Source: an optimization exercise on an open RTL-to-GDS flow (aim: small area). Production flows keep margins and buffers that such runs may drop.
Function was checked by simulation only, so behaviour that the tests miss may differ from the original.
Not every run is shown, and edits may drop behaviour that the tests do not exercise.
No activity file was given, so power comes from the tool's default toggle rates.

run_1/final_all.png
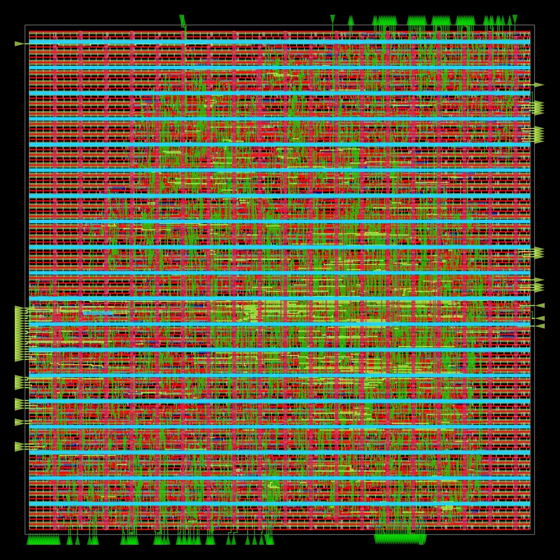
run_1/gate_families.png
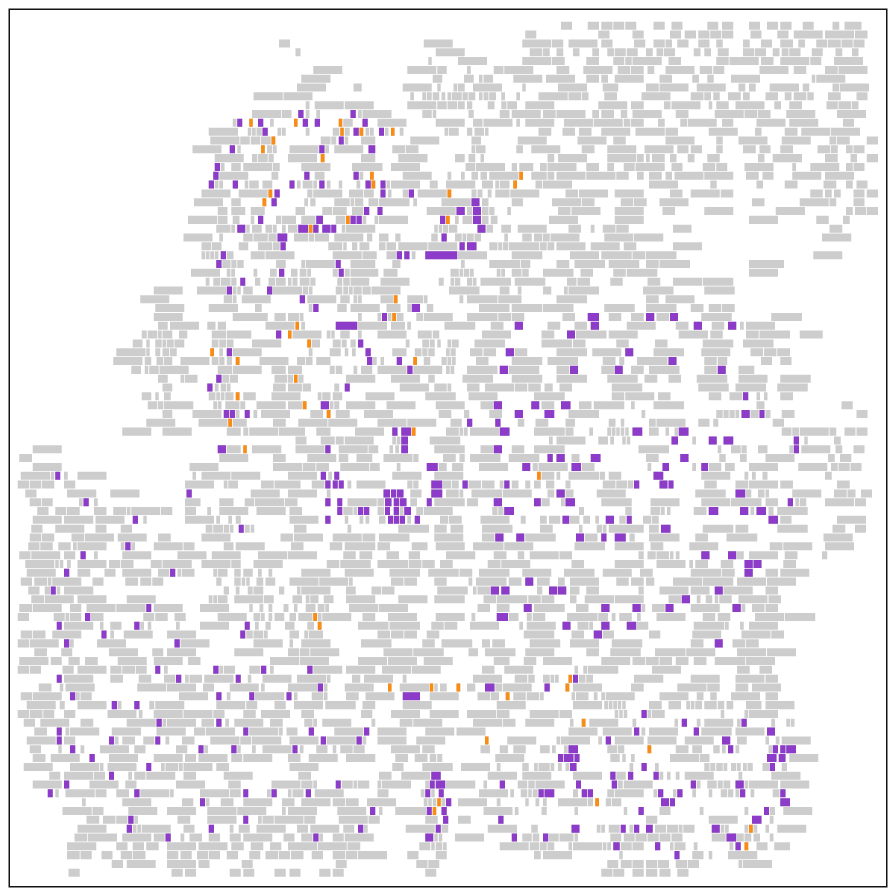
run_1/pins.png
Pins as bars across the die edge, other pins in gray.
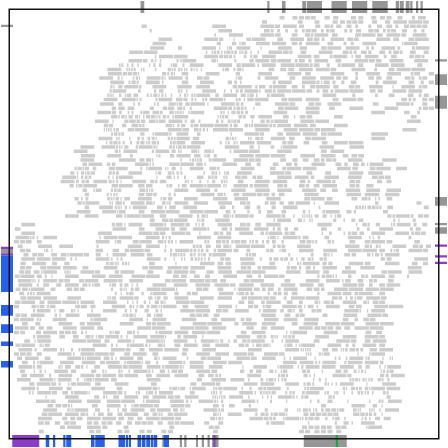
===== flow/config.mk =====
export PLATFORM = sky130hd
export DESIGN_NAME = spi2usb_sync
export DESIGN_NICKNAME = spi2usb_sync
export VERILOG_FILES = /design/flow/design.v
export SDC_FILE = /design/flow/constraint.sdc
export NUM_CORES = 4
export LEC_CHECK = 0
export CAP_MARGIN = 20
export CORE_MARGIN = 2
export CORE_UTILIZATION = 40
export SLEW_MARGIN = 20

===== flow/constraint.sdc =====
create_clock -name core_clock -period 10.0 [get_ports {clk}]
set_input_delay 2.0000 -clock core_clock [delete_from_list [all_inputs] [get_ports {clk}]]
set_output_delay 2.0000 -clock core_clock [all_outputs]
set_load 0.01 [all_outputs]

===== flow/design.v =====
`timescale 1 ps/1 ps
module spi_slave_usb
  ( input             spiclk,    
    input             CS,
    input             SI,    
    output            SO,    
    input             rst,   
    output reg [7:0]  status3_pullup,  
    input [7:0]       status_reg3,
    input [7:0]       status3_clr_tog,
    output reg [7:0] vendor_cmd_buf0,  
    output reg [7:0] vendor_cmd_buf1,  
    output reg [7:0] vendor_cmd_buf2,  
    output reg [7:0] vendor_cmd_buf3,  
    output reg [7:0] vendor_cmd_buf4,  
    output reg [7:0] vendor_cmd_buf5,  
    output reg [7:0] vendor_cmd_buf6,  
    output reg [7:0] vendor_cmd_buf7,  
    output reg [7:0] vendor_cmd_buf8,  
    output reg [7:0] vendor_cmd_buf9,  
    output reg [7:0] vendor_cmd_buf10,  
    output reg [7:0] vendor_cmd_buf11,  
    output reg [7:0] vendor_cmd_buf12,  
    output [63:0] wdata, 
    output sram_wr_start,  
    output reg wr_8byte_done,
    input [63:0] rdata,  
    output sram_rd_start,
    output reg rd_8byte_done,  
    input [7:0] reg_status0,
    input [7:0] reg_status1,
    input [7:0] reg_status2
    );
parameter cnt_bit = 16;  
parameter cnt_byte = 13;  
reg [7:0] SI_shift;  
reg [7:0] SI_buf;
reg SO_o1;  
reg [7:0] SO_buf;
reg [cnt_bit :0] Bit; 
reg [cnt_bit :0] SI_bit_cnt; 
reg [cnt_byte:0] SI_byte_cnt; 
reg [2:0]state; 
reg [2:0]state_next; 
localparam IDLE                 =3'b000;    
localparam READ_CMD             =3'b001; 
localparam STATUS_READ          =3'b010; 
localparam VENDOR_CMD_WRITE     =3'b011;
localparam DATA_WRITE           =3'b100;
localparam DATA_READ            =3'b101;
reg byte_done;  
reg [7:0] cmd_bus; 
reg tran_end;
reg err_cmd;
wire status_rd_mode;
reg [63:0] data;  
wire vendor_wr_mode;
reg [15:0] data_len;  
reg [cnt_byte:0]total_data_bytelen; 
reg [2:0]sram_data_8bit_cnt; 
reg [2:0]sram_data_8byte_cnt; 
reg sram_8byte_done;
reg rd_byte_done;
reg [63:0]data_temp;
reg rd_cmd_end;
assign SO =( (CS==0) && (status_rd_mode==1 || sram_rd_start==1) )? SO_o1 : 1'b0;
always @(posedge spiclk or negedge rst)begin
    if (~rst)begin
        SI_shift <= 8'b0;
    end else begin
            if(CS)
                    SI_shift <= 8'b0;
            else 
                    SI_shift <= {SI_shift[6:0],SI};
        end
end
always @(posedge spiclk or negedge rst)begin
    if (~rst)begin
         SI_bit_cnt  <= 0;
         SI_byte_cnt <= 0;
         SI_buf <=0;
    end else if (CS ==0 )begin
        if (SI_bit_cnt==7)begin
            SI_bit_cnt <= 0;
            if (tran_end==1 || err_cmd==1)begin
                SI_byte_cnt <= 0;
            end else begin
                SI_byte_cnt <= SI_byte_cnt+1;
                SI_buf <=  {SI_shift[6:0],SI};  
            end
        end else begin
            SI_bit_cnt <= SI_bit_cnt+1;
        end
    end
end
always @(posedge spiclk or negedge rst)begin
    if (~rst)
        Bit <= 0;
    else if (tran_end==1 || err_cmd==1) 
        Bit <= 0;
    else if (CS==0)
        Bit <= Bit +1;
end
always @(posedge spiclk or negedge rst)begin
    if (~rst)begin
        cmd_bus <= 8'hff; 
    end else if (Bit == 0)begin  
            cmd_bus <= 8'hff;  
    end else if (Bit == 7 )begin  
            cmd_bus <= {SI_shift[6:0],SI};
    end
end
always @(posedge spiclk or negedge rst)begin
    if (~rst)begin
        state <= IDLE;
    end else begin
        state <= state_next;
    end
end
always @(*)begin  
tran_end =0;
err_cmd =0;
    case(state)
        IDLE:begin
                        if (CS==0)begin
                state_next = READ_CMD;
            end
            else begin
                state_next = IDLE;
            end
        end
                READ_CMD:begin
                        if(Bit==7 && ~SI_shift[3:1]==3'b0)begin
                            err_cmd = 1;
                        end
                        if(Bit==8)begin
                            case(cmd_bus)  
                                8'h00:begin 
                                            state_next = STATUS_READ; 
                                            end
                                8'h10:begin 
                                            state_next = VENDOR_CMD_WRITE; 
                                            end
                                8'h20:begin 
                                            state_next = DATA_WRITE; 
                                            end
                                8'h30:begin 
                                            state_next = DATA_READ; 
                                            end
                                default:begin
                                        state_next = IDLE;
                                        end
                            endcase
                        end
                        else begin
                            state_next = READ_CMD;
                        end
        end      
                STATUS_READ:begin
                        if(Bit==15'h27)begin 
                state_next = IDLE;
                tran_end = 1;
            end else begin               
                state_next = STATUS_READ;
            end
        end
                VENDOR_CMD_WRITE:begin
                        if(Bit==15'h6f)begin  
                state_next = IDLE;
                tran_end = 1;
                        end else begin
                state_next = VENDOR_CMD_WRITE;
            end
        end
                DATA_WRITE:begin  
                        if(SI_byte_cnt == total_data_bytelen && SI_bit_cnt ==7)begin 
                state_next = IDLE;
                tran_end = 1;
            end else begin
                state_next = DATA_WRITE;
            end
        end
        DATA_READ:begin  
                        if(SI_byte_cnt == total_data_bytelen && SI_bit_cnt ==7)begin 
                state_next = IDLE;
                tran_end = 1;
            end else begin 
                state_next = DATA_READ;
            end
        end
        default:begin
                state_next = IDLE;
              end
    endcase
end
assign status_rd_mode = (CS==0 && cmd_bus == 8'h00 )? 1'b1 : 1'b0;
assign vendor_wr_mode = (CS==0 && cmd_bus == 8'h10 )? 1'b1 : 1'b0;
assign sram_wr_start = (CS==0 && cmd_bus == 8'h20 )? 1'b1 : 1'b0;
assign sram_rd_start = (CS==0 && cmd_bus == 8'h30 )? 1'b1 : 1'b0;  
always @(negedge spiclk or negedge rst)begin  
   if (~rst)begin
        SO_o1 <= 0;
   end else begin
        if (status_rd_mode==1 || (sram_rd_start==1 && SI_byte_cnt>2) )  
           SO_o1 <= SO_buf[7-SI_bit_cnt]; 
        else
           SO_o1 <= 0;
   end
end
always @(posedge spiclk or negedge rst)begin 
   if (~rst)begin
        status3_pullup <= 1'b0;
   end else if (vendor_wr_mode==1'b1 && SI_byte_cnt<2)begin
        status3_pullup[0] <= 1'b1;
   end else if (sram_wr_start==1'b1 && SI_byte_cnt<2)begin
        status3_pullup[2] <= 1'b1;
   end else if (sram_rd_start==1'b1 && SI_byte_cnt<2)begin
        status3_pullup[1] <= 1'b1;
   end else begin
        status3_pullup <= 1'b0;
   end
end
always @(posedge spiclk or negedge rst)begin
    if (~rst)begin
         byte_done <=0;
    end else begin
            if (SI_bit_cnt ==6)begin
                byte_done <=1;
            end else begin
                byte_done <=0;
            end
    end
end
always @(posedge spiclk or negedge rst)begin
    if (~rst)begin
        vendor_cmd_buf0 <= 8'hf3;
        vendor_cmd_buf1 <= 8'hf4;
        vendor_cmd_buf2 <= 8'hf5;
        vendor_cmd_buf3 <= 8'hf6;
        vendor_cmd_buf4 <= 8'hf7;
        vendor_cmd_buf5 <= 8'hf8;
        vendor_cmd_buf6 <= 8'hf9;
        vendor_cmd_buf7 <= 8'hfa;
        vendor_cmd_buf8 <= 8'hfb;
        vendor_cmd_buf9 <= 8'hfc;
        vendor_cmd_buf10<= 8'hfd;
        vendor_cmd_buf11<= 8'hfe;
        vendor_cmd_buf12<= 8'hff;
    end else if (vendor_wr_mode==1)begin
        case(SI_byte_cnt[3:0])
            4'b0010: begin
                        vendor_cmd_buf0 <= SI_buf; 
                     end
            4'b0011: vendor_cmd_buf1 <= SI_buf;
            4'b0100: vendor_cmd_buf2 <= SI_buf;
            4'b0101: vendor_cmd_buf3 <= SI_buf;
            4'b0110: vendor_cmd_buf4 <= SI_buf;
            4'b0111: vendor_cmd_buf5 <= SI_buf;
            4'b1000: vendor_cmd_buf6 <= SI_buf;
            4'b1001: vendor_cmd_buf7 <= SI_buf;
            4'b1010: vendor_cmd_buf8 <= SI_buf;
            4'b1011: vendor_cmd_buf9 <= SI_buf;
            4'b1100: vendor_cmd_buf10 <= SI_buf;
            4'b1101: begin vendor_cmd_buf11 <= SI_buf; 
                        if (SI_bit_cnt==7)begin
                            vendor_cmd_buf12 <= {SI_shift[6:0],SI}; 
                        end
                     end
        endcase
    end 
end
always @(posedge spiclk or negedge rst)begin
    if (~rst)begin
        data_len <= 16'h0003;  
    end else if (sram_wr_start==1 || sram_rd_start==1)begin    
        if (SI_byte_cnt==2)
            data_len[15:8] <= SI_buf;
        else if (SI_byte_cnt==3)
            data_len[7:0] <= SI_buf;
    end
end
always @(posedge spiclk or negedge rst)begin
    if (~rst)begin
        total_data_bytelen <= 0;  
    end else if (sram_wr_start==1 ||  sram_rd_start==1)begin
        if (SI_byte_cnt < 3)
            total_data_bytelen <= data_len  + 3; 
        else
            total_data_bytelen <= data_len  + 2; 
    end
end
always @(posedge spiclk or negedge rst)begin  
    if (~rst)begin
        sram_data_8bit_cnt <= 0;
        sram_data_8byte_cnt <= 0;
        sram_8byte_done <= 0;
    end 
    else if (sram_wr_start==1 || sram_rd_start==1)begin  
        if (SI_byte_cnt >=3 ) begin
            sram_data_8bit_cnt <= sram_data_8bit_cnt +1;
            sram_8byte_done <= 0;
            if (sram_data_8bit_cnt ==7)begin
                sram_data_8bit_cnt <=0;
                sram_data_8byte_cnt <= sram_data_8byte_cnt+1;
                if(sram_data_8byte_cnt==7)begin
                    sram_data_8byte_cnt <= 0;
                    sram_8byte_done <= 1;
                end
            end
        end    
    end
end
always @(posedge spiclk or negedge rst)begin
    if (~rst)begin
        wr_8byte_done <= 0;
    end 
    else if(sram_wr_start==1 && SI_byte_cnt > 4 && ((sram_data_8byte_cnt==7 && sram_data_8bit_cnt > 6) || (sram_data_8byte_cnt==0 && sram_data_8bit_cnt < 2)) )begin 
        wr_8byte_done <= 1; 
    end 
    else begin
        wr_8byte_done <= 0;
    end
end
always @(posedge spiclk or negedge rst)begin
    if (~rst)begin
        rd_byte_done <= 0;
        rd_8byte_done <= 0;
    end else if (sram_rd_start==1 && SI_byte_cnt >= 2)begin  
            if (SI_bit_cnt ==6)begin
                rd_byte_done <=1;  
            end 
            else if (sram_rd_start==1 && sram_data_8byte_cnt==6 && sram_data_8bit_cnt<2 && SI_byte_cnt < data_len)begin  
                rd_8byte_done <= 1;
            end
            else begin
                rd_byte_done <=0;
                rd_8byte_done <= 0;
            end
    end
end
always @(posedge spiclk or negedge rst)begin
    if (~rst)begin
        data <= 0;
        data_temp <= 0;
        SO_buf <=0;
    end else if (sram_wr_start==1 && SI_byte_cnt >=3 && SI_bit_cnt==7)begin  
            data <= { {SI_shift[6:0]}, SI, {data[63:8]} };
    end else if (Bit==7)begin
            SO_buf <= reg_status0;  
    end else if (status_rd_mode==1 && byte_done)begin
         case(SI_byte_cnt[2:0])  
             3'b001: SO_buf <= reg_status1;
             3'b010: SO_buf <= reg_status2;
             3'b011: SO_buf <= status_reg3;
             default: SO_buf <= 0;
         endcase
    end else if (sram_rd_start==1)begin 
        if ( (SI_byte_cnt == 2 && SI_bit_cnt ==6) || (sram_data_8byte_cnt==7 && sram_data_8bit_cnt==6 ) )begin 
            data_temp <= rdata;
        end
        else if (SI_byte_cnt >= 2 && rd_byte_done==1 )begin
            SO_buf <= data_temp[8:0];
            data_temp <= data_temp >> 8;
        end
    end
end
assign wdata = data;
endmodule
`timescale 1 ps/1 ps
module spi_slave_CPU(
    input cpu_clk,
    input rstb,
    input [7:0] status3_setup_tog,  
    input [7:0] status3_clr_tog,  
    output reg [7:0] CPU_status_reg3  
);
reg [7:0] syc_status3_setup_tog_ff1;  
reg [7:0] syc_status3_setup_tog_ff2; 
reg [7:0] status3_clr_tog_s;
wire [7:0] reg_status3_clear = (status3_clr_tog & ~status3_clr_tog_s) | (~status3_clr_tog & status3_clr_tog_s);
always @(posedge cpu_clk or negedge rstb)begin
    if(rstb==0) syc_status3_setup_tog_ff1 <=0;
    else syc_status3_setup_tog_ff1 <= status3_setup_tog;
end
always @(posedge cpu_clk or negedge rstb)begin
    if(rstb==0) syc_status3_setup_tog_ff2 <=0;
    else syc_status3_setup_tog_ff2 <= syc_status3_setup_tog_ff1;
end
always @(negedge rstb or posedge cpu_clk) begin
   if(~rstb) begin
      status3_clr_tog_s <= 1'b0;
   end
   else begin
      status3_clr_tog_s <= status3_clr_tog;
   end
end
always @(posedge cpu_clk or negedge rstb)begin
    if (rstb==0)begin
        CPU_status_reg3 <= 8'h00;
    end else if (reg_status3_clear[2] == 1'b1)begin
        CPU_status_reg3[2] <= 1'b0;
    end else if (reg_status3_clear[1] == 1'b1)begin
        CPU_status_reg3[1] <= 1'b0;
    end else if (reg_status3_clear[0] == 1'b1)begin
        CPU_status_reg3[0] <= 1'b0;
    end else if ( |syc_status3_setup_tog_ff2[2:0] ==1'b1 )begin  
        if ( syc_status3_setup_tog_ff2[2] ==1'b1 )begin
            CPU_status_reg3[2] <= 1'b1;
        end else if ( syc_status3_setup_tog_ff2[1] ==1'b1 )begin
            CPU_status_reg3[1] <= 1'b1;
        end else if ( syc_status3_setup_tog_ff2[0] ==1'b1 )begin
            CPU_status_reg3[0] <= 1'b1;
        end
    end else begin
             CPU_status_reg3 <=  CPU_status_reg3;
    end
end
endmodule
`timescale 1 ps/1 ps
module sram_ctrl_CPU(
    input CS,
    input sram_wr_start,
    input [63:0]wdata,
    input wr_8byte_done,
    input sram_rd_start,
    input rd_8byte_done,
    input cpu_clk,
    input rstb,
    output CEN,
    output [7:0] WEN,
    output [16:0]A, 
    output [63:0]D, 
    input  [63:0]Q,  
    input ready,  
    input [7:0]wr_start_addr_HS,
    input [7:0]wr_start_addr_H, 
    input [7:0]wr_start_addr_L, 
    input [7:0]rd_start_addr_HS, 
    input [7:0]rd_start_addr_H, 
    input [7:0]rd_start_addr_L,
    output reg[63:0]rdata_cpu_sram 
);
reg sync_sram_wr_start_ff1;
reg sync_sram_wr_start_ff2;
reg sync_sram_wr_start_ff3; 
reg sync_wr_8byte_done_ff1;
reg sync_wr_8byte_done_ff2;
reg sync_wr_8byte_done_ff3; 
reg sync_sram_rd_start_ff1;
reg sync_sram_rd_start_ff2;
reg sync_sram_rd_start_ff3; 
reg sync_rd_8byte_done_ff1;
reg sync_rd_8byte_done_ff2;
reg sync_rd_8byte_done_ff3; 
reg wr_pulse_A;
reg wr_pulse_B;
wire wr_pulse;
reg rd_pulse_A;
reg rd_pulse_B;
reg rd_pulse_C; 
wire rd_pulse;
reg [13:0] wen_cnt; 
reg [16:0] A_temp_wr;
reg [16:0] A_temp_rd;
wire [16:0] A_wr_start;
wire [16:0] A_rd_start;
reg A_wr_keep; 
reg A_rd_keep;
reg [4:0]era_sram_rd_start_cnt;
always @(posedge cpu_clk or negedge rstb)begin
    if(rstb==0)
         era_sram_rd_start_cnt <=0;
    else if (CS==1)
         era_sram_rd_start_cnt <=0;
    else if (CS==0)
         era_sram_rd_start_cnt <= era_sram_rd_start_cnt+1;
end
always @(posedge cpu_clk or negedge rstb)begin
    if(rstb==0)
         sync_sram_wr_start_ff1 <=0;
    else
         sync_sram_wr_start_ff1 <= sram_wr_start;
end
always @(posedge cpu_clk or negedge rstb)begin
    if(rstb==0)
         sync_sram_wr_start_ff2 <=0;
    else
         sync_sram_wr_start_ff2 <= sync_sram_wr_start_ff1;
end
always @(posedge cpu_clk or negedge rstb)begin
    if(rstb==0)
         sync_sram_wr_start_ff3 <=0;
    else
         sync_sram_wr_start_ff3 <= sync_sram_wr_start_ff2;
end
always @(posedge cpu_clk or negedge rstb)begin
    if(rstb==0)
         sync_wr_8byte_done_ff1 <=0;
    else 
         sync_wr_8byte_done_ff1 <= wr_8byte_done;
end
always @(posedge cpu_clk or negedge rstb)begin
    if(rstb==0)
         sync_wr_8byte_done_ff2 <=0;
    else
         sync_wr_8byte_done_ff2 <= sync_wr_8byte_done_ff1;
end
always @(posedge cpu_clk or negedge rstb)begin
    if(rstb==0)
         sync_wr_8byte_done_ff3 <=0;
    else
         sync_wr_8byte_done_ff3 <= sync_wr_8byte_done_ff2;
end
always @(posedge cpu_clk or negedge rstb)begin
    if(rstb==0)
         sync_sram_rd_start_ff1 <=0;
    else if (era_sram_rd_start_cnt>3) 
         sync_sram_rd_start_ff1 <= sram_rd_start;
end
always @(posedge cpu_clk or negedge rstb)begin
    if(rstb==0)
         sync_sram_rd_start_ff2 <=0;
    else
         sync_sram_rd_start_ff2 <= sync_sram_rd_start_ff1;
end
always @(posedge cpu_clk or negedge rstb)begin
    if(rstb==0)
         sync_sram_rd_start_ff3 <=0;
    else
         sync_sram_rd_start_ff3 <= sync_sram_rd_start_ff2;
end
always @(posedge cpu_clk or negedge rstb)begin
    if(rstb==0)
         sync_rd_8byte_done_ff1 <=0;
    else
         sync_rd_8byte_done_ff1 <= rd_8byte_done;
end
always @(posedge cpu_clk or negedge rstb)begin
    if(rstb==0)
         sync_rd_8byte_done_ff2 <=0;
    else
         sync_rd_8byte_done_ff2 <= sync_rd_8byte_done_ff1;
end
always @(posedge cpu_clk or negedge rstb)begin
    if(rstb==0)
         sync_rd_8byte_done_ff3 <=0;
    else
         sync_rd_8byte_done_ff3 <= sync_rd_8byte_done_ff2;
end
always @(*)begin
    if (sync_wr_8byte_done_ff2 ==1 && sync_wr_8byte_done_ff3==0)
        wr_pulse_A =1;
    else
        wr_pulse_A =0;
end
always @(posedge cpu_clk or negedge rstb)begin
    if(rstb==0)
        wr_pulse_B <= 0;
    else if (ready == 0 && wr_pulse ==1) 
        wr_pulse_B <= 1; 
    else if (ready == 1)
        wr_pulse_B <= 0; 
end
assign wr_pulse = wr_pulse_A | wr_pulse_B;
always @(*)begin
    if ((sync_sram_rd_start_ff2 ==1 && sync_sram_rd_start_ff3 ==0) || (sync_rd_8byte_done_ff2 ==0 &&sync_rd_8byte_done_ff3 ==1))
        rd_pulse_A =1;
    else
        rd_pulse_A =0;
end
always @(posedge cpu_clk or negedge rstb)begin
    if(rstb==0)
        rd_pulse_B <= 0;
    else if (ready == 0 && rd_pulse ==1) 
        rd_pulse_B <= 1; 
    else if (ready == 1)
        rd_pulse_B <= 0;
end
assign rd_pulse = rd_pulse_A | rd_pulse_B;
assign CEN = (wr_pulse | rd_pulse) ? 1'b0 : 1'b1;  
assign WEN = wr_pulse==1'b1 ?  8'h00: 
             rd_pulse==1'b1 ?  8'hff: 8'hff;
assign A_wr_start = {{wr_start_addr_HS[0]},{wr_start_addr_H},{wr_start_addr_L}};
assign A_rd_start = {{rd_start_addr_HS[0]},{rd_start_addr_H},{rd_start_addr_L}};
always @(posedge cpu_clk or negedge rstb)begin
    if(rstb==0)begin
            wen_cnt <= 0;
    end else begin
            if(CS==1)begin
                wen_cnt <= 0;
            end else if(CEN==0 && rd_pulse_B==1)begin
                wen_cnt <= wen_cnt +1;
            end
    end
end
always @(posedge cpu_clk or negedge rstb)begin
    if(rstb==0)begin
        A_wr_keep <= 0;
    end else if (sync_sram_wr_start_ff3 ==1) begin
        A_wr_keep <= 1;
    end
end
always @(posedge cpu_clk or negedge rstb)begin
    if(rstb==0)begin
            A_temp_wr <= 0;
    end else begin
        if (A_wr_start!=1'b0 && wen_cnt==14'b0 && wr_pulse==1'b0 && A_wr_keep==1'b0 )begin 
            A_temp_wr <= A_wr_start;
        end else if (wr_pulse && ready==1)begin 
            A_temp_wr <= A_temp_wr + 8;
        end
    end
end
always @(posedge cpu_clk or negedge rstb)begin
    if(rstb==0)begin
        A_rd_keep <= 0;
    end else if (sync_sram_rd_start_ff3 ==1) begin
        A_rd_keep <= 1;
    end
end
always @(posedge cpu_clk or negedge rstb)begin
    if(rstb==0)begin
            A_temp_rd <= 0;
    end else begin
        if (A_rd_start!=1'b0 && wen_cnt==14'b0 && rd_pulse==1'b0 && A_rd_keep==1'b0 )begin 
            A_temp_rd <= A_rd_start;
        end else if (rd_pulse_B==1'b1 && ready==1)begin 
            A_temp_rd <= A_temp_rd + 8;
        end
    end
end
assign A = (wr_pulse) ? A_temp_wr : 
           (rd_pulse) ? A_temp_rd   : 20'h0; 
assign D = wr_pulse ? wdata : 0;
always @(posedge cpu_clk or negedge rstb)begin
    if(rstb==0)
         rd_pulse_C <=0;
    else
         rd_pulse_C <= rd_pulse_B ;
end
always @(posedge cpu_clk or negedge rstb)begin
    if(rstb==0)begin
            rdata_cpu_sram  <= 0;
    end else begin
        if (rd_pulse_C == 1)
            rdata_cpu_sram  <= Q;
    end
end
endmodule
`timescale 1ps/1ps
module cpu2apb
(
  clk,
  resetn,
  xaddress,
  xdatao,
  xdatai,
  xdataz,
  xdatawr,
  xdatard,
  ready,
  pclk,  
  presetn,
  paddr,
  penable,
  pwrite,
  pprot,
  pstrb,
  pwdata
  ,psel1
  ,pready1
  ,prdata1
  ,pslverr1
  ,reg_slverr_clr
  ,slverr      
);
input        clk;
input        resetn;
input[23:0]  xaddress;
input[7:0]   xdatao;
input        xdataz;
input        xdatawr;
input        xdatard;
output[7:0]  xdatai;
output       ready;
input        pclk;
input        presetn;
output[31:0] paddr;
reg   [31:0] paddr;
output       penable;
reg          penable;
output       pwrite;
reg          pwrite;
output[2:0]  pprot;
output       pstrb;
output[7:0]  pwdata;
  output      psel1;
  input       pready1;
  input[7:0] prdata1;
  input       pslverr1;
  input       reg_slverr_clr;
  output      slverr;
  reg         slverr;
wire        valid_cpu_cmd;
wire        pready_muxed;
wire [7:0] prdata_muxed;
reg  [2:0]  apb_state;
wire [2:0]  apb_state_idle;
wire [2:0]  apb_state_setup;
wire [2:0]  apb_state_access;
reg  [15:0] slave_select;
wire [15:0] pready_vector;
wire [15:0] pslverr_vector;
reg  [15:0] psel_vector;
wire        pslverr_muxed;
wire [7:0] prdata0_q;
wire [7:0] prdata1_q;
wire [7:0] prdata2_q;
wire [7:0] prdata3_q;
wire [7:0] prdata4_q;
wire [7:0] prdata5_q;
wire [7:0] prdata6_q;
wire [7:0] prdata7_q;
wire [7:0] prdata8_q;
wire [7:0] prdata9_q;
wire [7:0] prdata10_q;
wire [7:0] prdata11_q;
wire [7:0] prdata12_q;
wire [7:0] prdata13_q;
wire [7:0] prdata14_q;
wire [7:0] prdata15_q;
reg        ready_mask;
assign ready = (((apb_state == apb_state_idle)&(valid_cpu_cmd == 1'b1 ))|
                (apb_state == apb_state_setup)) ? 1'b0 : 1'b1;
assign xdatai = prdata_muxed;
reg [7:0]  pwdata;
assign pprot    = 3'h2;
assign pstrb    = 1'b1;
assign valid_cpu_cmd = xdatawr | xdatard;
always @(posedge clk or negedge resetn) begin
  if (resetn == 1'b0) begin
    ready_mask <= 1'b0;
  end else if (apb_state == apb_state_access && pready_muxed == 1'b1) begin 
    ready_mask <= 1'b1;
  end else begin  
    ready_mask <= 1'b0;
  end  
end
always @(posedge clk or negedge resetn) begin
  if (resetn == 1'b0) begin
    slverr <= 1'b0;
  end else if (reg_slverr_clr) begin 
    slverr <= 1'b0;
  end else if (apb_state == apb_state_access && pready_muxed == 1'b1) begin  
    slverr <= pslverr_muxed;
  end  
end
assign apb_state_idle   = 3'b001;
assign apb_state_setup  = 3'b010;
assign apb_state_access = 3'b100;
always @(posedge pclk or negedge presetn) begin
  if (presetn == 1'b0) begin
    apb_state   <= apb_state_idle;
    psel_vector <= 16'b0;
    penable     <= 1'b0;
    paddr       <= 1'b0;
    pwrite      <= 1'b0;
    pwdata      <= 8'b0;
  end  
  else begin
    if (apb_state == apb_state_idle) begin
      if (valid_cpu_cmd == 1'b1  ) begin
        apb_state   <= apb_state_setup;
        psel_vector <= slave_select;
        paddr       <= xaddress;
        pwrite      <= xdatawr;
        pwdata      <= xdatao;
      end  
    end
    if (apb_state == apb_state_setup) begin
        if (psel1) begin
            apb_state <= apb_state_access;
            penable   <= 1'b1;
        end else begin
            apb_state <= apb_state_idle;
            penable   <= 1'b0;
        end
    end
    if (apb_state == apb_state_access) begin
      if (pready_muxed == 1'b1) begin
        apb_state   <= apb_state_idle;      
        penable     <= 1'b0;
        psel_vector <= 'b0;
      end
    end
  end
end
always @(*) begin
  slave_select = 16'b0;
  case(xaddress[17])  
    1'b1 : slave_select[1]   = 1'b1;
    default : slave_select = 16'b0;
  endcase
end
assign pready_muxed  = |(psel_vector & pready_vector);
assign pslverr_muxed = |(psel_vector & pslverr_vector);
assign prdata_muxed  = prdata0_q  | prdata1_q  | prdata2_q  | prdata3_q  |
                       prdata4_q  | prdata5_q  | prdata6_q  | prdata7_q  |
                       prdata8_q  | prdata9_q  | prdata10_q | prdata11_q |
                       prdata12_q | prdata13_q | prdata14_q | prdata15_q ;
  assign pready_vector[0] = 1'b0;
  assign pslverr_vector[0] = 1'b0;
  assign prdata0_q        = 'b0;
  assign psel1            = psel_vector[1];
  assign pready_vector[1] = pready1;
  assign pslverr_vector[1] = pslverr1;
  assign prdata1_q        = (psel1 == 1'b1) ? prdata1 : 'b0;
  assign pready_vector[2] = 1'b0;
  assign pslverr_vector[2] = 1'b0;
  assign prdata2_q        = 'b0;
  assign pready_vector[3] = 1'b0;
  assign pslverr_vector[3] = 1'b0;
  assign prdata3_q        = 'b0;
  assign pready_vector[4] = 1'b0;
  assign pslverr_vector[4] = 1'b0;
  assign prdata4_q        = 'b0;
  assign pready_vector[5] = 1'b0;
  assign pslverr_vector[5] = 1'b0;
  assign prdata5_q        = 'b0;
  assign pready_vector[6] = 1'b0;
  assign pslverr_vector[6] = 1'b0;
  assign prdata6_q        = 'b0;
  assign pready_vector[7] = 1'b0;
  assign pslverr_vector[7] = 1'b0;
  assign prdata7_q        = 'b0;
  assign pready_vector[8] = 1'b0;
  assign pslverr_vector[8] = 1'b0;
  assign prdata8_q        = 'b0;
  assign pready_vector[9] = 1'b0;
  assign pslverr_vector[9] = 1'b0;
  assign prdata9_q        = 'b0;
  assign pready_vector[10] = 1'b0;
  assign pslverr_vector[10] = 1'b0;
  assign prdata10_q        = 'b0;
  assign pready_vector[11] = 1'b0;
  assign pslverr_vector[11] = 1'b0;
  assign prdata11_q        = 'b0;
  assign pready_vector[12] = 1'b0;
  assign pslverr_vector[12] = 1'b0;
  assign prdata12_q        = 'b0;
  assign pready_vector[13] = 1'b0;
  assign pslverr_vector[13] = 1'b0;
  assign prdata13_q        = 'b0;
  assign pready_vector[14] = 1'b0;
  assign pslverr_vector[14] = 1'b0;
  assign prdata14_q        = 'b0;
  assign pready_vector[15] = 1'b0;
  assign pslverr_vector[15] = 1'b0;
  assign prdata15_q        = 'b0;
endmodule
module reg_spi_slave_reg (
output reg [ 7: 0] reg_rdata_address_H,
output reg [ 7: 0] reg_rdata_address_HS,
output reg [ 7: 0] reg_rdata_address_L,
output reg [ 7: 0] reg_status0,
output reg [ 7: 0] reg_status1,
output reg [ 7: 0] reg_status2,
output reg [ 7: 0] reg_wdata_address_H,
output reg [ 7: 0] reg_wdata_address_HS,
output reg [ 7: 0] reg_wdata_address_L,
output reg [ 7: 0] reg_status3_clr,
input [ 7: 0] reg_status3,
input [ 7: 0] reg_vnedor_cmd0,
input [ 7: 0] reg_vnedor_cmd1,
input [ 7: 0] reg_vnedor_cmd10,
input [ 7: 0] reg_vnedor_cmd11,
input [ 7: 0] reg_vnedor_cmd12,
input [ 7: 0] reg_vnedor_cmd2,
input [ 7: 0] reg_vnedor_cmd3,
input [ 7: 0] reg_vnedor_cmd4,
input [ 7: 0] reg_vnedor_cmd5,
input [ 7: 0] reg_vnedor_cmd6,
input [ 7: 0] reg_vnedor_cmd7,
input [ 7: 0] reg_vnedor_cmd8,
input [ 7: 0] reg_vnedor_cmd9,
input         cpu_clk,
input         presetn,
input  [11:0] paddr,
input         pwrite,
input         psel,
input         penable,
input  [2:0]  pprot,     
input  [0:0]  pstrb,     
input  [7:0] pwdata,    
input         pready_ack,
output reg  [7:0] prdata,
output reg         pready,
output reg         pslverr
);
parameter RD=0;
parameter REG_SPI_SLAVE_REG_SPI_CFG_0 = 12'h0;
parameter REG_SPI_SLAVE_REG_SPI_CFG_1 = 12'h1;
parameter REG_SPI_SLAVE_REG_SPI_CFG_2 = 12'h2;
parameter REG_SPI_SLAVE_REG_SPI_CFG_3 = 12'h3;
parameter REG_SPI_SLAVE_REG_SPI_CFG_4 = 12'h4;
parameter REG_SPI_SLAVE_REG_SPI_CFG_5 = 12'h5;
parameter REG_SPI_SLAVE_REG_SPI_CFG_6 = 12'h6;
parameter REG_SPI_SLAVE_REG_SPI_CFG_7 = 12'h7;
parameter REG_SPI_SLAVE_REG_SPI_CFG_8 = 12'h8;
parameter REG_SPI_SLAVE_REG_SPI_CFG_9 = 12'h9;
parameter REG_SPI_SLAVE_REG_SPI_CFG_10 = 12'ha;
parameter REG_SPI_SLAVE_REG_SPI_CFG_11 = 12'hb;
parameter REG_SPI_SLAVE_REG_SPI_CFG_12 = 12'hc;
parameter REG_SPI_SLAVE_REG_SPI_CFG_13 = 12'hd;
parameter REG_SPI_SLAVE_REG_SPI_CFG_14 = 12'he;
parameter REG_SPI_SLAVE_REG_SPI_CFG_15 = 12'hf;
parameter REG_SPI_SLAVE_REG_SPI_CFG_16 = 12'h10;
parameter REG_SPI_SLAVE_REG_SPI_CFG_17 = 12'h11;
parameter REG_SPI_SLAVE_REG_SPI_CFG_18 = 12'h12;
parameter REG_SPI_SLAVE_REG_SPI_CFG_19 = 12'h13;
parameter REG_SPI_SLAVE_REG_SPI_CFG_20 = 12'h14;
parameter REG_SPI_SLAVE_REG_SPI_CFG_21 = 12'h15;
parameter REG_SPI_SLAVE_REG_SPI_CFG_22 = 12'h16;
parameter REG_STATUS0_INIT = 8'hf0;
parameter REG_STATUS1_INIT = 8'hf1;
parameter REG_STATUS2_INIT = 8'hf2;
parameter REG_STATUS3_INIT = 8'h06;
parameter REG_VNEDOR_CMD0_INIT = 8'hf3;
parameter REG_VNEDOR_CMD1_INIT = 8'hf4;
parameter REG_VNEDOR_CMD2_INIT = 8'hf5;
parameter REG_VNEDOR_CMD3_INIT = 8'hf6;
parameter REG_VNEDOR_CMD4_INIT = 8'hf7;
parameter REG_VNEDOR_CMD5_INIT = 8'hf8;
parameter REG_VNEDOR_CMD6_INIT = 8'hf9;
parameter REG_VNEDOR_CMD7_INIT = 8'hfa;
parameter REG_VNEDOR_CMD8_INIT = 8'hfb;
parameter REG_VNEDOR_CMD9_INIT = 8'hfc;
parameter REG_VNEDOR_CMD10_INIT = 8'hfd;
parameter REG_VNEDOR_CMD11_INIT = 8'hfe;
parameter REG_VNEDOR_CMD12_INIT = 8'hff;
parameter REG_WDATA_ADDRESS_HS_INIT = 8'h1;
parameter REG_WDATA_ADDRESS_H_INIT = 8'h2;
parameter REG_WDATA_ADDRESS_L_INIT = 8'h3;
parameter REG_RDATA_ADDRESS_HS_INIT = 8'h1;
parameter REG_RDATA_ADDRESS_H_INIT = 8'h2;
parameter REG_RDATA_ADDRESS_L_INIT = 8'h3;
reg pready_pre;
wire rdata_en = psel & ~pwrite;
wire rd_en    = penable & psel & ~pwrite & pready_pre;
wire wr_en = psel & pwrite & ~penable;
wire wr_en_mask = wr_en;
wire [7:0] pwstrb_mask = {{8{pstrb[0]}}};
wire [7:0] pwstrb_mask_pwdata = pwstrb_mask[7:0] & pwdata[7:0];
wire en_addr_0000 = (paddr[11:0] == REG_SPI_SLAVE_REG_SPI_CFG_0) & wr_en;
wire en_addr_0001 = (paddr[11:0] == REG_SPI_SLAVE_REG_SPI_CFG_1) & wr_en;
wire en_addr_0002 = (paddr[11:0] == REG_SPI_SLAVE_REG_SPI_CFG_2) & wr_en;
wire en_addr_0003 = (paddr[11:0] == REG_SPI_SLAVE_REG_SPI_CFG_3) & wr_en;
wire en_addr_0004 = (paddr[11:0] == REG_SPI_SLAVE_REG_SPI_CFG_4) & wr_en;
wire en_addr_0005 = (paddr[11:0] == REG_SPI_SLAVE_REG_SPI_CFG_5) & wr_en;
wire en_addr_0006 = (paddr[11:0] == REG_SPI_SLAVE_REG_SPI_CFG_6) & wr_en;
wire en_addr_0007 = (paddr[11:0] == REG_SPI_SLAVE_REG_SPI_CFG_7) & wr_en;
wire en_addr_0008 = (paddr[11:0] == REG_SPI_SLAVE_REG_SPI_CFG_8) & wr_en;
wire en_addr_0009 = (paddr[11:0] == REG_SPI_SLAVE_REG_SPI_CFG_9) & wr_en;
wire en_addr_000a = (paddr[11:0] == REG_SPI_SLAVE_REG_SPI_CFG_10) & wr_en;
wire en_addr_000b = (paddr[11:0] == REG_SPI_SLAVE_REG_SPI_CFG_11) & wr_en;
wire en_addr_000c = (paddr[11:0] == REG_SPI_SLAVE_REG_SPI_CFG_12) & wr_en;
wire en_addr_000d = (paddr[11:0] == REG_SPI_SLAVE_REG_SPI_CFG_13) & wr_en;
wire en_addr_000e = (paddr[11:0] == REG_SPI_SLAVE_REG_SPI_CFG_14) & wr_en;
wire en_addr_000f = (paddr[11:0] == REG_SPI_SLAVE_REG_SPI_CFG_15) & wr_en;
wire en_addr_0010 = (paddr[11:0] == REG_SPI_SLAVE_REG_SPI_CFG_16) & wr_en;
wire en_addr_0011 = (paddr[11:0] == REG_SPI_SLAVE_REG_SPI_CFG_17) & wr_en;
wire en_addr_0012 = (paddr[11:0] == REG_SPI_SLAVE_REG_SPI_CFG_18) & wr_en;
wire en_addr_0013 = (paddr[11:0] == REG_SPI_SLAVE_REG_SPI_CFG_19) & wr_en;
wire en_addr_0014 = (paddr[11:0] == REG_SPI_SLAVE_REG_SPI_CFG_20) & wr_en;
wire en_addr_0015 = (paddr[11:0] == REG_SPI_SLAVE_REG_SPI_CFG_21) & wr_en;
wire en_addr_0016 = (paddr[11:0] == REG_SPI_SLAVE_REG_SPI_CFG_22) & wr_en;
reg [7:0] prdata_p;
reg        pslverr_p;
always@* begin : REG_PRDATA
    pslverr_p = 1'b0;
    case(paddr[11:0])
      REG_SPI_SLAVE_REG_SPI_CFG_0  : prdata_p =  {reg_status0[7:0]} ;
      REG_SPI_SLAVE_REG_SPI_CFG_1  : prdata_p =  {reg_status1[7:0]} ;
      REG_SPI_SLAVE_REG_SPI_CFG_2  : prdata_p =  {reg_status2[7:0]} ;
      REG_SPI_SLAVE_REG_SPI_CFG_3  : prdata_p =  {reg_status3[7:0]} ;
      REG_SPI_SLAVE_REG_SPI_CFG_4  : prdata_p =  {reg_vnedor_cmd0[7:0]} ;
      REG_SPI_SLAVE_REG_SPI_CFG_5  : prdata_p =  {reg_vnedor_cmd1[7:0]} ;
      REG_SPI_SLAVE_REG_SPI_CFG_6  : prdata_p =  {reg_vnedor_cmd2[7:0]} ;
      REG_SPI_SLAVE_REG_SPI_CFG_7  : prdata_p =  {reg_vnedor_cmd3[7:0]} ;
      REG_SPI_SLAVE_REG_SPI_CFG_8  : prdata_p =  {reg_vnedor_cmd4[7:0]} ;
      REG_SPI_SLAVE_REG_SPI_CFG_9  : prdata_p =  {reg_vnedor_cmd5[7:0]} ;
      REG_SPI_SLAVE_REG_SPI_CFG_10 : prdata_p =  {reg_vnedor_cmd6[7:0]} ;
      REG_SPI_SLAVE_REG_SPI_CFG_11 : prdata_p =  {reg_vnedor_cmd7[7:0]} ;
      REG_SPI_SLAVE_REG_SPI_CFG_12 : prdata_p =  {reg_vnedor_cmd8[7:0]} ;
      REG_SPI_SLAVE_REG_SPI_CFG_13 : prdata_p =  {reg_vnedor_cmd9[7:0]} ;
      REG_SPI_SLAVE_REG_SPI_CFG_14 : prdata_p =  {reg_vnedor_cmd10[7:0]} ;
      REG_SPI_SLAVE_REG_SPI_CFG_15 : prdata_p =  {reg_vnedor_cmd11[7:0]} ;
      REG_SPI_SLAVE_REG_SPI_CFG_16 : prdata_p =  {reg_vnedor_cmd12[7:0]} ;
      REG_SPI_SLAVE_REG_SPI_CFG_17 : prdata_p =  {reg_wdata_address_HS[7:0]} ;
      REG_SPI_SLAVE_REG_SPI_CFG_18 : prdata_p =  {reg_wdata_address_H[7:0]} ;
      REG_SPI_SLAVE_REG_SPI_CFG_19 : prdata_p =  {reg_wdata_address_L[7:0]} ;
      REG_SPI_SLAVE_REG_SPI_CFG_20 : prdata_p =  {reg_rdata_address_HS[7:0]} ;
      REG_SPI_SLAVE_REG_SPI_CFG_21 : prdata_p =  {reg_rdata_address_H[7:0]} ;
      REG_SPI_SLAVE_REG_SPI_CFG_22 : prdata_p =  {reg_rdata_address_L[7:0]} ;
      default:begin
          prdata_p = 8'h00;
          pslverr_p = 1'b0;
        end
    endcase
end
always @(posedge cpu_clk or negedge presetn)
begin:blk_prdata_pslverr
  if(~presetn) begin
    prdata <= 8'h0;
  end
  else if(rdata_en) begin
    prdata <= prdata_p;
  end
end
always @(posedge cpu_clk or negedge presetn) 
begin:blk_pready_pre
  if(~presetn)
    pready_pre <= 1'b0;
  else if(psel & !penable)
    pready_pre <= 1'b1;
  else
    pready_pre <= 1'b0;
end
always @(posedge cpu_clk or negedge presetn) 
begin:blk_pready_pslverr
  if(~presetn) begin
    pready  <= 1'b1;
    pslverr <= 1'b1;
  end
  else if(pready) begin
    pready  <= 1'b0;
    pslverr <= 1'b0;
  end
  else if(psel & pready_ack) begin
    pready  <= 1'b1;
    pslverr <= pslverr_p;
  end
end
always @(posedge cpu_clk or negedge presetn)
begin:addr_h0_blk_SPI_CFG_0
  if(~presetn) begin
    reg_status0[7:0] <= REG_STATUS0_INIT[7:0];
  end
  else if(en_addr_0000) begin
    reg_status0[7:0] <= (~pwstrb_mask[7:0] & reg_status0[7:0]) |  pwstrb_mask_pwdata[7:0]; 
  end
end
always @(posedge cpu_clk or negedge presetn)
begin:addr_h1_blk_SPI_CFG_1
  if(~presetn) begin
    reg_status1[7:0] <= REG_STATUS1_INIT[7:0];
  end
  else if(en_addr_0001) begin
    reg_status1[7:0] <= (~pwstrb_mask[7:0] & reg_status1[7:0]) |  pwstrb_mask_pwdata[7:0]; 
  end
end
always @(posedge cpu_clk or negedge presetn)
begin:addr_h2_blk_SPI_CFG_2
  if(~presetn) begin
    reg_status2[7:0] <= REG_STATUS2_INIT[7:0];
  end
  else if(en_addr_0002) begin
    reg_status2[7:0] <= (~pwstrb_mask[7:0] & reg_status2[7:0]) |  pwstrb_mask_pwdata[7:0]; 
  end
end
always @(posedge cpu_clk or negedge presetn)
begin:addr_h3_blk_SPI_CFG_3
  if(~presetn) begin
    reg_status3_clr[7:0] <= 8'h0;
  end
  else if(en_addr_0003) begin
    reg_status3_clr[7:0] <= reg_status3_clr[7:0] ^ pwstrb_mask_pwdata[7:0];
  end
end
always @(posedge cpu_clk or negedge presetn)
begin:addr_h11_blk_SPI_CFG_17
  if(~presetn) begin
    reg_wdata_address_HS[7:0] <= REG_WDATA_ADDRESS_HS_INIT[7:0];
  end
  else if(en_addr_0011) begin
    reg_wdata_address_HS[7:0] <= (~pwstrb_mask[7:0] & reg_wdata_address_HS[7:0]) |  pwstrb_mask_pwdata[7:0]; 
  end
end
always @(posedge cpu_clk or negedge presetn)
begin:addr_h12_blk_SPI_CFG_18
  if(~presetn) begin
    reg_wdata_address_H[7:0] <= REG_WDATA_ADDRESS_H_INIT[7:0];
  end
  else if(en_addr_0012) begin
    reg_wdata_address_H[7:0] <= (~pwstrb_mask[7:0] & reg_wdata_address_H[7:0]) |  pwstrb_mask_pwdata[7:0]; 
  end
end
always @(posedge cpu_clk or negedge presetn)
begin:addr_h13_blk_SPI_CFG_19
  if(~presetn) begin
    reg_wdata_address_L[7:0] <= REG_WDATA_ADDRESS_L_INIT[7:0];
  end
  else if(en_addr_0013) begin
    reg_wdata_address_L[7:0] <= (~pwstrb_mask[7:0] & reg_wdata_address_L[7:0]) |  pwstrb_mask_pwdata[7:0]; 
  end
end
always @(posedge cpu_clk or negedge presetn)
begin:addr_h14_blk_SPI_CFG_20
  if(~presetn) begin
    reg_rdata_address_HS[7:0] <= REG_RDATA_ADDRESS_HS_INIT[7:0];
  end
  else if(en_addr_0014) begin
    reg_rdata_address_HS[7:0] <= (~pwstrb_mask[7:0] & reg_rdata_address_HS[7:0]) |  pwstrb_mask_pwdata[7:0]; 
  end
end
always @(posedge cpu_clk or negedge presetn)
begin:addr_h15_blk_SPI_CFG_21
  if(~presetn) begin
    reg_rdata_address_H[7:0] <= REG_RDATA_ADDRESS_H_INIT[7:0];
  end
  else if(en_addr_0015) begin
    reg_rdata_address_H[7:0] <= (~pwstrb_mask[7:0] & reg_rdata_address_H[7:0]) |  pwstrb_mask_pwdata[7:0]; 
  end
end
always @(posedge cpu_clk or negedge presetn)
begin:addr_h16_blk_SPI_CFG_22
  if(~presetn) begin
    reg_rdata_address_L[7:0] <= REG_RDATA_ADDRESS_L_INIT[7:0];
  end
  else if(en_addr_0016) begin
    reg_rdata_address_L[7:0] <= (~pwstrb_mask[7:0] & reg_rdata_address_L[7:0]) |  pwstrb_mask_pwdata[7:0]; 
  end
end
endmodule  
`timescale 1 ps/1 ps
module spi_slave_top(
input reset_spi, 
input spiclk,
input CS,  
input SI,
output SO,
output [7:0] WEN_o,  
output [16:0]A_o,  
output [63:0]D_o,  
input  [63:0]Q,  
input ready,
output CEN_N,  
output wr,
output rd,
input cpu_clk,
input reset_cpu, 
output [7:0] xdatai_cpu2apb,
output ready_cpu2apb,
input [7:0] xdatao,
input [23:0] xaddress,
input xdatawr,
input xdatard
);
wire CEN;
wire [7:0] WEN;
assign CEN_N = ~CEN;
assign WEN_o = WEN;
assign wr = ( (&WEN[7:0])==0 && CEN ==0)? 1'b1 : 1'b0; 
assign rd = (WEN==8'hff && CEN ==0)? 1'b1 : 1'b0; 
wire [7:0] status3_pullup;
wire [7:0] CPUout_status_reg3;
wire [63:0] wdata_fsm;
wire [63:0] wdata_usb_o;
wire [63:0] rdata_cpu_o;
wire sram_wr_start;
wire wr_8byte_done_fsm;
wire sram_rd_start_fsm;
wire rd_8byte_done_o;
wire [31:0] paddr;
wire [2:0] pprot;
wire [7:0] pwdata;
wire [7:0] prdata1;
wire [7:0] vendor_cmd_buf0;                   
wire [7:0] vendor_cmd_buf1;                   
wire [7:0] vendor_cmd_buf2;                  
wire [7:0] vendor_cmd_buf3;                   
wire [7:0] vendor_cmd_buf4;                   
wire [7:0] vendor_cmd_buf5;                   
wire [7:0] vendor_cmd_buf6;                   
wire [7:0] vendor_cmd_buf7;                   
wire [7:0] vendor_cmd_buf8;                   
wire [7:0] vendor_cmd_buf9;                   
wire [7:0] vendor_cmd_buf10;                   
wire [7:0] vendor_cmd_buf11;                   
wire [7:0] vendor_cmd_buf12; 
wire [7:0] reg_status0;
wire [7:0] reg_status1;
wire [7:0] reg_status2;
wire [7:0] reg_status3_clear;
wire [7:0] status3_clr_tog;
wire [7:0] reg_wdata_address_HS;
wire [7:0] reg_wdata_address_H;
wire [7:0] reg_wdata_address_L;
wire [7:0] reg_rdata_address_HS;
wire [7:0] reg_rdata_address_H;
wire [7:0] reg_rdata_address_L;
spi_slave_usb u_spi_slave_usb(
                          .spiclk               (spiclk), 
                          .CS                   (CS),
                          .SI                   (SI), 
                          .SO                   (SO),       
                          .rst                  (reset_spi),
                          .status3_pullup       (status3_pullup), 
                          .status_reg3          (CPUout_status_reg3),  
                          .status3_clr_tog     (status3_clr_tog), 
                          .vendor_cmd_buf0      (vendor_cmd_buf0),
                          .vendor_cmd_buf1      (vendor_cmd_buf1),
                          .vendor_cmd_buf2      (vendor_cmd_buf2),
                          .vendor_cmd_buf3      (vendor_cmd_buf3),
                          .vendor_cmd_buf4      (vendor_cmd_buf4),
                          .vendor_cmd_buf5      (vendor_cmd_buf5),
                          .vendor_cmd_buf6      (vendor_cmd_buf6),
                          .vendor_cmd_buf7      (vendor_cmd_buf7),
                          .vendor_cmd_buf8      (vendor_cmd_buf8),
                          .vendor_cmd_buf9      (vendor_cmd_buf9),
                          .vendor_cmd_buf10     (vendor_cmd_buf10),
                          .vendor_cmd_buf11     (vendor_cmd_buf11),
                          .vendor_cmd_buf12     (vendor_cmd_buf12),
                          .wdata                (wdata_fsm),  
                          .sram_wr_start        (sram_wr_start), 
                          .wr_8byte_done        (wr_8byte_done_fsm), 
                          .rdata                (rdata_cpu_o),  
                          .sram_rd_start        (sram_rd_start_fsm),
                          .rd_8byte_done        (rd_8byte_done_o),
                          .reg_status0          (reg_status0),
                          .reg_status1          (reg_status1),
                          .reg_status2          (reg_status2)
                         );
spi_slave_CPU u_spi_slave_CPU(
                           .cpu_clk              (cpu_clk),
                           .rstb                 (reset_cpu),
                           .status3_setup_tog    (status3_pullup), 
                           .status3_clr_tog     (status3_clr_tog), 
                           .CPU_status_reg3      (CPUout_status_reg3) 
                          );
sram_ctrl_CPU u_sram_ctrl_CPU(      
                            .CS                  (CS), 
                            .sram_wr_start       (sram_wr_start),
                            .wdata               (wdata_fsm),  
                            .wr_8byte_done        (wr_8byte_done_fsm),  
                            .sram_rd_start       (sram_rd_start_fsm),  
                            .rd_8byte_done        (rd_8byte_done_o), 
                            .cpu_clk            (cpu_clk),  
                            .rstb               (reset_cpu),  
                            .CEN                (CEN),  
                            .WEN                (WEN),  
                            .A                  (A_o),  
                            .D                  (D_o),  
                            .Q                  (Q),  
                            .ready              (ready),  
                            .wr_start_addr_HS   (reg_wdata_address_HS), 
                            .wr_start_addr_H    (reg_wdata_address_H), 
                            .wr_start_addr_L    (reg_wdata_address_L), 
                            .rd_start_addr_HS   (reg_rdata_address_HS ), 
                            .rd_start_addr_H    (reg_rdata_address_H ), 
                            .rd_start_addr_L    (reg_rdata_address_L ),  
                            .rdata_cpu_sram     (rdata_cpu_o)
                    );
cpu2apb u_cpu2apb ( 
                   .xdatai              (xdatai_cpu2apb),         
                   .ready               (ready_cpu2apb),          
                   .paddr               (paddr[31:0]),
                   .penable             (penable),
                   .pwrite              (pwrite),
                   .pprot               (pprot[2:0]),
                   .pstrb               (pstrb),
                   .pwdata              (pwdata[7:0]),
                   .psel1               (psel1),
                   .slverr              (),                       
                   .clk                 (cpu_clk),                        
                   .resetn              (reset_cpu),              
                   .xaddress    (xaddress),
                   .xdatao              (xdatao),
                   .xdatawr             (xdatawr),
                   .xdatard             (xdatard),
                   .pclk                (cpu_clk),
                   .presetn             (reset_cpu),
                   .pready1             (pready1),
                   .prdata1             (prdata1[7:0]),
                   .pslverr1    (pslverr1),
                   .reg_slverr_clr      (1'b0)
);                        
wire [11:0] paddr_sel;
assign paddr_sel =  { {7'b0000000} , {paddr[4:0]} };
reg_spi_slave_reg u_reg_spi_slave_reg(
           .cpu_clk                     (cpu_clk),
               .presetn                 (reset_cpu),
           .paddr                       (paddr_sel[11:0]),
               .pwrite                  (pwrite),
               .psel                    (psel1),
               .penable                 (penable),
               .pprot                   (pprot[2:0]),
               .pstrb                   (pstrb),
               .pwdata                  (pwdata[7:0]),
           .pready_ack      (1'b1),
           .prdata          (prdata1),
           .pready          (pready1),
           .pslverr         (pslverr1),
            .reg_rdata_address_HS    (reg_rdata_address_HS),
            .reg_rdata_address_H     (reg_rdata_address_H),
            .reg_rdata_address_L     (reg_rdata_address_L),
            .reg_status0             (reg_status0),
            .reg_status1             (reg_status1),
            .reg_status2             (reg_status2),
            .reg_wdata_address_HS    (reg_wdata_address_HS),
            .reg_wdata_address_H     (reg_wdata_address_H),
            .reg_wdata_address_L     (reg_wdata_address_L),
            .reg_status3_clr         (status3_clr_tog),
            .reg_status3            (CPUout_status_reg3),
            .reg_vnedor_cmd0        (vendor_cmd_buf0),
            .reg_vnedor_cmd1        (vendor_cmd_buf1),       
            .reg_vnedor_cmd2        (vendor_cmd_buf2),
            .reg_vnedor_cmd3        (vendor_cmd_buf3),
            .reg_vnedor_cmd4        (vendor_cmd_buf4),
            .reg_vnedor_cmd5        (vendor_cmd_buf5),
            .reg_vnedor_cmd6        (vendor_cmd_buf6),
            .reg_vnedor_cmd7        (vendor_cmd_buf7),
            .reg_vnedor_cmd8        (vendor_cmd_buf8),
            .reg_vnedor_cmd9        (vendor_cmd_buf9),
            .reg_vnedor_cmd10       (vendor_cmd_buf10),
            .reg_vnedor_cmd11       (vendor_cmd_buf11),
            .reg_vnedor_cmd12       (vendor_cmd_buf12)
);
endmodule
module spi2usb_sync (
    input         clk,
    input         rst_n,
    input         CS,
    input         SI,
    output        SO,
    output [7:0]  WEN_o,
    output [16:0] A_o,
    output [63:0] D_o,
    input  [63:0] Q,
    input         ready,
    output        CEN_N,
    output        wr,
    output        rd,
    output [7:0]  xdatai_cpu2apb,
    output        ready_cpu2apb,
    input  [7:0]  xdatao,
    input  [23:0] xaddress,
    input         xdatawr,
    input         xdatard
);
spi_slave_top u_top (
    .reset_spi      (rst_n),
    .spiclk         (clk),
    .CS             (CS),
    .SI             (SI),
    .SO             (SO),
    .WEN_o          (WEN_o),
    .A_o            (A_o),
    .D_o            (D_o),
    .Q              (Q),
    .ready          (ready),
    .CEN_N          (CEN_N),
    .wr             (wr),
    .rd             (rd),
    .cpu_clk        (clk),
    .reset_cpu      (rst_n),
    .xdatai_cpu2apb (xdatai_cpu2apb),
    .ready_cpu2apb  (ready_cpu2apb),
    .xdatao         (xdatao),
    .xaddress       (xaddress),
    .xdatawr        (xdatawr),
    .xdatard        (xdatard)
);
endmodule

===== flow/run.sh =====
#!/bin/bash
# synth_recipe.tcl (not shown) runs the flow's synth.tcl, then flattens the netlist and writes it again
# the make line also repeats each setting of config.mk as NAME=value (left out here)
make -C /OpenROAD-flow-scripts/flow DESIGN_CONFIG=/design/flow/config.mk WORK_HOME=/design/flow/orfs CLKGATE_MAP_FILE= SYNTH_SCRIPT=/design/flow/synth_recipe.tcl finish

==> impl_metrics.json, run 1 <==
{
  "syn-instance-count": 2506,
  "hold-worst-slack_ns": 0.348,
  "dr_wl_met3_mm": 4.53,
  "dp_slack_ns": 1.68,
  "cp_slowest_cell": "clkdlybuf4s50_1",
  "post_cts_buffers": 0,
  "nNonClkInverters": 51,
  "syn_to_final_growth_pct": 17.2,
  "worstPathRequired_ns": 8.00,
  "seq_area_frac_synth_pct": 54.2,
  "setup_viol": 0,
  "cts_resized": 0,
  "synthArstFlopShare_pct": 100,
  "setup_tns_ns": 0,
  "drive_gt1_share_pct": 22.6,
  "nMultiInputCombCells": 1710,
  "ir_drop_mv": 0.142,
  "seq_area_um2": 15300,
  "synth_most_common_cell": "dfrtp_1",
  "p_total_w": 0.00646,
  "status": "finished clean",
  "min_path_type": "reg -> reg",
  "grt_use_met2_pct": 34.7,
  "cpPeakStageDelay_ns": 0.60,
  "multiInputGateArea_um2": 12200,
  "yosys-top-cells-count": "490 x dfrtp_1, 338 x mux2_2, 274 x nand2_1",
  "cp-end-kind": "output pin",
  "hold_viol": 0,
  "min_from": "u_top.u_sram_ctrl_CPU.sync_rd_8byte_done_ff1",
  "switching_power_w": 0.00183,
  "path_delay_family": "buffers and inverters",
  "detail_route.iter0.violations": 1621,
  "grtUsageTotal_pct": 21.1,
  "grt-ovfl-total": 0,
  "p_comb_w": 0.000821,
  "power_leader": "registers",
  "n_clock_buffer": 102,
  "largestClassByArea": "flip-flops and latches",
  "yosysTopAreaCellShare_pct": 43.3,
  "drcViolationCount": 0,
  "clock_skew_ns": 0.0224,
  "top_layer_used": "met5",
  "met3_usage_pct": 4.13,
  "multi_input_area_share_pct": 36.8,
  "post-route-util_pct": 47.4,
  "clock_latency_ns": 0.61,
  "power.share.switching_pct": 28.2,
  "ys_warn_count": 11,
  "reg_top3": "u_top.u_spi_slave_usb.data: 64 flops, u_top.u_spi_slave_usb.data_temp: 64 flops, u_top.u_sram_ctrl_CPU.rdata_cpu_sram: 64 flops",
  "busiest_layer": "met2",
  "finalNonFillerCells": 3641,
  "synth_seq_cells": 607,
  "finalInstanceArea_um2": 33200,
  "holdPathEnd": "u_top.u_sram_ctrl_CPU.sync_rd_8byte_done_ff2",
  "vias": 20100,
  "grt_pass1_vias": 20300,
  "rr_startpoint": "u_top.u_spi_slave_usb.SI_byte_cnt[9]",
  "powerClk_w": 0.00245,
  "cts-buffers-inserted": 69,
  "rsz0062_at_grt": "false"
}
About final_all.png:
Die H: 270 um
IO Count: 205
Die Span X: 270 um
Total Routed Length: 77.4 mm
std cell rows: 97

About gate_families.png:
| color | family | cells | most used |
|---|---|---|---|
| purple | inverting AOI/OAI gates | 343 | o21ai_0 |
| orange | inverters | 51 | inv_1 |

About pins.png:
| color | port | pins | direction | edge |
|---|---|---|---|---|
| purple | xaddress | 24 | input | 19 south, 3 east, 2 west |
| green | rd | 1 | output | south |
| blue | Q | 64 | input | 33 south, 31 west |
count of buffers from port buffering: 186

## Run 2: what changed since run 1
--- a/flow/config.mk
+++ b/flow/config.mk
@@ -8,4 +8,5 @@
 export CAP_MARGIN = 20
 export CORE_MARGIN = 2
-export CORE_UTILIZATION = 40
+export CORE_UTILIZATION = 70
+export CTS_BUF_LIST = sky130_fd_sc_hd__clkbuf_4
 export SLEW_MARGIN = 20
run_2/met4.png
Scale bar: 50 um.
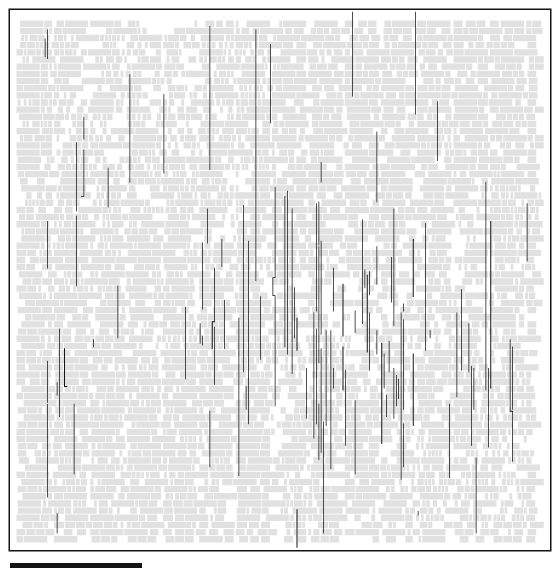
share of all routed wire: 3.9%
wire length on this layer: 2,900 um
main direction: vertical
nets with wire on the layer: 84
Via Count: 21,200
Total Routed Length: 74.0 mm

run_2/gate_families.png
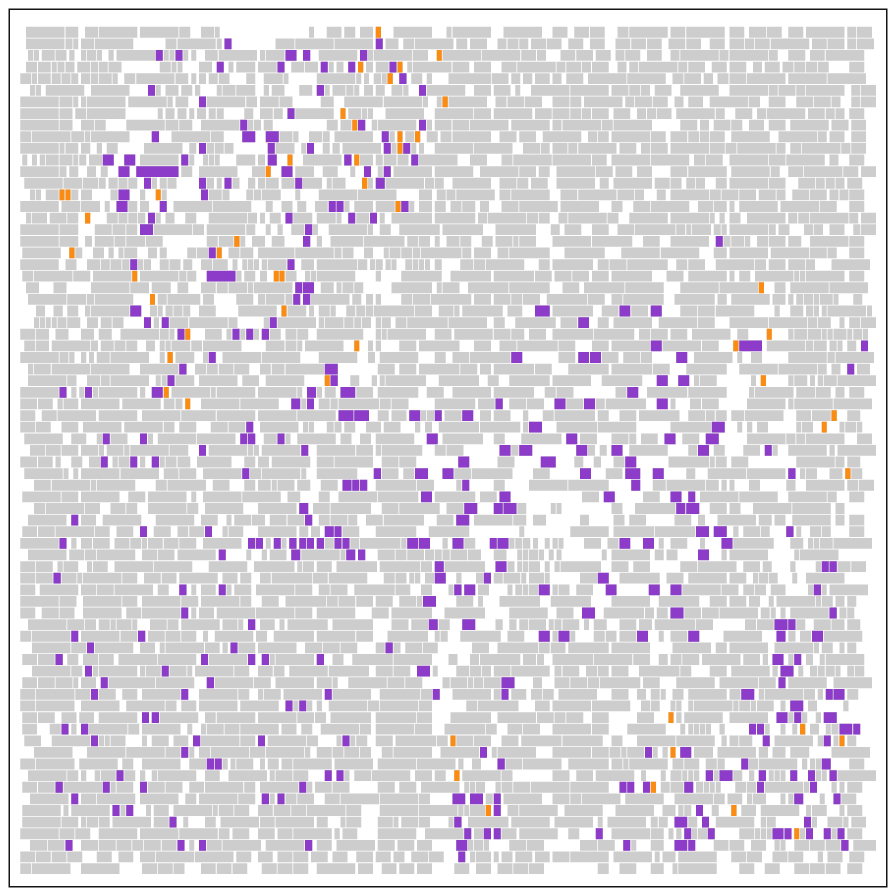
| color | family | cells | most used | where |
|---|---|---|---|---|
| orange | inverters | 51 | inv_1 | all over the die |
| purple | inverting AOI/OAI gates | 343 | o21ai_0 | all over the die |

run_2/drive_strength.png
Scale bar: 50 um.
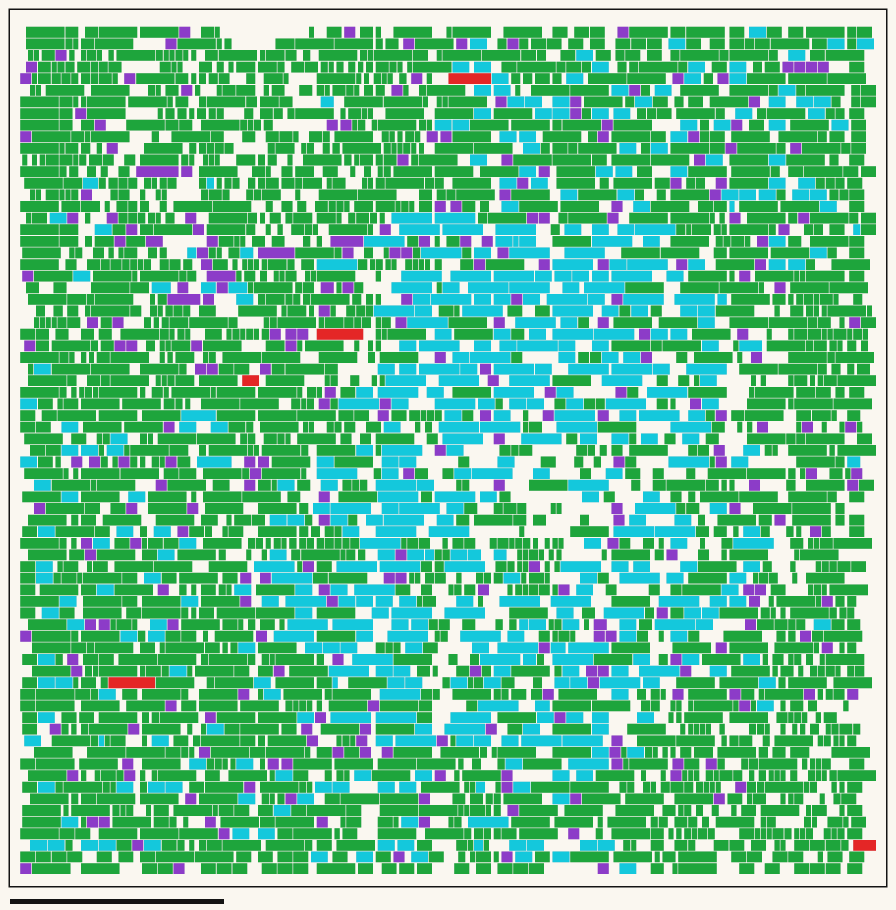
| color | size | cells |
|---|---|---|
| green | drive 1 or less | 2,098 |
| purple | drive 3 to 4 | 275 |
| red | drive 6 and up | 5 |
| cyan | drive 2 | 483 |
P&R area growth vs syn: 14.9%
final worst slack: 0.961 ns
fin area: 32,500 um^2

==> run 2 against run 1 <==
Still clean on timing, DRC and antenna; cell count is 6.9% lower; count of clock-buffer cells in the layout is 142 higher; die area is 42% lower; largest cell class unchanged.
==> impl_metrics.json, run 2 <==
{
  "yosysTopAreaCellShare_pct": 43.3,
  "setup_tns_ns": 0,
  "min_path_type": "reg -> reg",
  "hold_viol": 0,
  "switching_power_w": 0.00183,
  "ir_drop_mv": 0.200,
  "drive_gt1_share_pct": 26.7,
  "status": "finished clean",
  "multi_input_area_share_pct": 37.6,
  "rr_startpoint": "u_top.u_spi_slave_usb.SI_byte_cnt[9]",
  "finalNonFillerCells": 3389,
  "detail_route.iter0.violations": 2103,
  "core.rowCount": 73,
  "powerClk_w": 0.00218,
  "power_leader": "registers",
  "holdPathEnd": "u_top.u_sram_ctrl_CPU.sync_sram_wr_start_ff2",
  "p_total_w": 0.00620,
  "synth_most_common_cell": "dfrtp_1",
  "setup_viol": 0,
  "min_from": "u_top.u_sram_ctrl_CPU.sync_sram_wr_start_ff1",
  "path_delay_family": "buffers and inverters",
  "worstPathRequired_ns": 8.00,
  "multiInputGateArea_um2": 12200,
  "hold-worst-slack_ns": 0.348,
  "clock_skew_ns": 0.116,
  "fp.dieW_um": 205,
  "port_buffers": 186,
  "synth_seq_cells": 607,
  "ys_warn_count": 11,
  "synthArstFlopShare_pct": 100,
  "dr_wl_met3_mm": 5.83,
  "busiest_layer": "met2",
  "clock_latency_ns": 0.92,
  "grtUsageTotal_pct": 36.1,
  "seq_area_um2": 15300,
  "reg_top3": "u_top.u_spi_slave_usb.data: 64 flops, u_top.u_spi_slave_usb.data_temp: 64 flops, u_top.u_sram_ctrl_CPU.rdata_cpu_sram: 64 flops",
  "die-height_um": 205,
  "post-route-util_pct": 81.7,
  "grt_use_met2_pct": 58.5,
  "cts-buffers-inserted": 157,
  "top_layer_used": "met5",
  "io_pins": 205,
  "syn-instance-count": 2506,
  "nMultiInputCombCells": 1710,
  "dp_slack_ns": 1.51,
  "grt-ovfl-total": 0,
  "post_cts_buffers": 0,
  "seq_area_frac_synth_pct": 54.2
}
==> run 3: a larger rewrite; changed files in full <==
removed: flow/run.sh
==> flow/design.v <==
module spi2usb_sync (
    input         clk,
    input         rst_n,
    input         CS,
    input         SI,
    output        SO,
    output [7:0]  WEN_o,
    output [16:0] A_o,
    output [63:0] D_o,
    input  [63:0] Q,
    input         ready,
    output        CEN_N,
    output        wr,
    output        rd,
    output [7:0]  xdatai_cpu2apb,
    output        ready_cpu2apb,
    input  [7:0]  xdatao,
    input  [23:0] xaddress,
    input         xdatawr,
    input         xdatard
);
localparam IDLE             = 3'b000;
localparam READ_CMD         = 3'b001;
localparam STATUS_READ      = 3'b010;
localparam VENDOR_CMD_WRITE = 3'b011;
localparam DATA_WRITE       = 3'b100;
localparam DATA_READ        = 3'b101;
wire csl = ~CS;
reg  [6:0]  si_shift;       
reg  [2:0]  si_bit_cnt;     
reg  [13:0] si_byte_cnt;
reg  [7:0]  si_buf;
reg  [16:0] bit_cnt;        
reg         cmd_ok;         
reg  [1:0]  cmd_hi;         
reg  [2:0]  state, state_next;
reg  [2:0]  st3_set;         
reg         byte_done;
reg  [7:0]  vbuf0, vbuf1, vbuf2, vbuf3, vbuf4, vbuf5, vbuf6,
            vbuf7, vbuf8, vbuf9, vbuf10, vbuf11, vbuf12;
reg  [13:0] data_len;       
reg         data_len_hi;    
reg  [13:0] total_len;
reg  [5:0]  sram_cnt;       
reg         wr_8byte_done;
reg         rd_byte_done;
reg         rd_8byte_done;
reg  [63:0] wdata;
reg  [63:0] data_temp;
reg  [7:0]  so_buf;
reg         so_o1;
wire [7:0] si_byte = {si_shift, SI};
wire       bit7    = (si_bit_cnt == 3'd7);
wire is_st = cmd_ok & (cmd_hi == 2'd0);
wire is_vd = cmd_ok & (cmd_hi == 2'd1);
wire is_wr = cmd_ok & (cmd_hi == 2'd2);
wire is_rd = cmd_ok & (cmd_hi == 2'd3);
wire status_rd_mode = csl & is_st;
wire vendor_wr_mode = csl & is_vd;
wire sram_wr_start  = csl & is_wr;
wire sram_rd_start  = csl & is_rd;
wire sram_mode      = csl & cmd_ok & cmd_hi[1];
reg tran_end, err_cmd;
wire clr_cnt = tran_end | err_cmd;
always @(*) begin
    tran_end = 1'b0;
    err_cmd  = 1'b0;
    case (state)
        IDLE: state_next = csl ? READ_CMD : IDLE;
        READ_CMD: begin
            if (bit_cnt == 17'd7 && si_shift[3:1] == 3'b111)
                err_cmd = 1'b1;
            if (bit_cnt == 17'd8) begin
                if (cmd_ok)
                    state_next = {cmd_hi[1], ~cmd_hi[1], cmd_hi[0]};
                else
                    state_next = IDLE;
            end else
                state_next = READ_CMD;
        end
        STATUS_READ: begin
            if (bit_cnt == 17'h27) begin
                state_next = IDLE;
                tran_end   = 1'b1;
            end else
                state_next = STATUS_READ;
        end
        VENDOR_CMD_WRITE: begin
            if (bit_cnt == 17'h6f) begin
                state_next = IDLE;
                tran_end   = 1'b1;
            end else
                state_next = VENDOR_CMD_WRITE;
        end
        DATA_WRITE, DATA_READ: begin
            if (si_byte_cnt == total_len && bit7) begin
                state_next = IDLE;
                tran_end   = 1'b1;
            end else
                state_next = state;
        end
        default: state_next = IDLE;
    endcase
end
always @(posedge clk or negedge rst_n) begin
    if (~rst_n) state <= IDLE;
    else        state <= state_next;
end
always @(posedge clk or negedge rst_n) begin
    if (~rst_n)  si_shift <= 7'd0;
    else if (CS) si_shift <= 7'd0;
    else         si_shift <= si_byte[6:0];
end
always @(posedge clk or negedge rst_n) begin
    if (~rst_n) begin
        si_bit_cnt  <= 3'd0;
        si_byte_cnt <= 14'd0;
        si_buf      <= 8'd0;
    end else if (csl) begin
        si_bit_cnt <= si_bit_cnt + 3'd1;
        if (bit7) begin
            if (clr_cnt)
                si_byte_cnt <= 14'd0;
            else begin
                si_byte_cnt <= si_byte_cnt + 14'd1;
                si_buf      <= si_byte;
            end
        end
    end
end
always @(posedge clk or negedge rst_n) begin
    if (~rst_n)       bit_cnt <= 17'd0;
    else if (clr_cnt) bit_cnt <= 17'd0;
    else if (csl)     bit_cnt <= bit_cnt + 17'd1;
end
always @(posedge clk or negedge rst_n) begin
    if (~rst_n)
        cmd_ok <= 1'b0;
    else if (bit_cnt == 17'd0)
        cmd_ok <= 1'b0;
    else if (bit_cnt == 17'd7)
        cmd_ok <= (si_byte[7:6] == 2'b00) && (si_byte[3:0] == 4'h0);
end
always @(posedge clk or negedge rst_n) begin
    if (~rst_n)
        cmd_hi <= 2'b11;
    else if (bit_cnt == 17'd7)
        cmd_hi <= si_byte[5:4];
end
wire byte_lt2 = (si_byte_cnt[13:1] == 13'd0);
wire byte_lt3 = byte_lt2 | (si_byte_cnt == 14'd2);
wire byte_gt4 = ~byte_lt3 & (si_byte_cnt != 14'd3) & (si_byte_cnt != 14'd4);
always @(negedge clk or negedge rst_n) begin
    if (~rst_n)
        so_o1 <= 1'b0;
    else if (status_rd_mode | (sram_rd_start & ~byte_lt3))
        so_o1 <= so_buf[~si_bit_cnt];
    else
        so_o1 <= 1'b0;
end
assign SO = csl & cmd_ok & (cmd_hi[1] == cmd_hi[0]) & so_o1;
always @(posedge clk or negedge rst_n) begin
    if (~rst_n)
        st3_set <= 3'd0;
    else if (vendor_wr_mode & byte_lt2)
        st3_set[0] <= 1'b1;
    else if (sram_wr_start & byte_lt2)
        st3_set[2] <= 1'b1;
    else if (sram_rd_start & byte_lt2)
        st3_set[1] <= 1'b1;
    else
        st3_set <= 3'd0;
end
always @(posedge clk or negedge rst_n) begin
    if (~rst_n) byte_done <= 1'b0;
    else        byte_done <= (si_bit_cnt == 3'd6);
end
always @(posedge clk or negedge rst_n) begin
    if (~rst_n) begin
        vbuf0  <= 8'hf3;
        vbuf1  <= 8'hf4;
        vbuf2  <= 8'hf5;
        vbuf3  <= 8'hf6;
        vbuf4  <= 8'hf7;
        vbuf5  <= 8'hf8;
        vbuf6  <= 8'hf9;
        vbuf7  <= 8'hfa;
        vbuf8  <= 8'hfb;
        vbuf9  <= 8'hfc;
        vbuf10 <= 8'hfd;
        vbuf11 <= 8'hfe;
        vbuf12 <= 8'hff;
    end else if (vendor_wr_mode) begin
        case (si_byte_cnt[3:0])
            4'd2:  vbuf0  <= si_buf;
            4'd3:  vbuf1  <= si_buf;
            4'd4:  vbuf2  <= si_buf;
            4'd5:  vbuf3  <= si_buf;
            4'd6:  vbuf4  <= si_buf;
            4'd7:  vbuf5  <= si_buf;
            4'd8:  vbuf6  <= si_buf;
            4'd9:  vbuf7  <= si_buf;
            4'd10: vbuf8  <= si_buf;
            4'd11: vbuf9  <= si_buf;
            4'd12: vbuf10 <= si_buf;
            4'd13: begin
                vbuf11 <= si_buf;
                if (bit7) vbuf12 <= si_byte;
            end
            default: ;
        endcase
    end
end
always @(posedge clk or negedge rst_n) begin
    if (~rst_n) begin
        data_len    <= 14'd3;
        data_len_hi <= 1'b0;
    end else if (sram_mode) begin
        if (si_byte_cnt == 14'd2) begin
            data_len[13:8] <= si_buf[5:0];
            data_len_hi    <= |si_buf[7:6];
        end else if (si_byte_cnt == 14'd3)
            data_len[7:0] <= si_buf;
    end
end
always @(posedge clk or negedge rst_n) begin
    if (~rst_n)
        total_len <= 14'd0;
    else if (sram_mode)
        total_len <= data_len + (byte_lt3 ? 14'd3 : 14'd2);
end
always @(posedge clk or negedge rst_n) begin
    if (~rst_n)
        sram_cnt <= 6'd0;
    else if (sram_mode & ~byte_lt3)
        sram_cnt <= sram_cnt + 6'd1;
end
always @(posedge clk or negedge rst_n) begin
    if (~rst_n)
        wr_8byte_done <= 1'b0;
    else
        wr_8byte_done <= sram_wr_start & byte_gt4 &
                         ((sram_cnt == 6'd63) | (sram_cnt[5:1] == 5'd0));
end
wire byte_lt_len = data_len_hi | (si_byte_cnt < data_len);
always @(posedge clk or negedge rst_n) begin
    if (~rst_n) begin
        rd_byte_done  <= 1'b0;
        rd_8byte_done <= 1'b0;
    end else if (sram_rd_start & ~byte_lt2) begin
        if (si_bit_cnt == 3'd6)
            rd_byte_done <= 1'b1;
        else if (sram_cnt[5:1] == 5'b11000 && byte_lt_len)
            rd_8byte_done <= 1'b1;
        else begin
            rd_byte_done  <= 1'b0;
            rd_8byte_done <= 1'b0;
        end
    end
end
wire [7:0]  status3;
wire [63:0] rdata_cpu_sram;
wire [7:0]  reg_status0, reg_status1, reg_status2;
always @(posedge clk or negedge rst_n) begin
    if (~rst_n) begin
        wdata     <= 64'd0;
        data_temp <= 64'd0;
        so_buf    <= 8'd0;
    end else if (sram_wr_start & ~byte_lt3 & bit7) begin
        wdata <= {si_byte, wdata[63:8]};
    end else if (bit_cnt == 17'd7) begin
        so_buf <= reg_status0;
    end else if (status_rd_mode & byte_done) begin
        case (si_byte_cnt[2:0])
            3'd1:    so_buf <= reg_status1;
            3'd2:    so_buf <= reg_status2;
            3'd3:    so_buf <= status3;
            default: so_buf <= 8'd0;
        endcase
    end else if (sram_rd_start) begin
        if ((si_byte_cnt == 14'd2 && si_bit_cnt == 3'd6) || sram_cnt == 6'd62)
            data_temp <= rdata_cpu_sram;
        else if (~byte_lt2 & rd_byte_done) begin
            so_buf    <= data_temp[7:0];
            data_temp <= {8'd0, data_temp[63:8]};
        end
    end
end
reg  [2:0] st3_ff1, st3_ff2;
reg  [2:0] st3_clr;          
reg  [2:0] st3;
assign status3 = {5'd0, st3};
always @(posedge clk or negedge rst_n) begin
    if (~rst_n) begin
        st3_ff1 <= 3'd0;
        st3_ff2 <= 3'd0;
    end else begin
        st3_ff1 <= st3_set;
        st3_ff2 <= st3_ff1;
    end
end
always @(posedge clk or negedge rst_n) begin
    if (~rst_n)
        st3 <= 3'd0;
    else if (st3_clr[2])
        st3[2] <= 1'b0;
    else if (st3_clr[1])
        st3[1] <= 1'b0;
    else if (st3_clr[0])
        st3[0] <= 1'b0;
    else if (st3_ff2[2])
        st3[2] <= 1'b1;
    else if (st3_ff2[1])
        st3[1] <= 1'b1;
    else if (st3_ff2[0])
        st3[0] <= 1'b1;
end
reg [4:0]  era_cnt;
reg        wst1, wst2, wst3;     
reg        wd1, wd2, wd3;        
reg        rst1, rst2, rst3;     
reg        rd1, rd2, rd3;        
reg        wr_pulse_B, rd_pulse_B, rd_pulse_C;
reg [13:0] wen_cnt;
reg [16:0] a_wr, a_rd;
reg        a_wr_keep, a_rd_keep;
reg [63:0] rdata_q;
assign rdata_cpu_sram = rdata_q;
wire [7:0] wa_hs, wa_h, wa_l, ra_hs, ra_h, ra_l;
always @(posedge clk or negedge rst_n) begin
    if (~rst_n)  era_cnt <= 5'd0;
    else if (CS) era_cnt <= 5'd0;
    else         era_cnt <= era_cnt + 5'd1;
end
always @(posedge clk or negedge rst_n) begin
    if (~rst_n) begin
        wst1 <= 1'b0; wst2 <= 1'b0; wst3 <= 1'b0;
        wd1  <= 1'b0; wd2  <= 1'b0; wd3  <= 1'b0;
        rst1 <= 1'b0; rst2 <= 1'b0; rst3 <= 1'b0;
        rd1  <= 1'b0; rd2  <= 1'b0; rd3  <= 1'b0;
    end else begin
        wst1 <= sram_wr_start; wst2 <= wst1; wst3 <= wst2;
        wd1  <= wr_8byte_done; wd2  <= wd1;  wd3  <= wd2;
        if (era_cnt[4:2] != 3'd0) rst1 <= sram_rd_start;
        rst2 <= rst1; rst3 <= rst2;
        rd1  <= rd_8byte_done; rd2  <= rd1;  rd3  <= rd2;
    end
end
wire wr_pulse = (wd2 & ~wd3) | wr_pulse_B;
wire rd_pulse = (rst2 & ~rst3) | (~rd2 & rd3) | rd_pulse_B;
always @(posedge clk or negedge rst_n) begin
    if (~rst_n) begin
        wr_pulse_B <= 1'b0;
        rd_pulse_B <= 1'b0;
        rd_pulse_C <= 1'b0;
    end else begin
        if (ready)         wr_pulse_B <= 1'b0;
        else if (wr_pulse) wr_pulse_B <= 1'b1;
        if (ready)         rd_pulse_B <= 1'b0;
        else if (rd_pulse) rd_pulse_B <= 1'b1;
        rd_pulse_C <= rd_pulse_B;
    end
end
assign CEN_N = wr_pulse | rd_pulse;
assign WEN_o = {8{~wr_pulse}};
assign wr    = wr_pulse;
assign rd    = ~wr_pulse & rd_pulse;
always @(posedge clk or negedge rst_n) begin
    if (~rst_n)          wen_cnt <= 14'd0;
    else if (CS)         wen_cnt <= 14'd0;
    else if (rd_pulse_B) wen_cnt <= wen_cnt + 14'd1;
end
wire        wen_zero   = (wen_cnt == 14'd0);
wire [16:0] a_wr_start = {wa_hs[0], wa_h, wa_l};
wire [16:0] a_rd_start = {ra_hs[0], ra_h, ra_l};
always @(posedge clk or negedge rst_n) begin
    if (~rst_n) begin
        a_wr_keep <= 1'b0;
        a_rd_keep <= 1'b0;
    end else begin
        if (wst3) a_wr_keep <= 1'b1;
        if (rst3) a_rd_keep <= 1'b1;
    end
end
always @(posedge clk or negedge rst_n) begin
    if (~rst_n)
        a_wr <= 17'd0;
    else if ((a_wr_start != 17'd0) & wen_zero & ~wr_pulse & ~a_wr_keep)
        a_wr <= a_wr_start;
    else if (wr_pulse & ready)
        a_wr[16:3] <= a_wr[16:3] + 14'd1;
end
always @(posedge clk or negedge rst_n) begin
    if (~rst_n)
        a_rd <= 17'd0;
    else if ((a_rd_start != 17'd0) & wen_zero & ~rd_pulse & ~a_rd_keep)
        a_rd <= a_rd_start;
    else if (rd_pulse_B & ready)
        a_rd[16:3] <= a_rd[16:3] + 14'd1;
end
assign A_o = wr_pulse ? a_wr : rd_pulse ? a_rd : 17'd0;
assign D_o = wr_pulse ? wdata : 64'd0;
always @(posedge clk or negedge rst_n) begin
    if (~rst_n)          rdata_q <= 64'd0;
    else if (rd_pulse_C) rdata_q <= Q;
end
reg  [1:0] apb;
reg  [4:0] paddr;
reg        pwrite;
reg  [7:0] pwdata;
reg  [7:0] prdata;
reg        pready;
wire valid_cmd = xdatawr | xdatard;
wire apb_idle  = (apb == 2'b00);
wire psel      = apb[1];
wire penable   = apb[1] & apb[0];
always @(posedge clk or negedge rst_n) begin
    if (~rst_n) begin
        apb    <= 2'b00;
        paddr  <= 5'd0;
        pwrite <= 1'b0;
        pwdata <= 8'd0;
    end else begin
        case (apb)
            2'b00: if (valid_cmd) begin
                apb    <= {xaddress[17], ~xaddress[17]};
                paddr  <= xaddress[4:0];
                pwrite <= xdatawr;
                pwdata <= xdatao;
            end
            2'b01: apb <= 2'b00;
            2'b10: apb <= 2'b11;
            2'b11: if (pready) apb <= 2'b00;
        endcase
    end
end
assign ready_cpu2apb  = ~((apb_idle & valid_cmd) | (apb[1] ^ apb[0]));
assign xdatai_cpu2apb = psel ? prdata : 8'd0;
reg [7:0] r_status0, r_status1, r_status2;
reg [7:0] r_wa_hs, r_wa_h, r_wa_l, r_ra_hs, r_ra_h, r_ra_l;
assign reg_status0 = r_status0;
assign reg_status1 = r_status1;
assign reg_status2 = r_status2;
assign wa_hs = r_wa_hs; assign wa_h = r_wa_h; assign wa_l = r_wa_l;
assign ra_hs = r_ra_hs; assign ra_h = r_ra_h; assign ra_l = r_ra_l;
wire wr_en = psel & pwrite & ~penable;
always @(posedge clk or negedge rst_n) begin
    if (~rst_n)
        st3_clr <= 3'd0;
    else
        st3_clr <= (wr_en && paddr == 5'h03) ? pwdata[2:0] : 3'd0;
end
reg [7:0] prdata_p;
always @(*) begin
    case (paddr)
        5'h00: prdata_p = r_status0;
        5'h01: prdata_p = r_status1;
        5'h02: prdata_p = r_status2;
        5'h03: prdata_p = status3;
        5'h04: prdata_p = vbuf0;
        5'h05: prdata_p = vbuf1;
        5'h06: prdata_p = vbuf2;
        5'h07: prdata_p = vbuf3;
        5'h08: prdata_p = vbuf4;
        5'h09: prdata_p = vbuf5;
        5'h0a: prdata_p = vbuf6;
        5'h0b: prdata_p = vbuf7;
        5'h0c: prdata_p = vbuf8;
        5'h0d: prdata_p = vbuf9;
        5'h0e: prdata_p = vbuf10;
        5'h0f: prdata_p = vbuf11;
        5'h10: prdata_p = vbuf12;
        5'h11: prdata_p = r_wa_hs;
        5'h12: prdata_p = r_wa_h;
        5'h13: prdata_p = r_wa_l;
        5'h14: prdata_p = r_ra_hs;
        5'h15: prdata_p = r_ra_h;
        5'h16: prdata_p = r_ra_l;
        default: prdata_p = 8'h00;
    endcase
end
always @(posedge clk or negedge rst_n) begin
    if (~rst_n)
        prdata <= 8'h0;
    else if (psel & ~pwrite)
        prdata <= prdata_p;
end
always @(posedge clk or negedge rst_n) begin
    if (~rst_n)      pready <= 1'b1;
    else if (pready) pready <= 1'b0;
    else if (psel)   pready <= 1'b1;
end
always @(posedge clk or negedge rst_n) begin
    if (~rst_n) begin
        r_status0 <= 8'hf0;
        r_status1 <= 8'hf1;
        r_status2 <= 8'hf2;
        r_wa_hs   <= 8'h1;
        r_wa_h    <= 8'h2;
        r_wa_l    <= 8'h3;
        r_ra_hs   <= 8'h1;
        r_ra_h    <= 8'h2;
        r_ra_l    <= 8'h3;
    end else if (wr_en) begin
        case (paddr)
            5'h00: r_status0 <= pwdata;
            5'h01: r_status1 <= pwdata;
            5'h02: r_status2 <= pwdata;
            5'h11: r_wa_hs   <= pwdata;
            5'h12: r_wa_h    <= pwdata;
            5'h13: r_wa_l    <= pwdata;
            5'h14: r_ra_hs   <= pwdata;
            5'h15: r_ra_h    <= pwdata;
            5'h16: r_ra_l    <= pwdata;
            default: ;
        endcase
    end
end
endmodule
==> flow/flow/run.sh <==
#!/bin/bash
# Standard ORFS layout with two changes: ports are buffered with the smallest
# buffer, and the clock tree uses larger sink clusters without dummy loads.
set -euo pipefail
CTS="-sink_clustering_enable -repair_clock_nets -sink_clustering_size 30 -sink_clustering_max_diameter 80 -buf_list sky130_fd_sc_hd__clkbuf_16 -dont_use_dummy_load"
bash standard.sh "BUFFER_PORTS_ARGS=-buffer_cell sky130_fd_sc_hd__buf_1" "CTS_ARGS=$CTS" finish > standard_flow.log 2>&1
==> flow/standard.sh <==
#!/bin/bash
# synth_recipe.tcl (not shown) runs the flow's synth.tcl, then flattens the netlist and writes it again
# the make line also repeats each setting of config.mk as NAME=value (left out here)
make -C /OpenROAD-flow-scripts/flow DESIGN_CONFIG=/design/flow/config.mk WORK_HOME=/design/flow/orfs CLKGATE_MAP_FILE= SYNTH_SCRIPT=/design/flow/synth_recipe.tcl "${@:-finish}"
==> flow/config.mk <==
export PLATFORM = sky130hd
export DESIGN_NAME = spi2usb_sync
export DESIGN_NICKNAME = spi2usb_sync
export VERILOG_FILES = /design/flow/design.v
export SDC_FILE = /design/flow/constraint.sdc
export NUM_CORES = 4
export LEC_CHECK = 0
export CAP_MARGIN = 20
export CORE_MARGIN = 2
export CORE_UTILIZATION = 50
export SLEW_MARGIN = 20
run_3/drive_strength.png
Scale bar: 50 um.
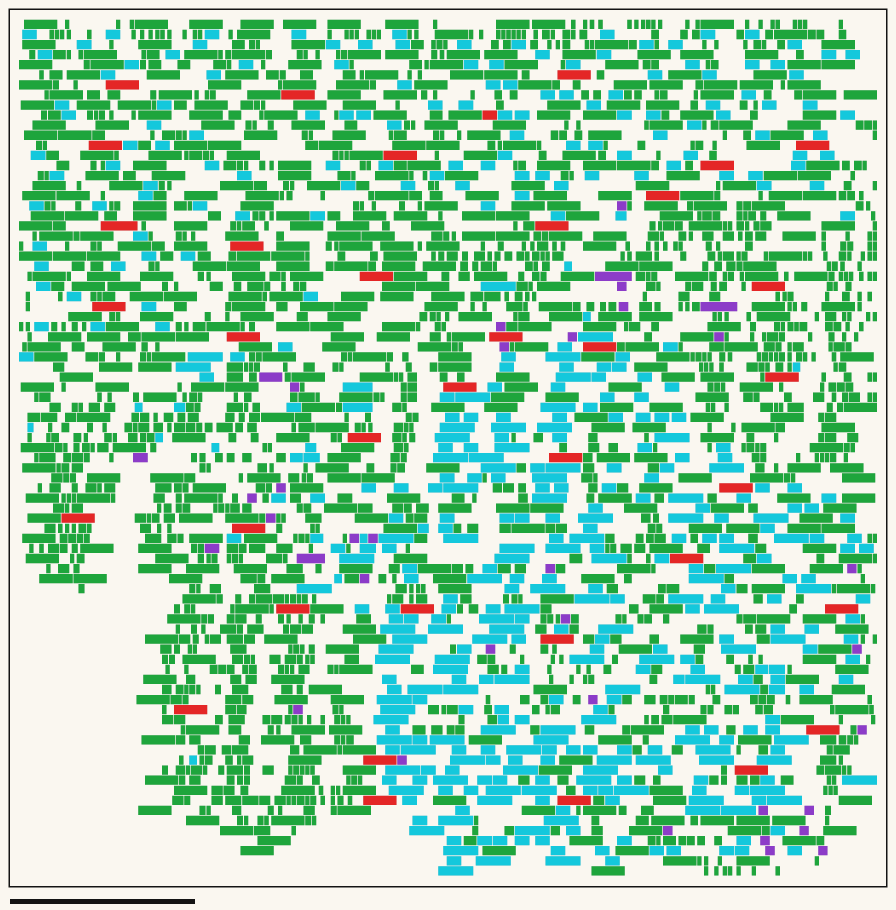
| color | size | cells |
|---|---|---|
| cyan | drive 2 | 468 |
| purple | drive 3 to 4 | 36 |
| green | drive 1 or less | 1,945 |
| red | drive 6 and up | 36 |

run_3/gate_families.png
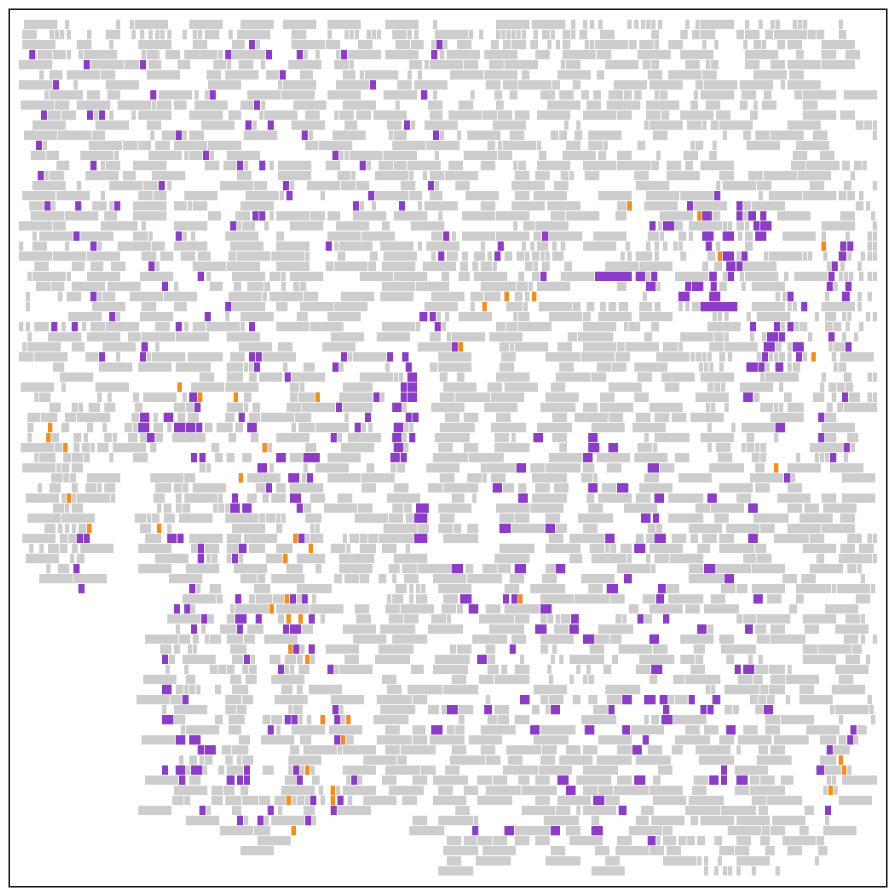
| color | family | cells | most used |
|---|---|---|---|
| purple | inverting AOI/OAI gates | 348 | o21ai_0 |
| orange | inverters | 43 | inv_1 |
most common cell after layout, fill and taps aside: dfrtp_1
fraction of area in multi-input gates: 40.0%
fin cells: 3,181

run_3/final_all.png
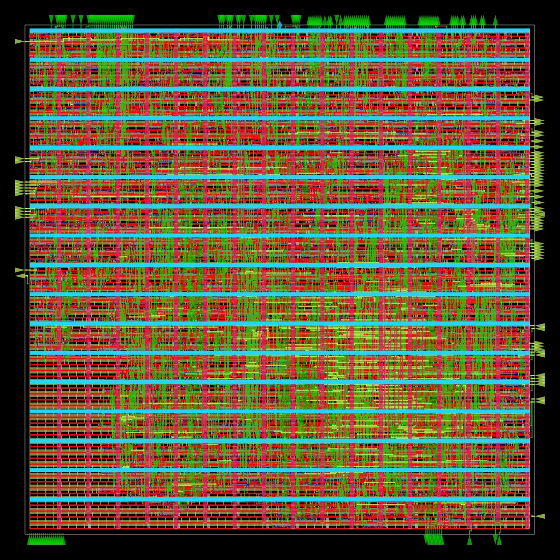
Die Span X: 236 um
fin area: 29,200 um^2
die area: 55,900 um^2
std cell rows: 85

==> run 3 against run 2 <==
Still clean on timing, DRC and antenna; area after synthesis decreased by 4.6%; utilization decreased by 27 points; count of clock-buffer cells in the layout decreased by 210; critical endpoint unchanged; largest cell class unchanged.
==> impl_metrics.json, run 3 <==
{
  "clock_skew_ns": 0.0471,
  "hold-worst-slack_ns": 0.359,
  "grt_use_met2_pct": 42.4,
  "holdPathEnd": "wst3",
  "rr_startpoint": "si_byte_cnt[3]",
  "grt-ovfl-total": 0,
  "seq_area_um2": 14700,
  "min_from": "wst2",
  "synthArstFlopShare_pct": 100,
  "cts-buffers-inserted": 34,
  "nMultiInputCombCells": 1610,
  "vias": 19000,
  "status": "finished clean",
  "power_leader": "registers",
  "switching_power_w": 0.00193,
  "synth_most_common_cell": "dfrtp_1",
  "grtUsageTotal_pct": 26.4,
  "syn_to_final_growth_pct": 7.99,
  "port_buffers": 186,
  "setup_tns_ns": 0,
  "path_delay_family": "simple AND/OR/NAND/NOR gates",
  "reg_top3": "data_temp: 64 flops, rdata_q: 64 flops, wdata: 64 flops",
  "post_cts_buffers": 0,
  "ys_warn_count": 1,
  "wl_mm": 73.3,
  "dp_slack_ns": 1.77,
  "ir_drop_mv": 0.109,
  "worst_slack_ns": 1.45,
  "busiest_layer": "met2",
  "p_total_w": 0.00560,
  "synth_seq_cells": 581,
  "yosysTopAreaCellShare_pct": 43.6,
  "setup_viol": 0
}
## Run 4: what changed since run 3
==> flow/run.sh (new file) <==
#!/bin/bash
# synth_recipe.tcl (not shown) runs the flow's synth.tcl, then flattens the netlist and writes it again
# the make line also repeats each setting of config.mk as NAME=value (left out here)
make -C /OpenROAD-flow-scripts/flow DESIGN_CONFIG=/design/flow/config.mk WORK_HOME=/design/flow/orfs CLKGATE_MAP_FILE= SYNTH_SCRIPT=/design/flow/synth_recipe.tcl finish
--- a/flow/config.mk
+++ b/flow/config.mk
@@ -9,3 +9,6 @@
 export CORE_MARGIN = 2
 export CORE_UTILIZATION = 50
+export CTS_BUF_LIST = sky130_fd_sc_hd__clkbuf_16
+export CTS_CLUSTER_DIAMETER = 80
+export CTS_CLUSTER_SIZE = 30
 export SLEW_MARGIN = 20
removed: flow/flow/run.sh
removed: flow/standard.sh
run_4/gate_families.png
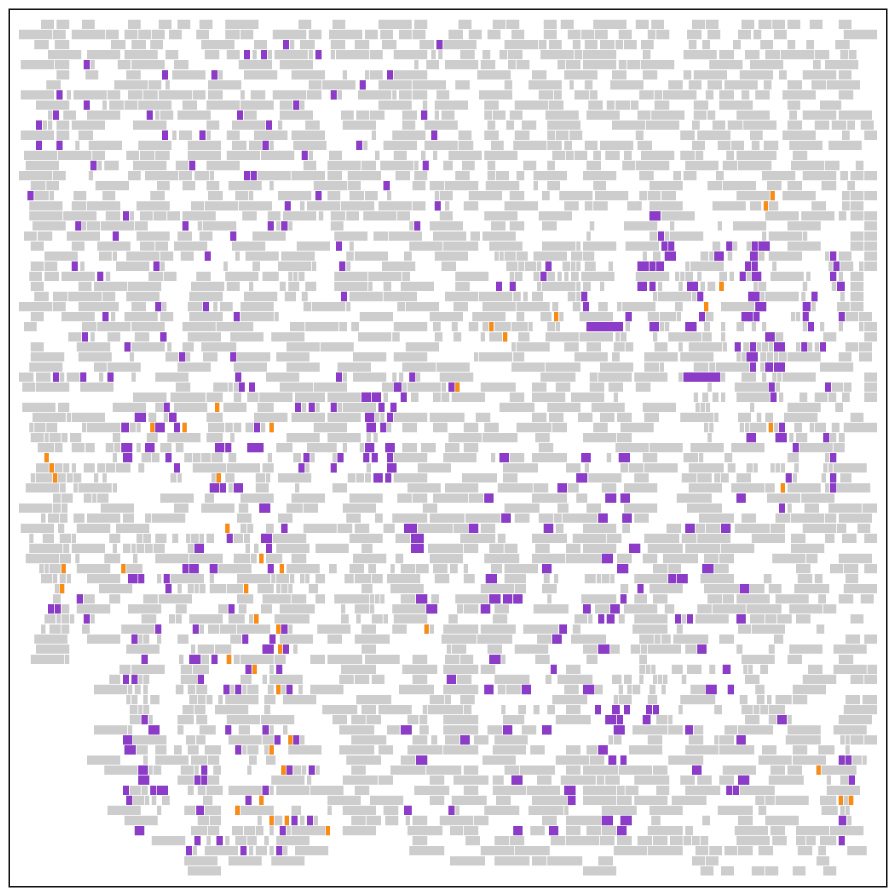
| color | family | cells | most used |
|---|---|---|---|
| orange | inverters | 43 | inv_1 |
| purple | inverting AOI/OAI gates | 348 | o21ai_0 |

run_4/drive_strength.png
Scale bar: 50 um.
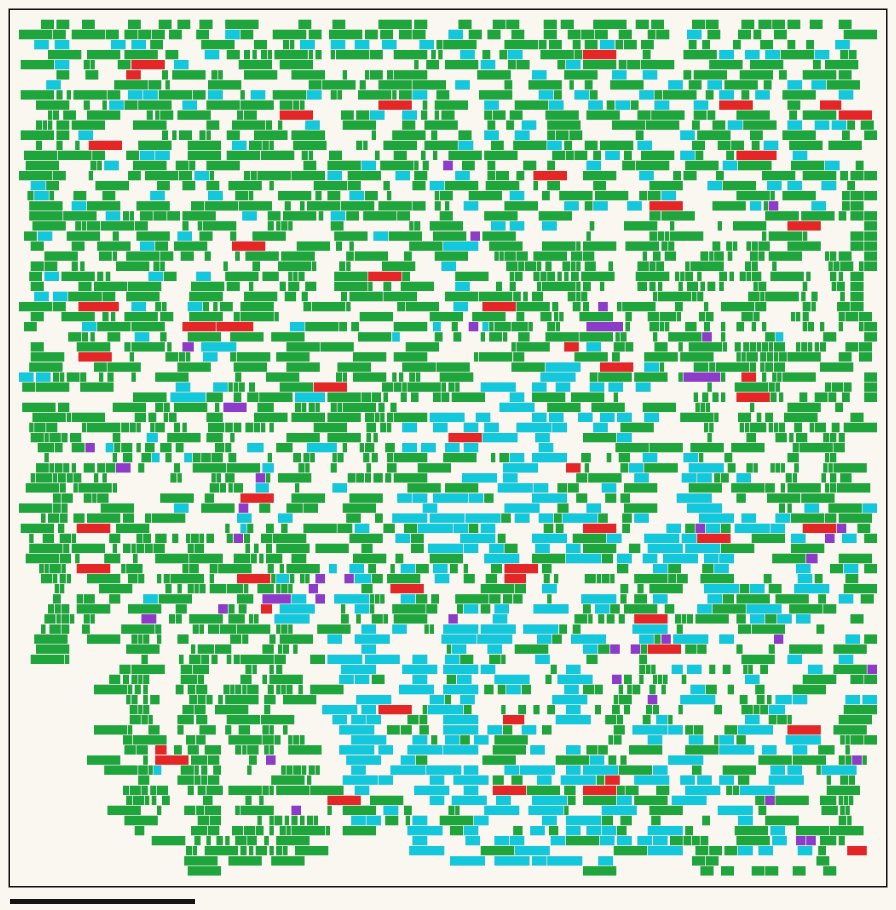
| color | size | cells |
|---|---|---|
| purple | drive 3 to 4 | 40 |
| cyan | drive 2 | 466 |
| red | drive 6 and up | 50 |
| green | drive 1 or less | 1,957 |
P&R area growth vs syn: 13.4%
final worst slack: 1.06 ns

run_4/pins.png
Pins as bars across the die edge, other pins in gray.
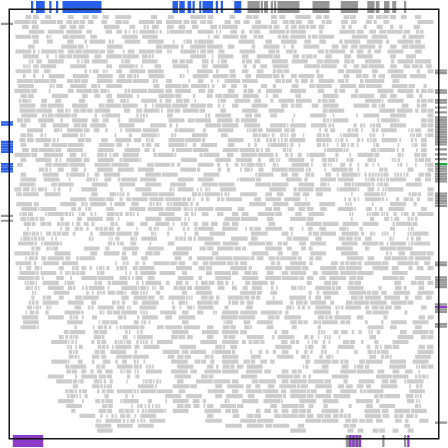
| color | port | pins | direction | edge |
|---|---|---|---|---|
| blue | Q | 64 | input | 53 north, 11 west |
| green | rd | 1 | output | east |
| purple | xaddress | 24 | input | 23 south, 1 east |
all pins by edge: 110 north, 51 east, 30 south, 14 west
Die H: 236 um

==> run 4 against run 3 <==
Wire length grew 1.4%; power up 4.3%; non-clock buffer count grew 2; critical path type unchanged; largest cell class unchanged.
==> impl_metrics.json, run 4 <==
{
  "port_buffers": 186,
  "wl_mm": 74.4,
  "nMultiInputCombCells": 1610,
  "grtUsageTotal_pct": 26.8,
  "switching_power_w": 0.00202,
  "dp_slack_ns": 1.73,
  "hold-worst-slack_ns": 0.341,
  "reg_top3": "data_temp: 64 flops, rdata_q: 64 flops, wdata: 64 flops",
  "synth_most_common_cell": "dfrtp_1",
  "seq_area_um2": 14700,
  "grt-ovfl-total": 0,
  "yosysTopAreaCellShare_pct": 43.6,
  "synthArstFlopShare_pct": 100,
  "min_from": "rd1",
  "grt_use_met2_pct": 42.9,
  "finalNonFillerCells": 3211,
  "fp.dieW_um": 236,
  "ys_warn_count": 1,
  "vias": 19000,
  "path_delay_family": "buffers and inverters",
  "clock_skew_ns": 0.0255,
  "p_total_w": 0.00584,
  "power_leader": "registers",
  "final_common_cell": "dfrtp_1",
  "status": "finished clean"
}
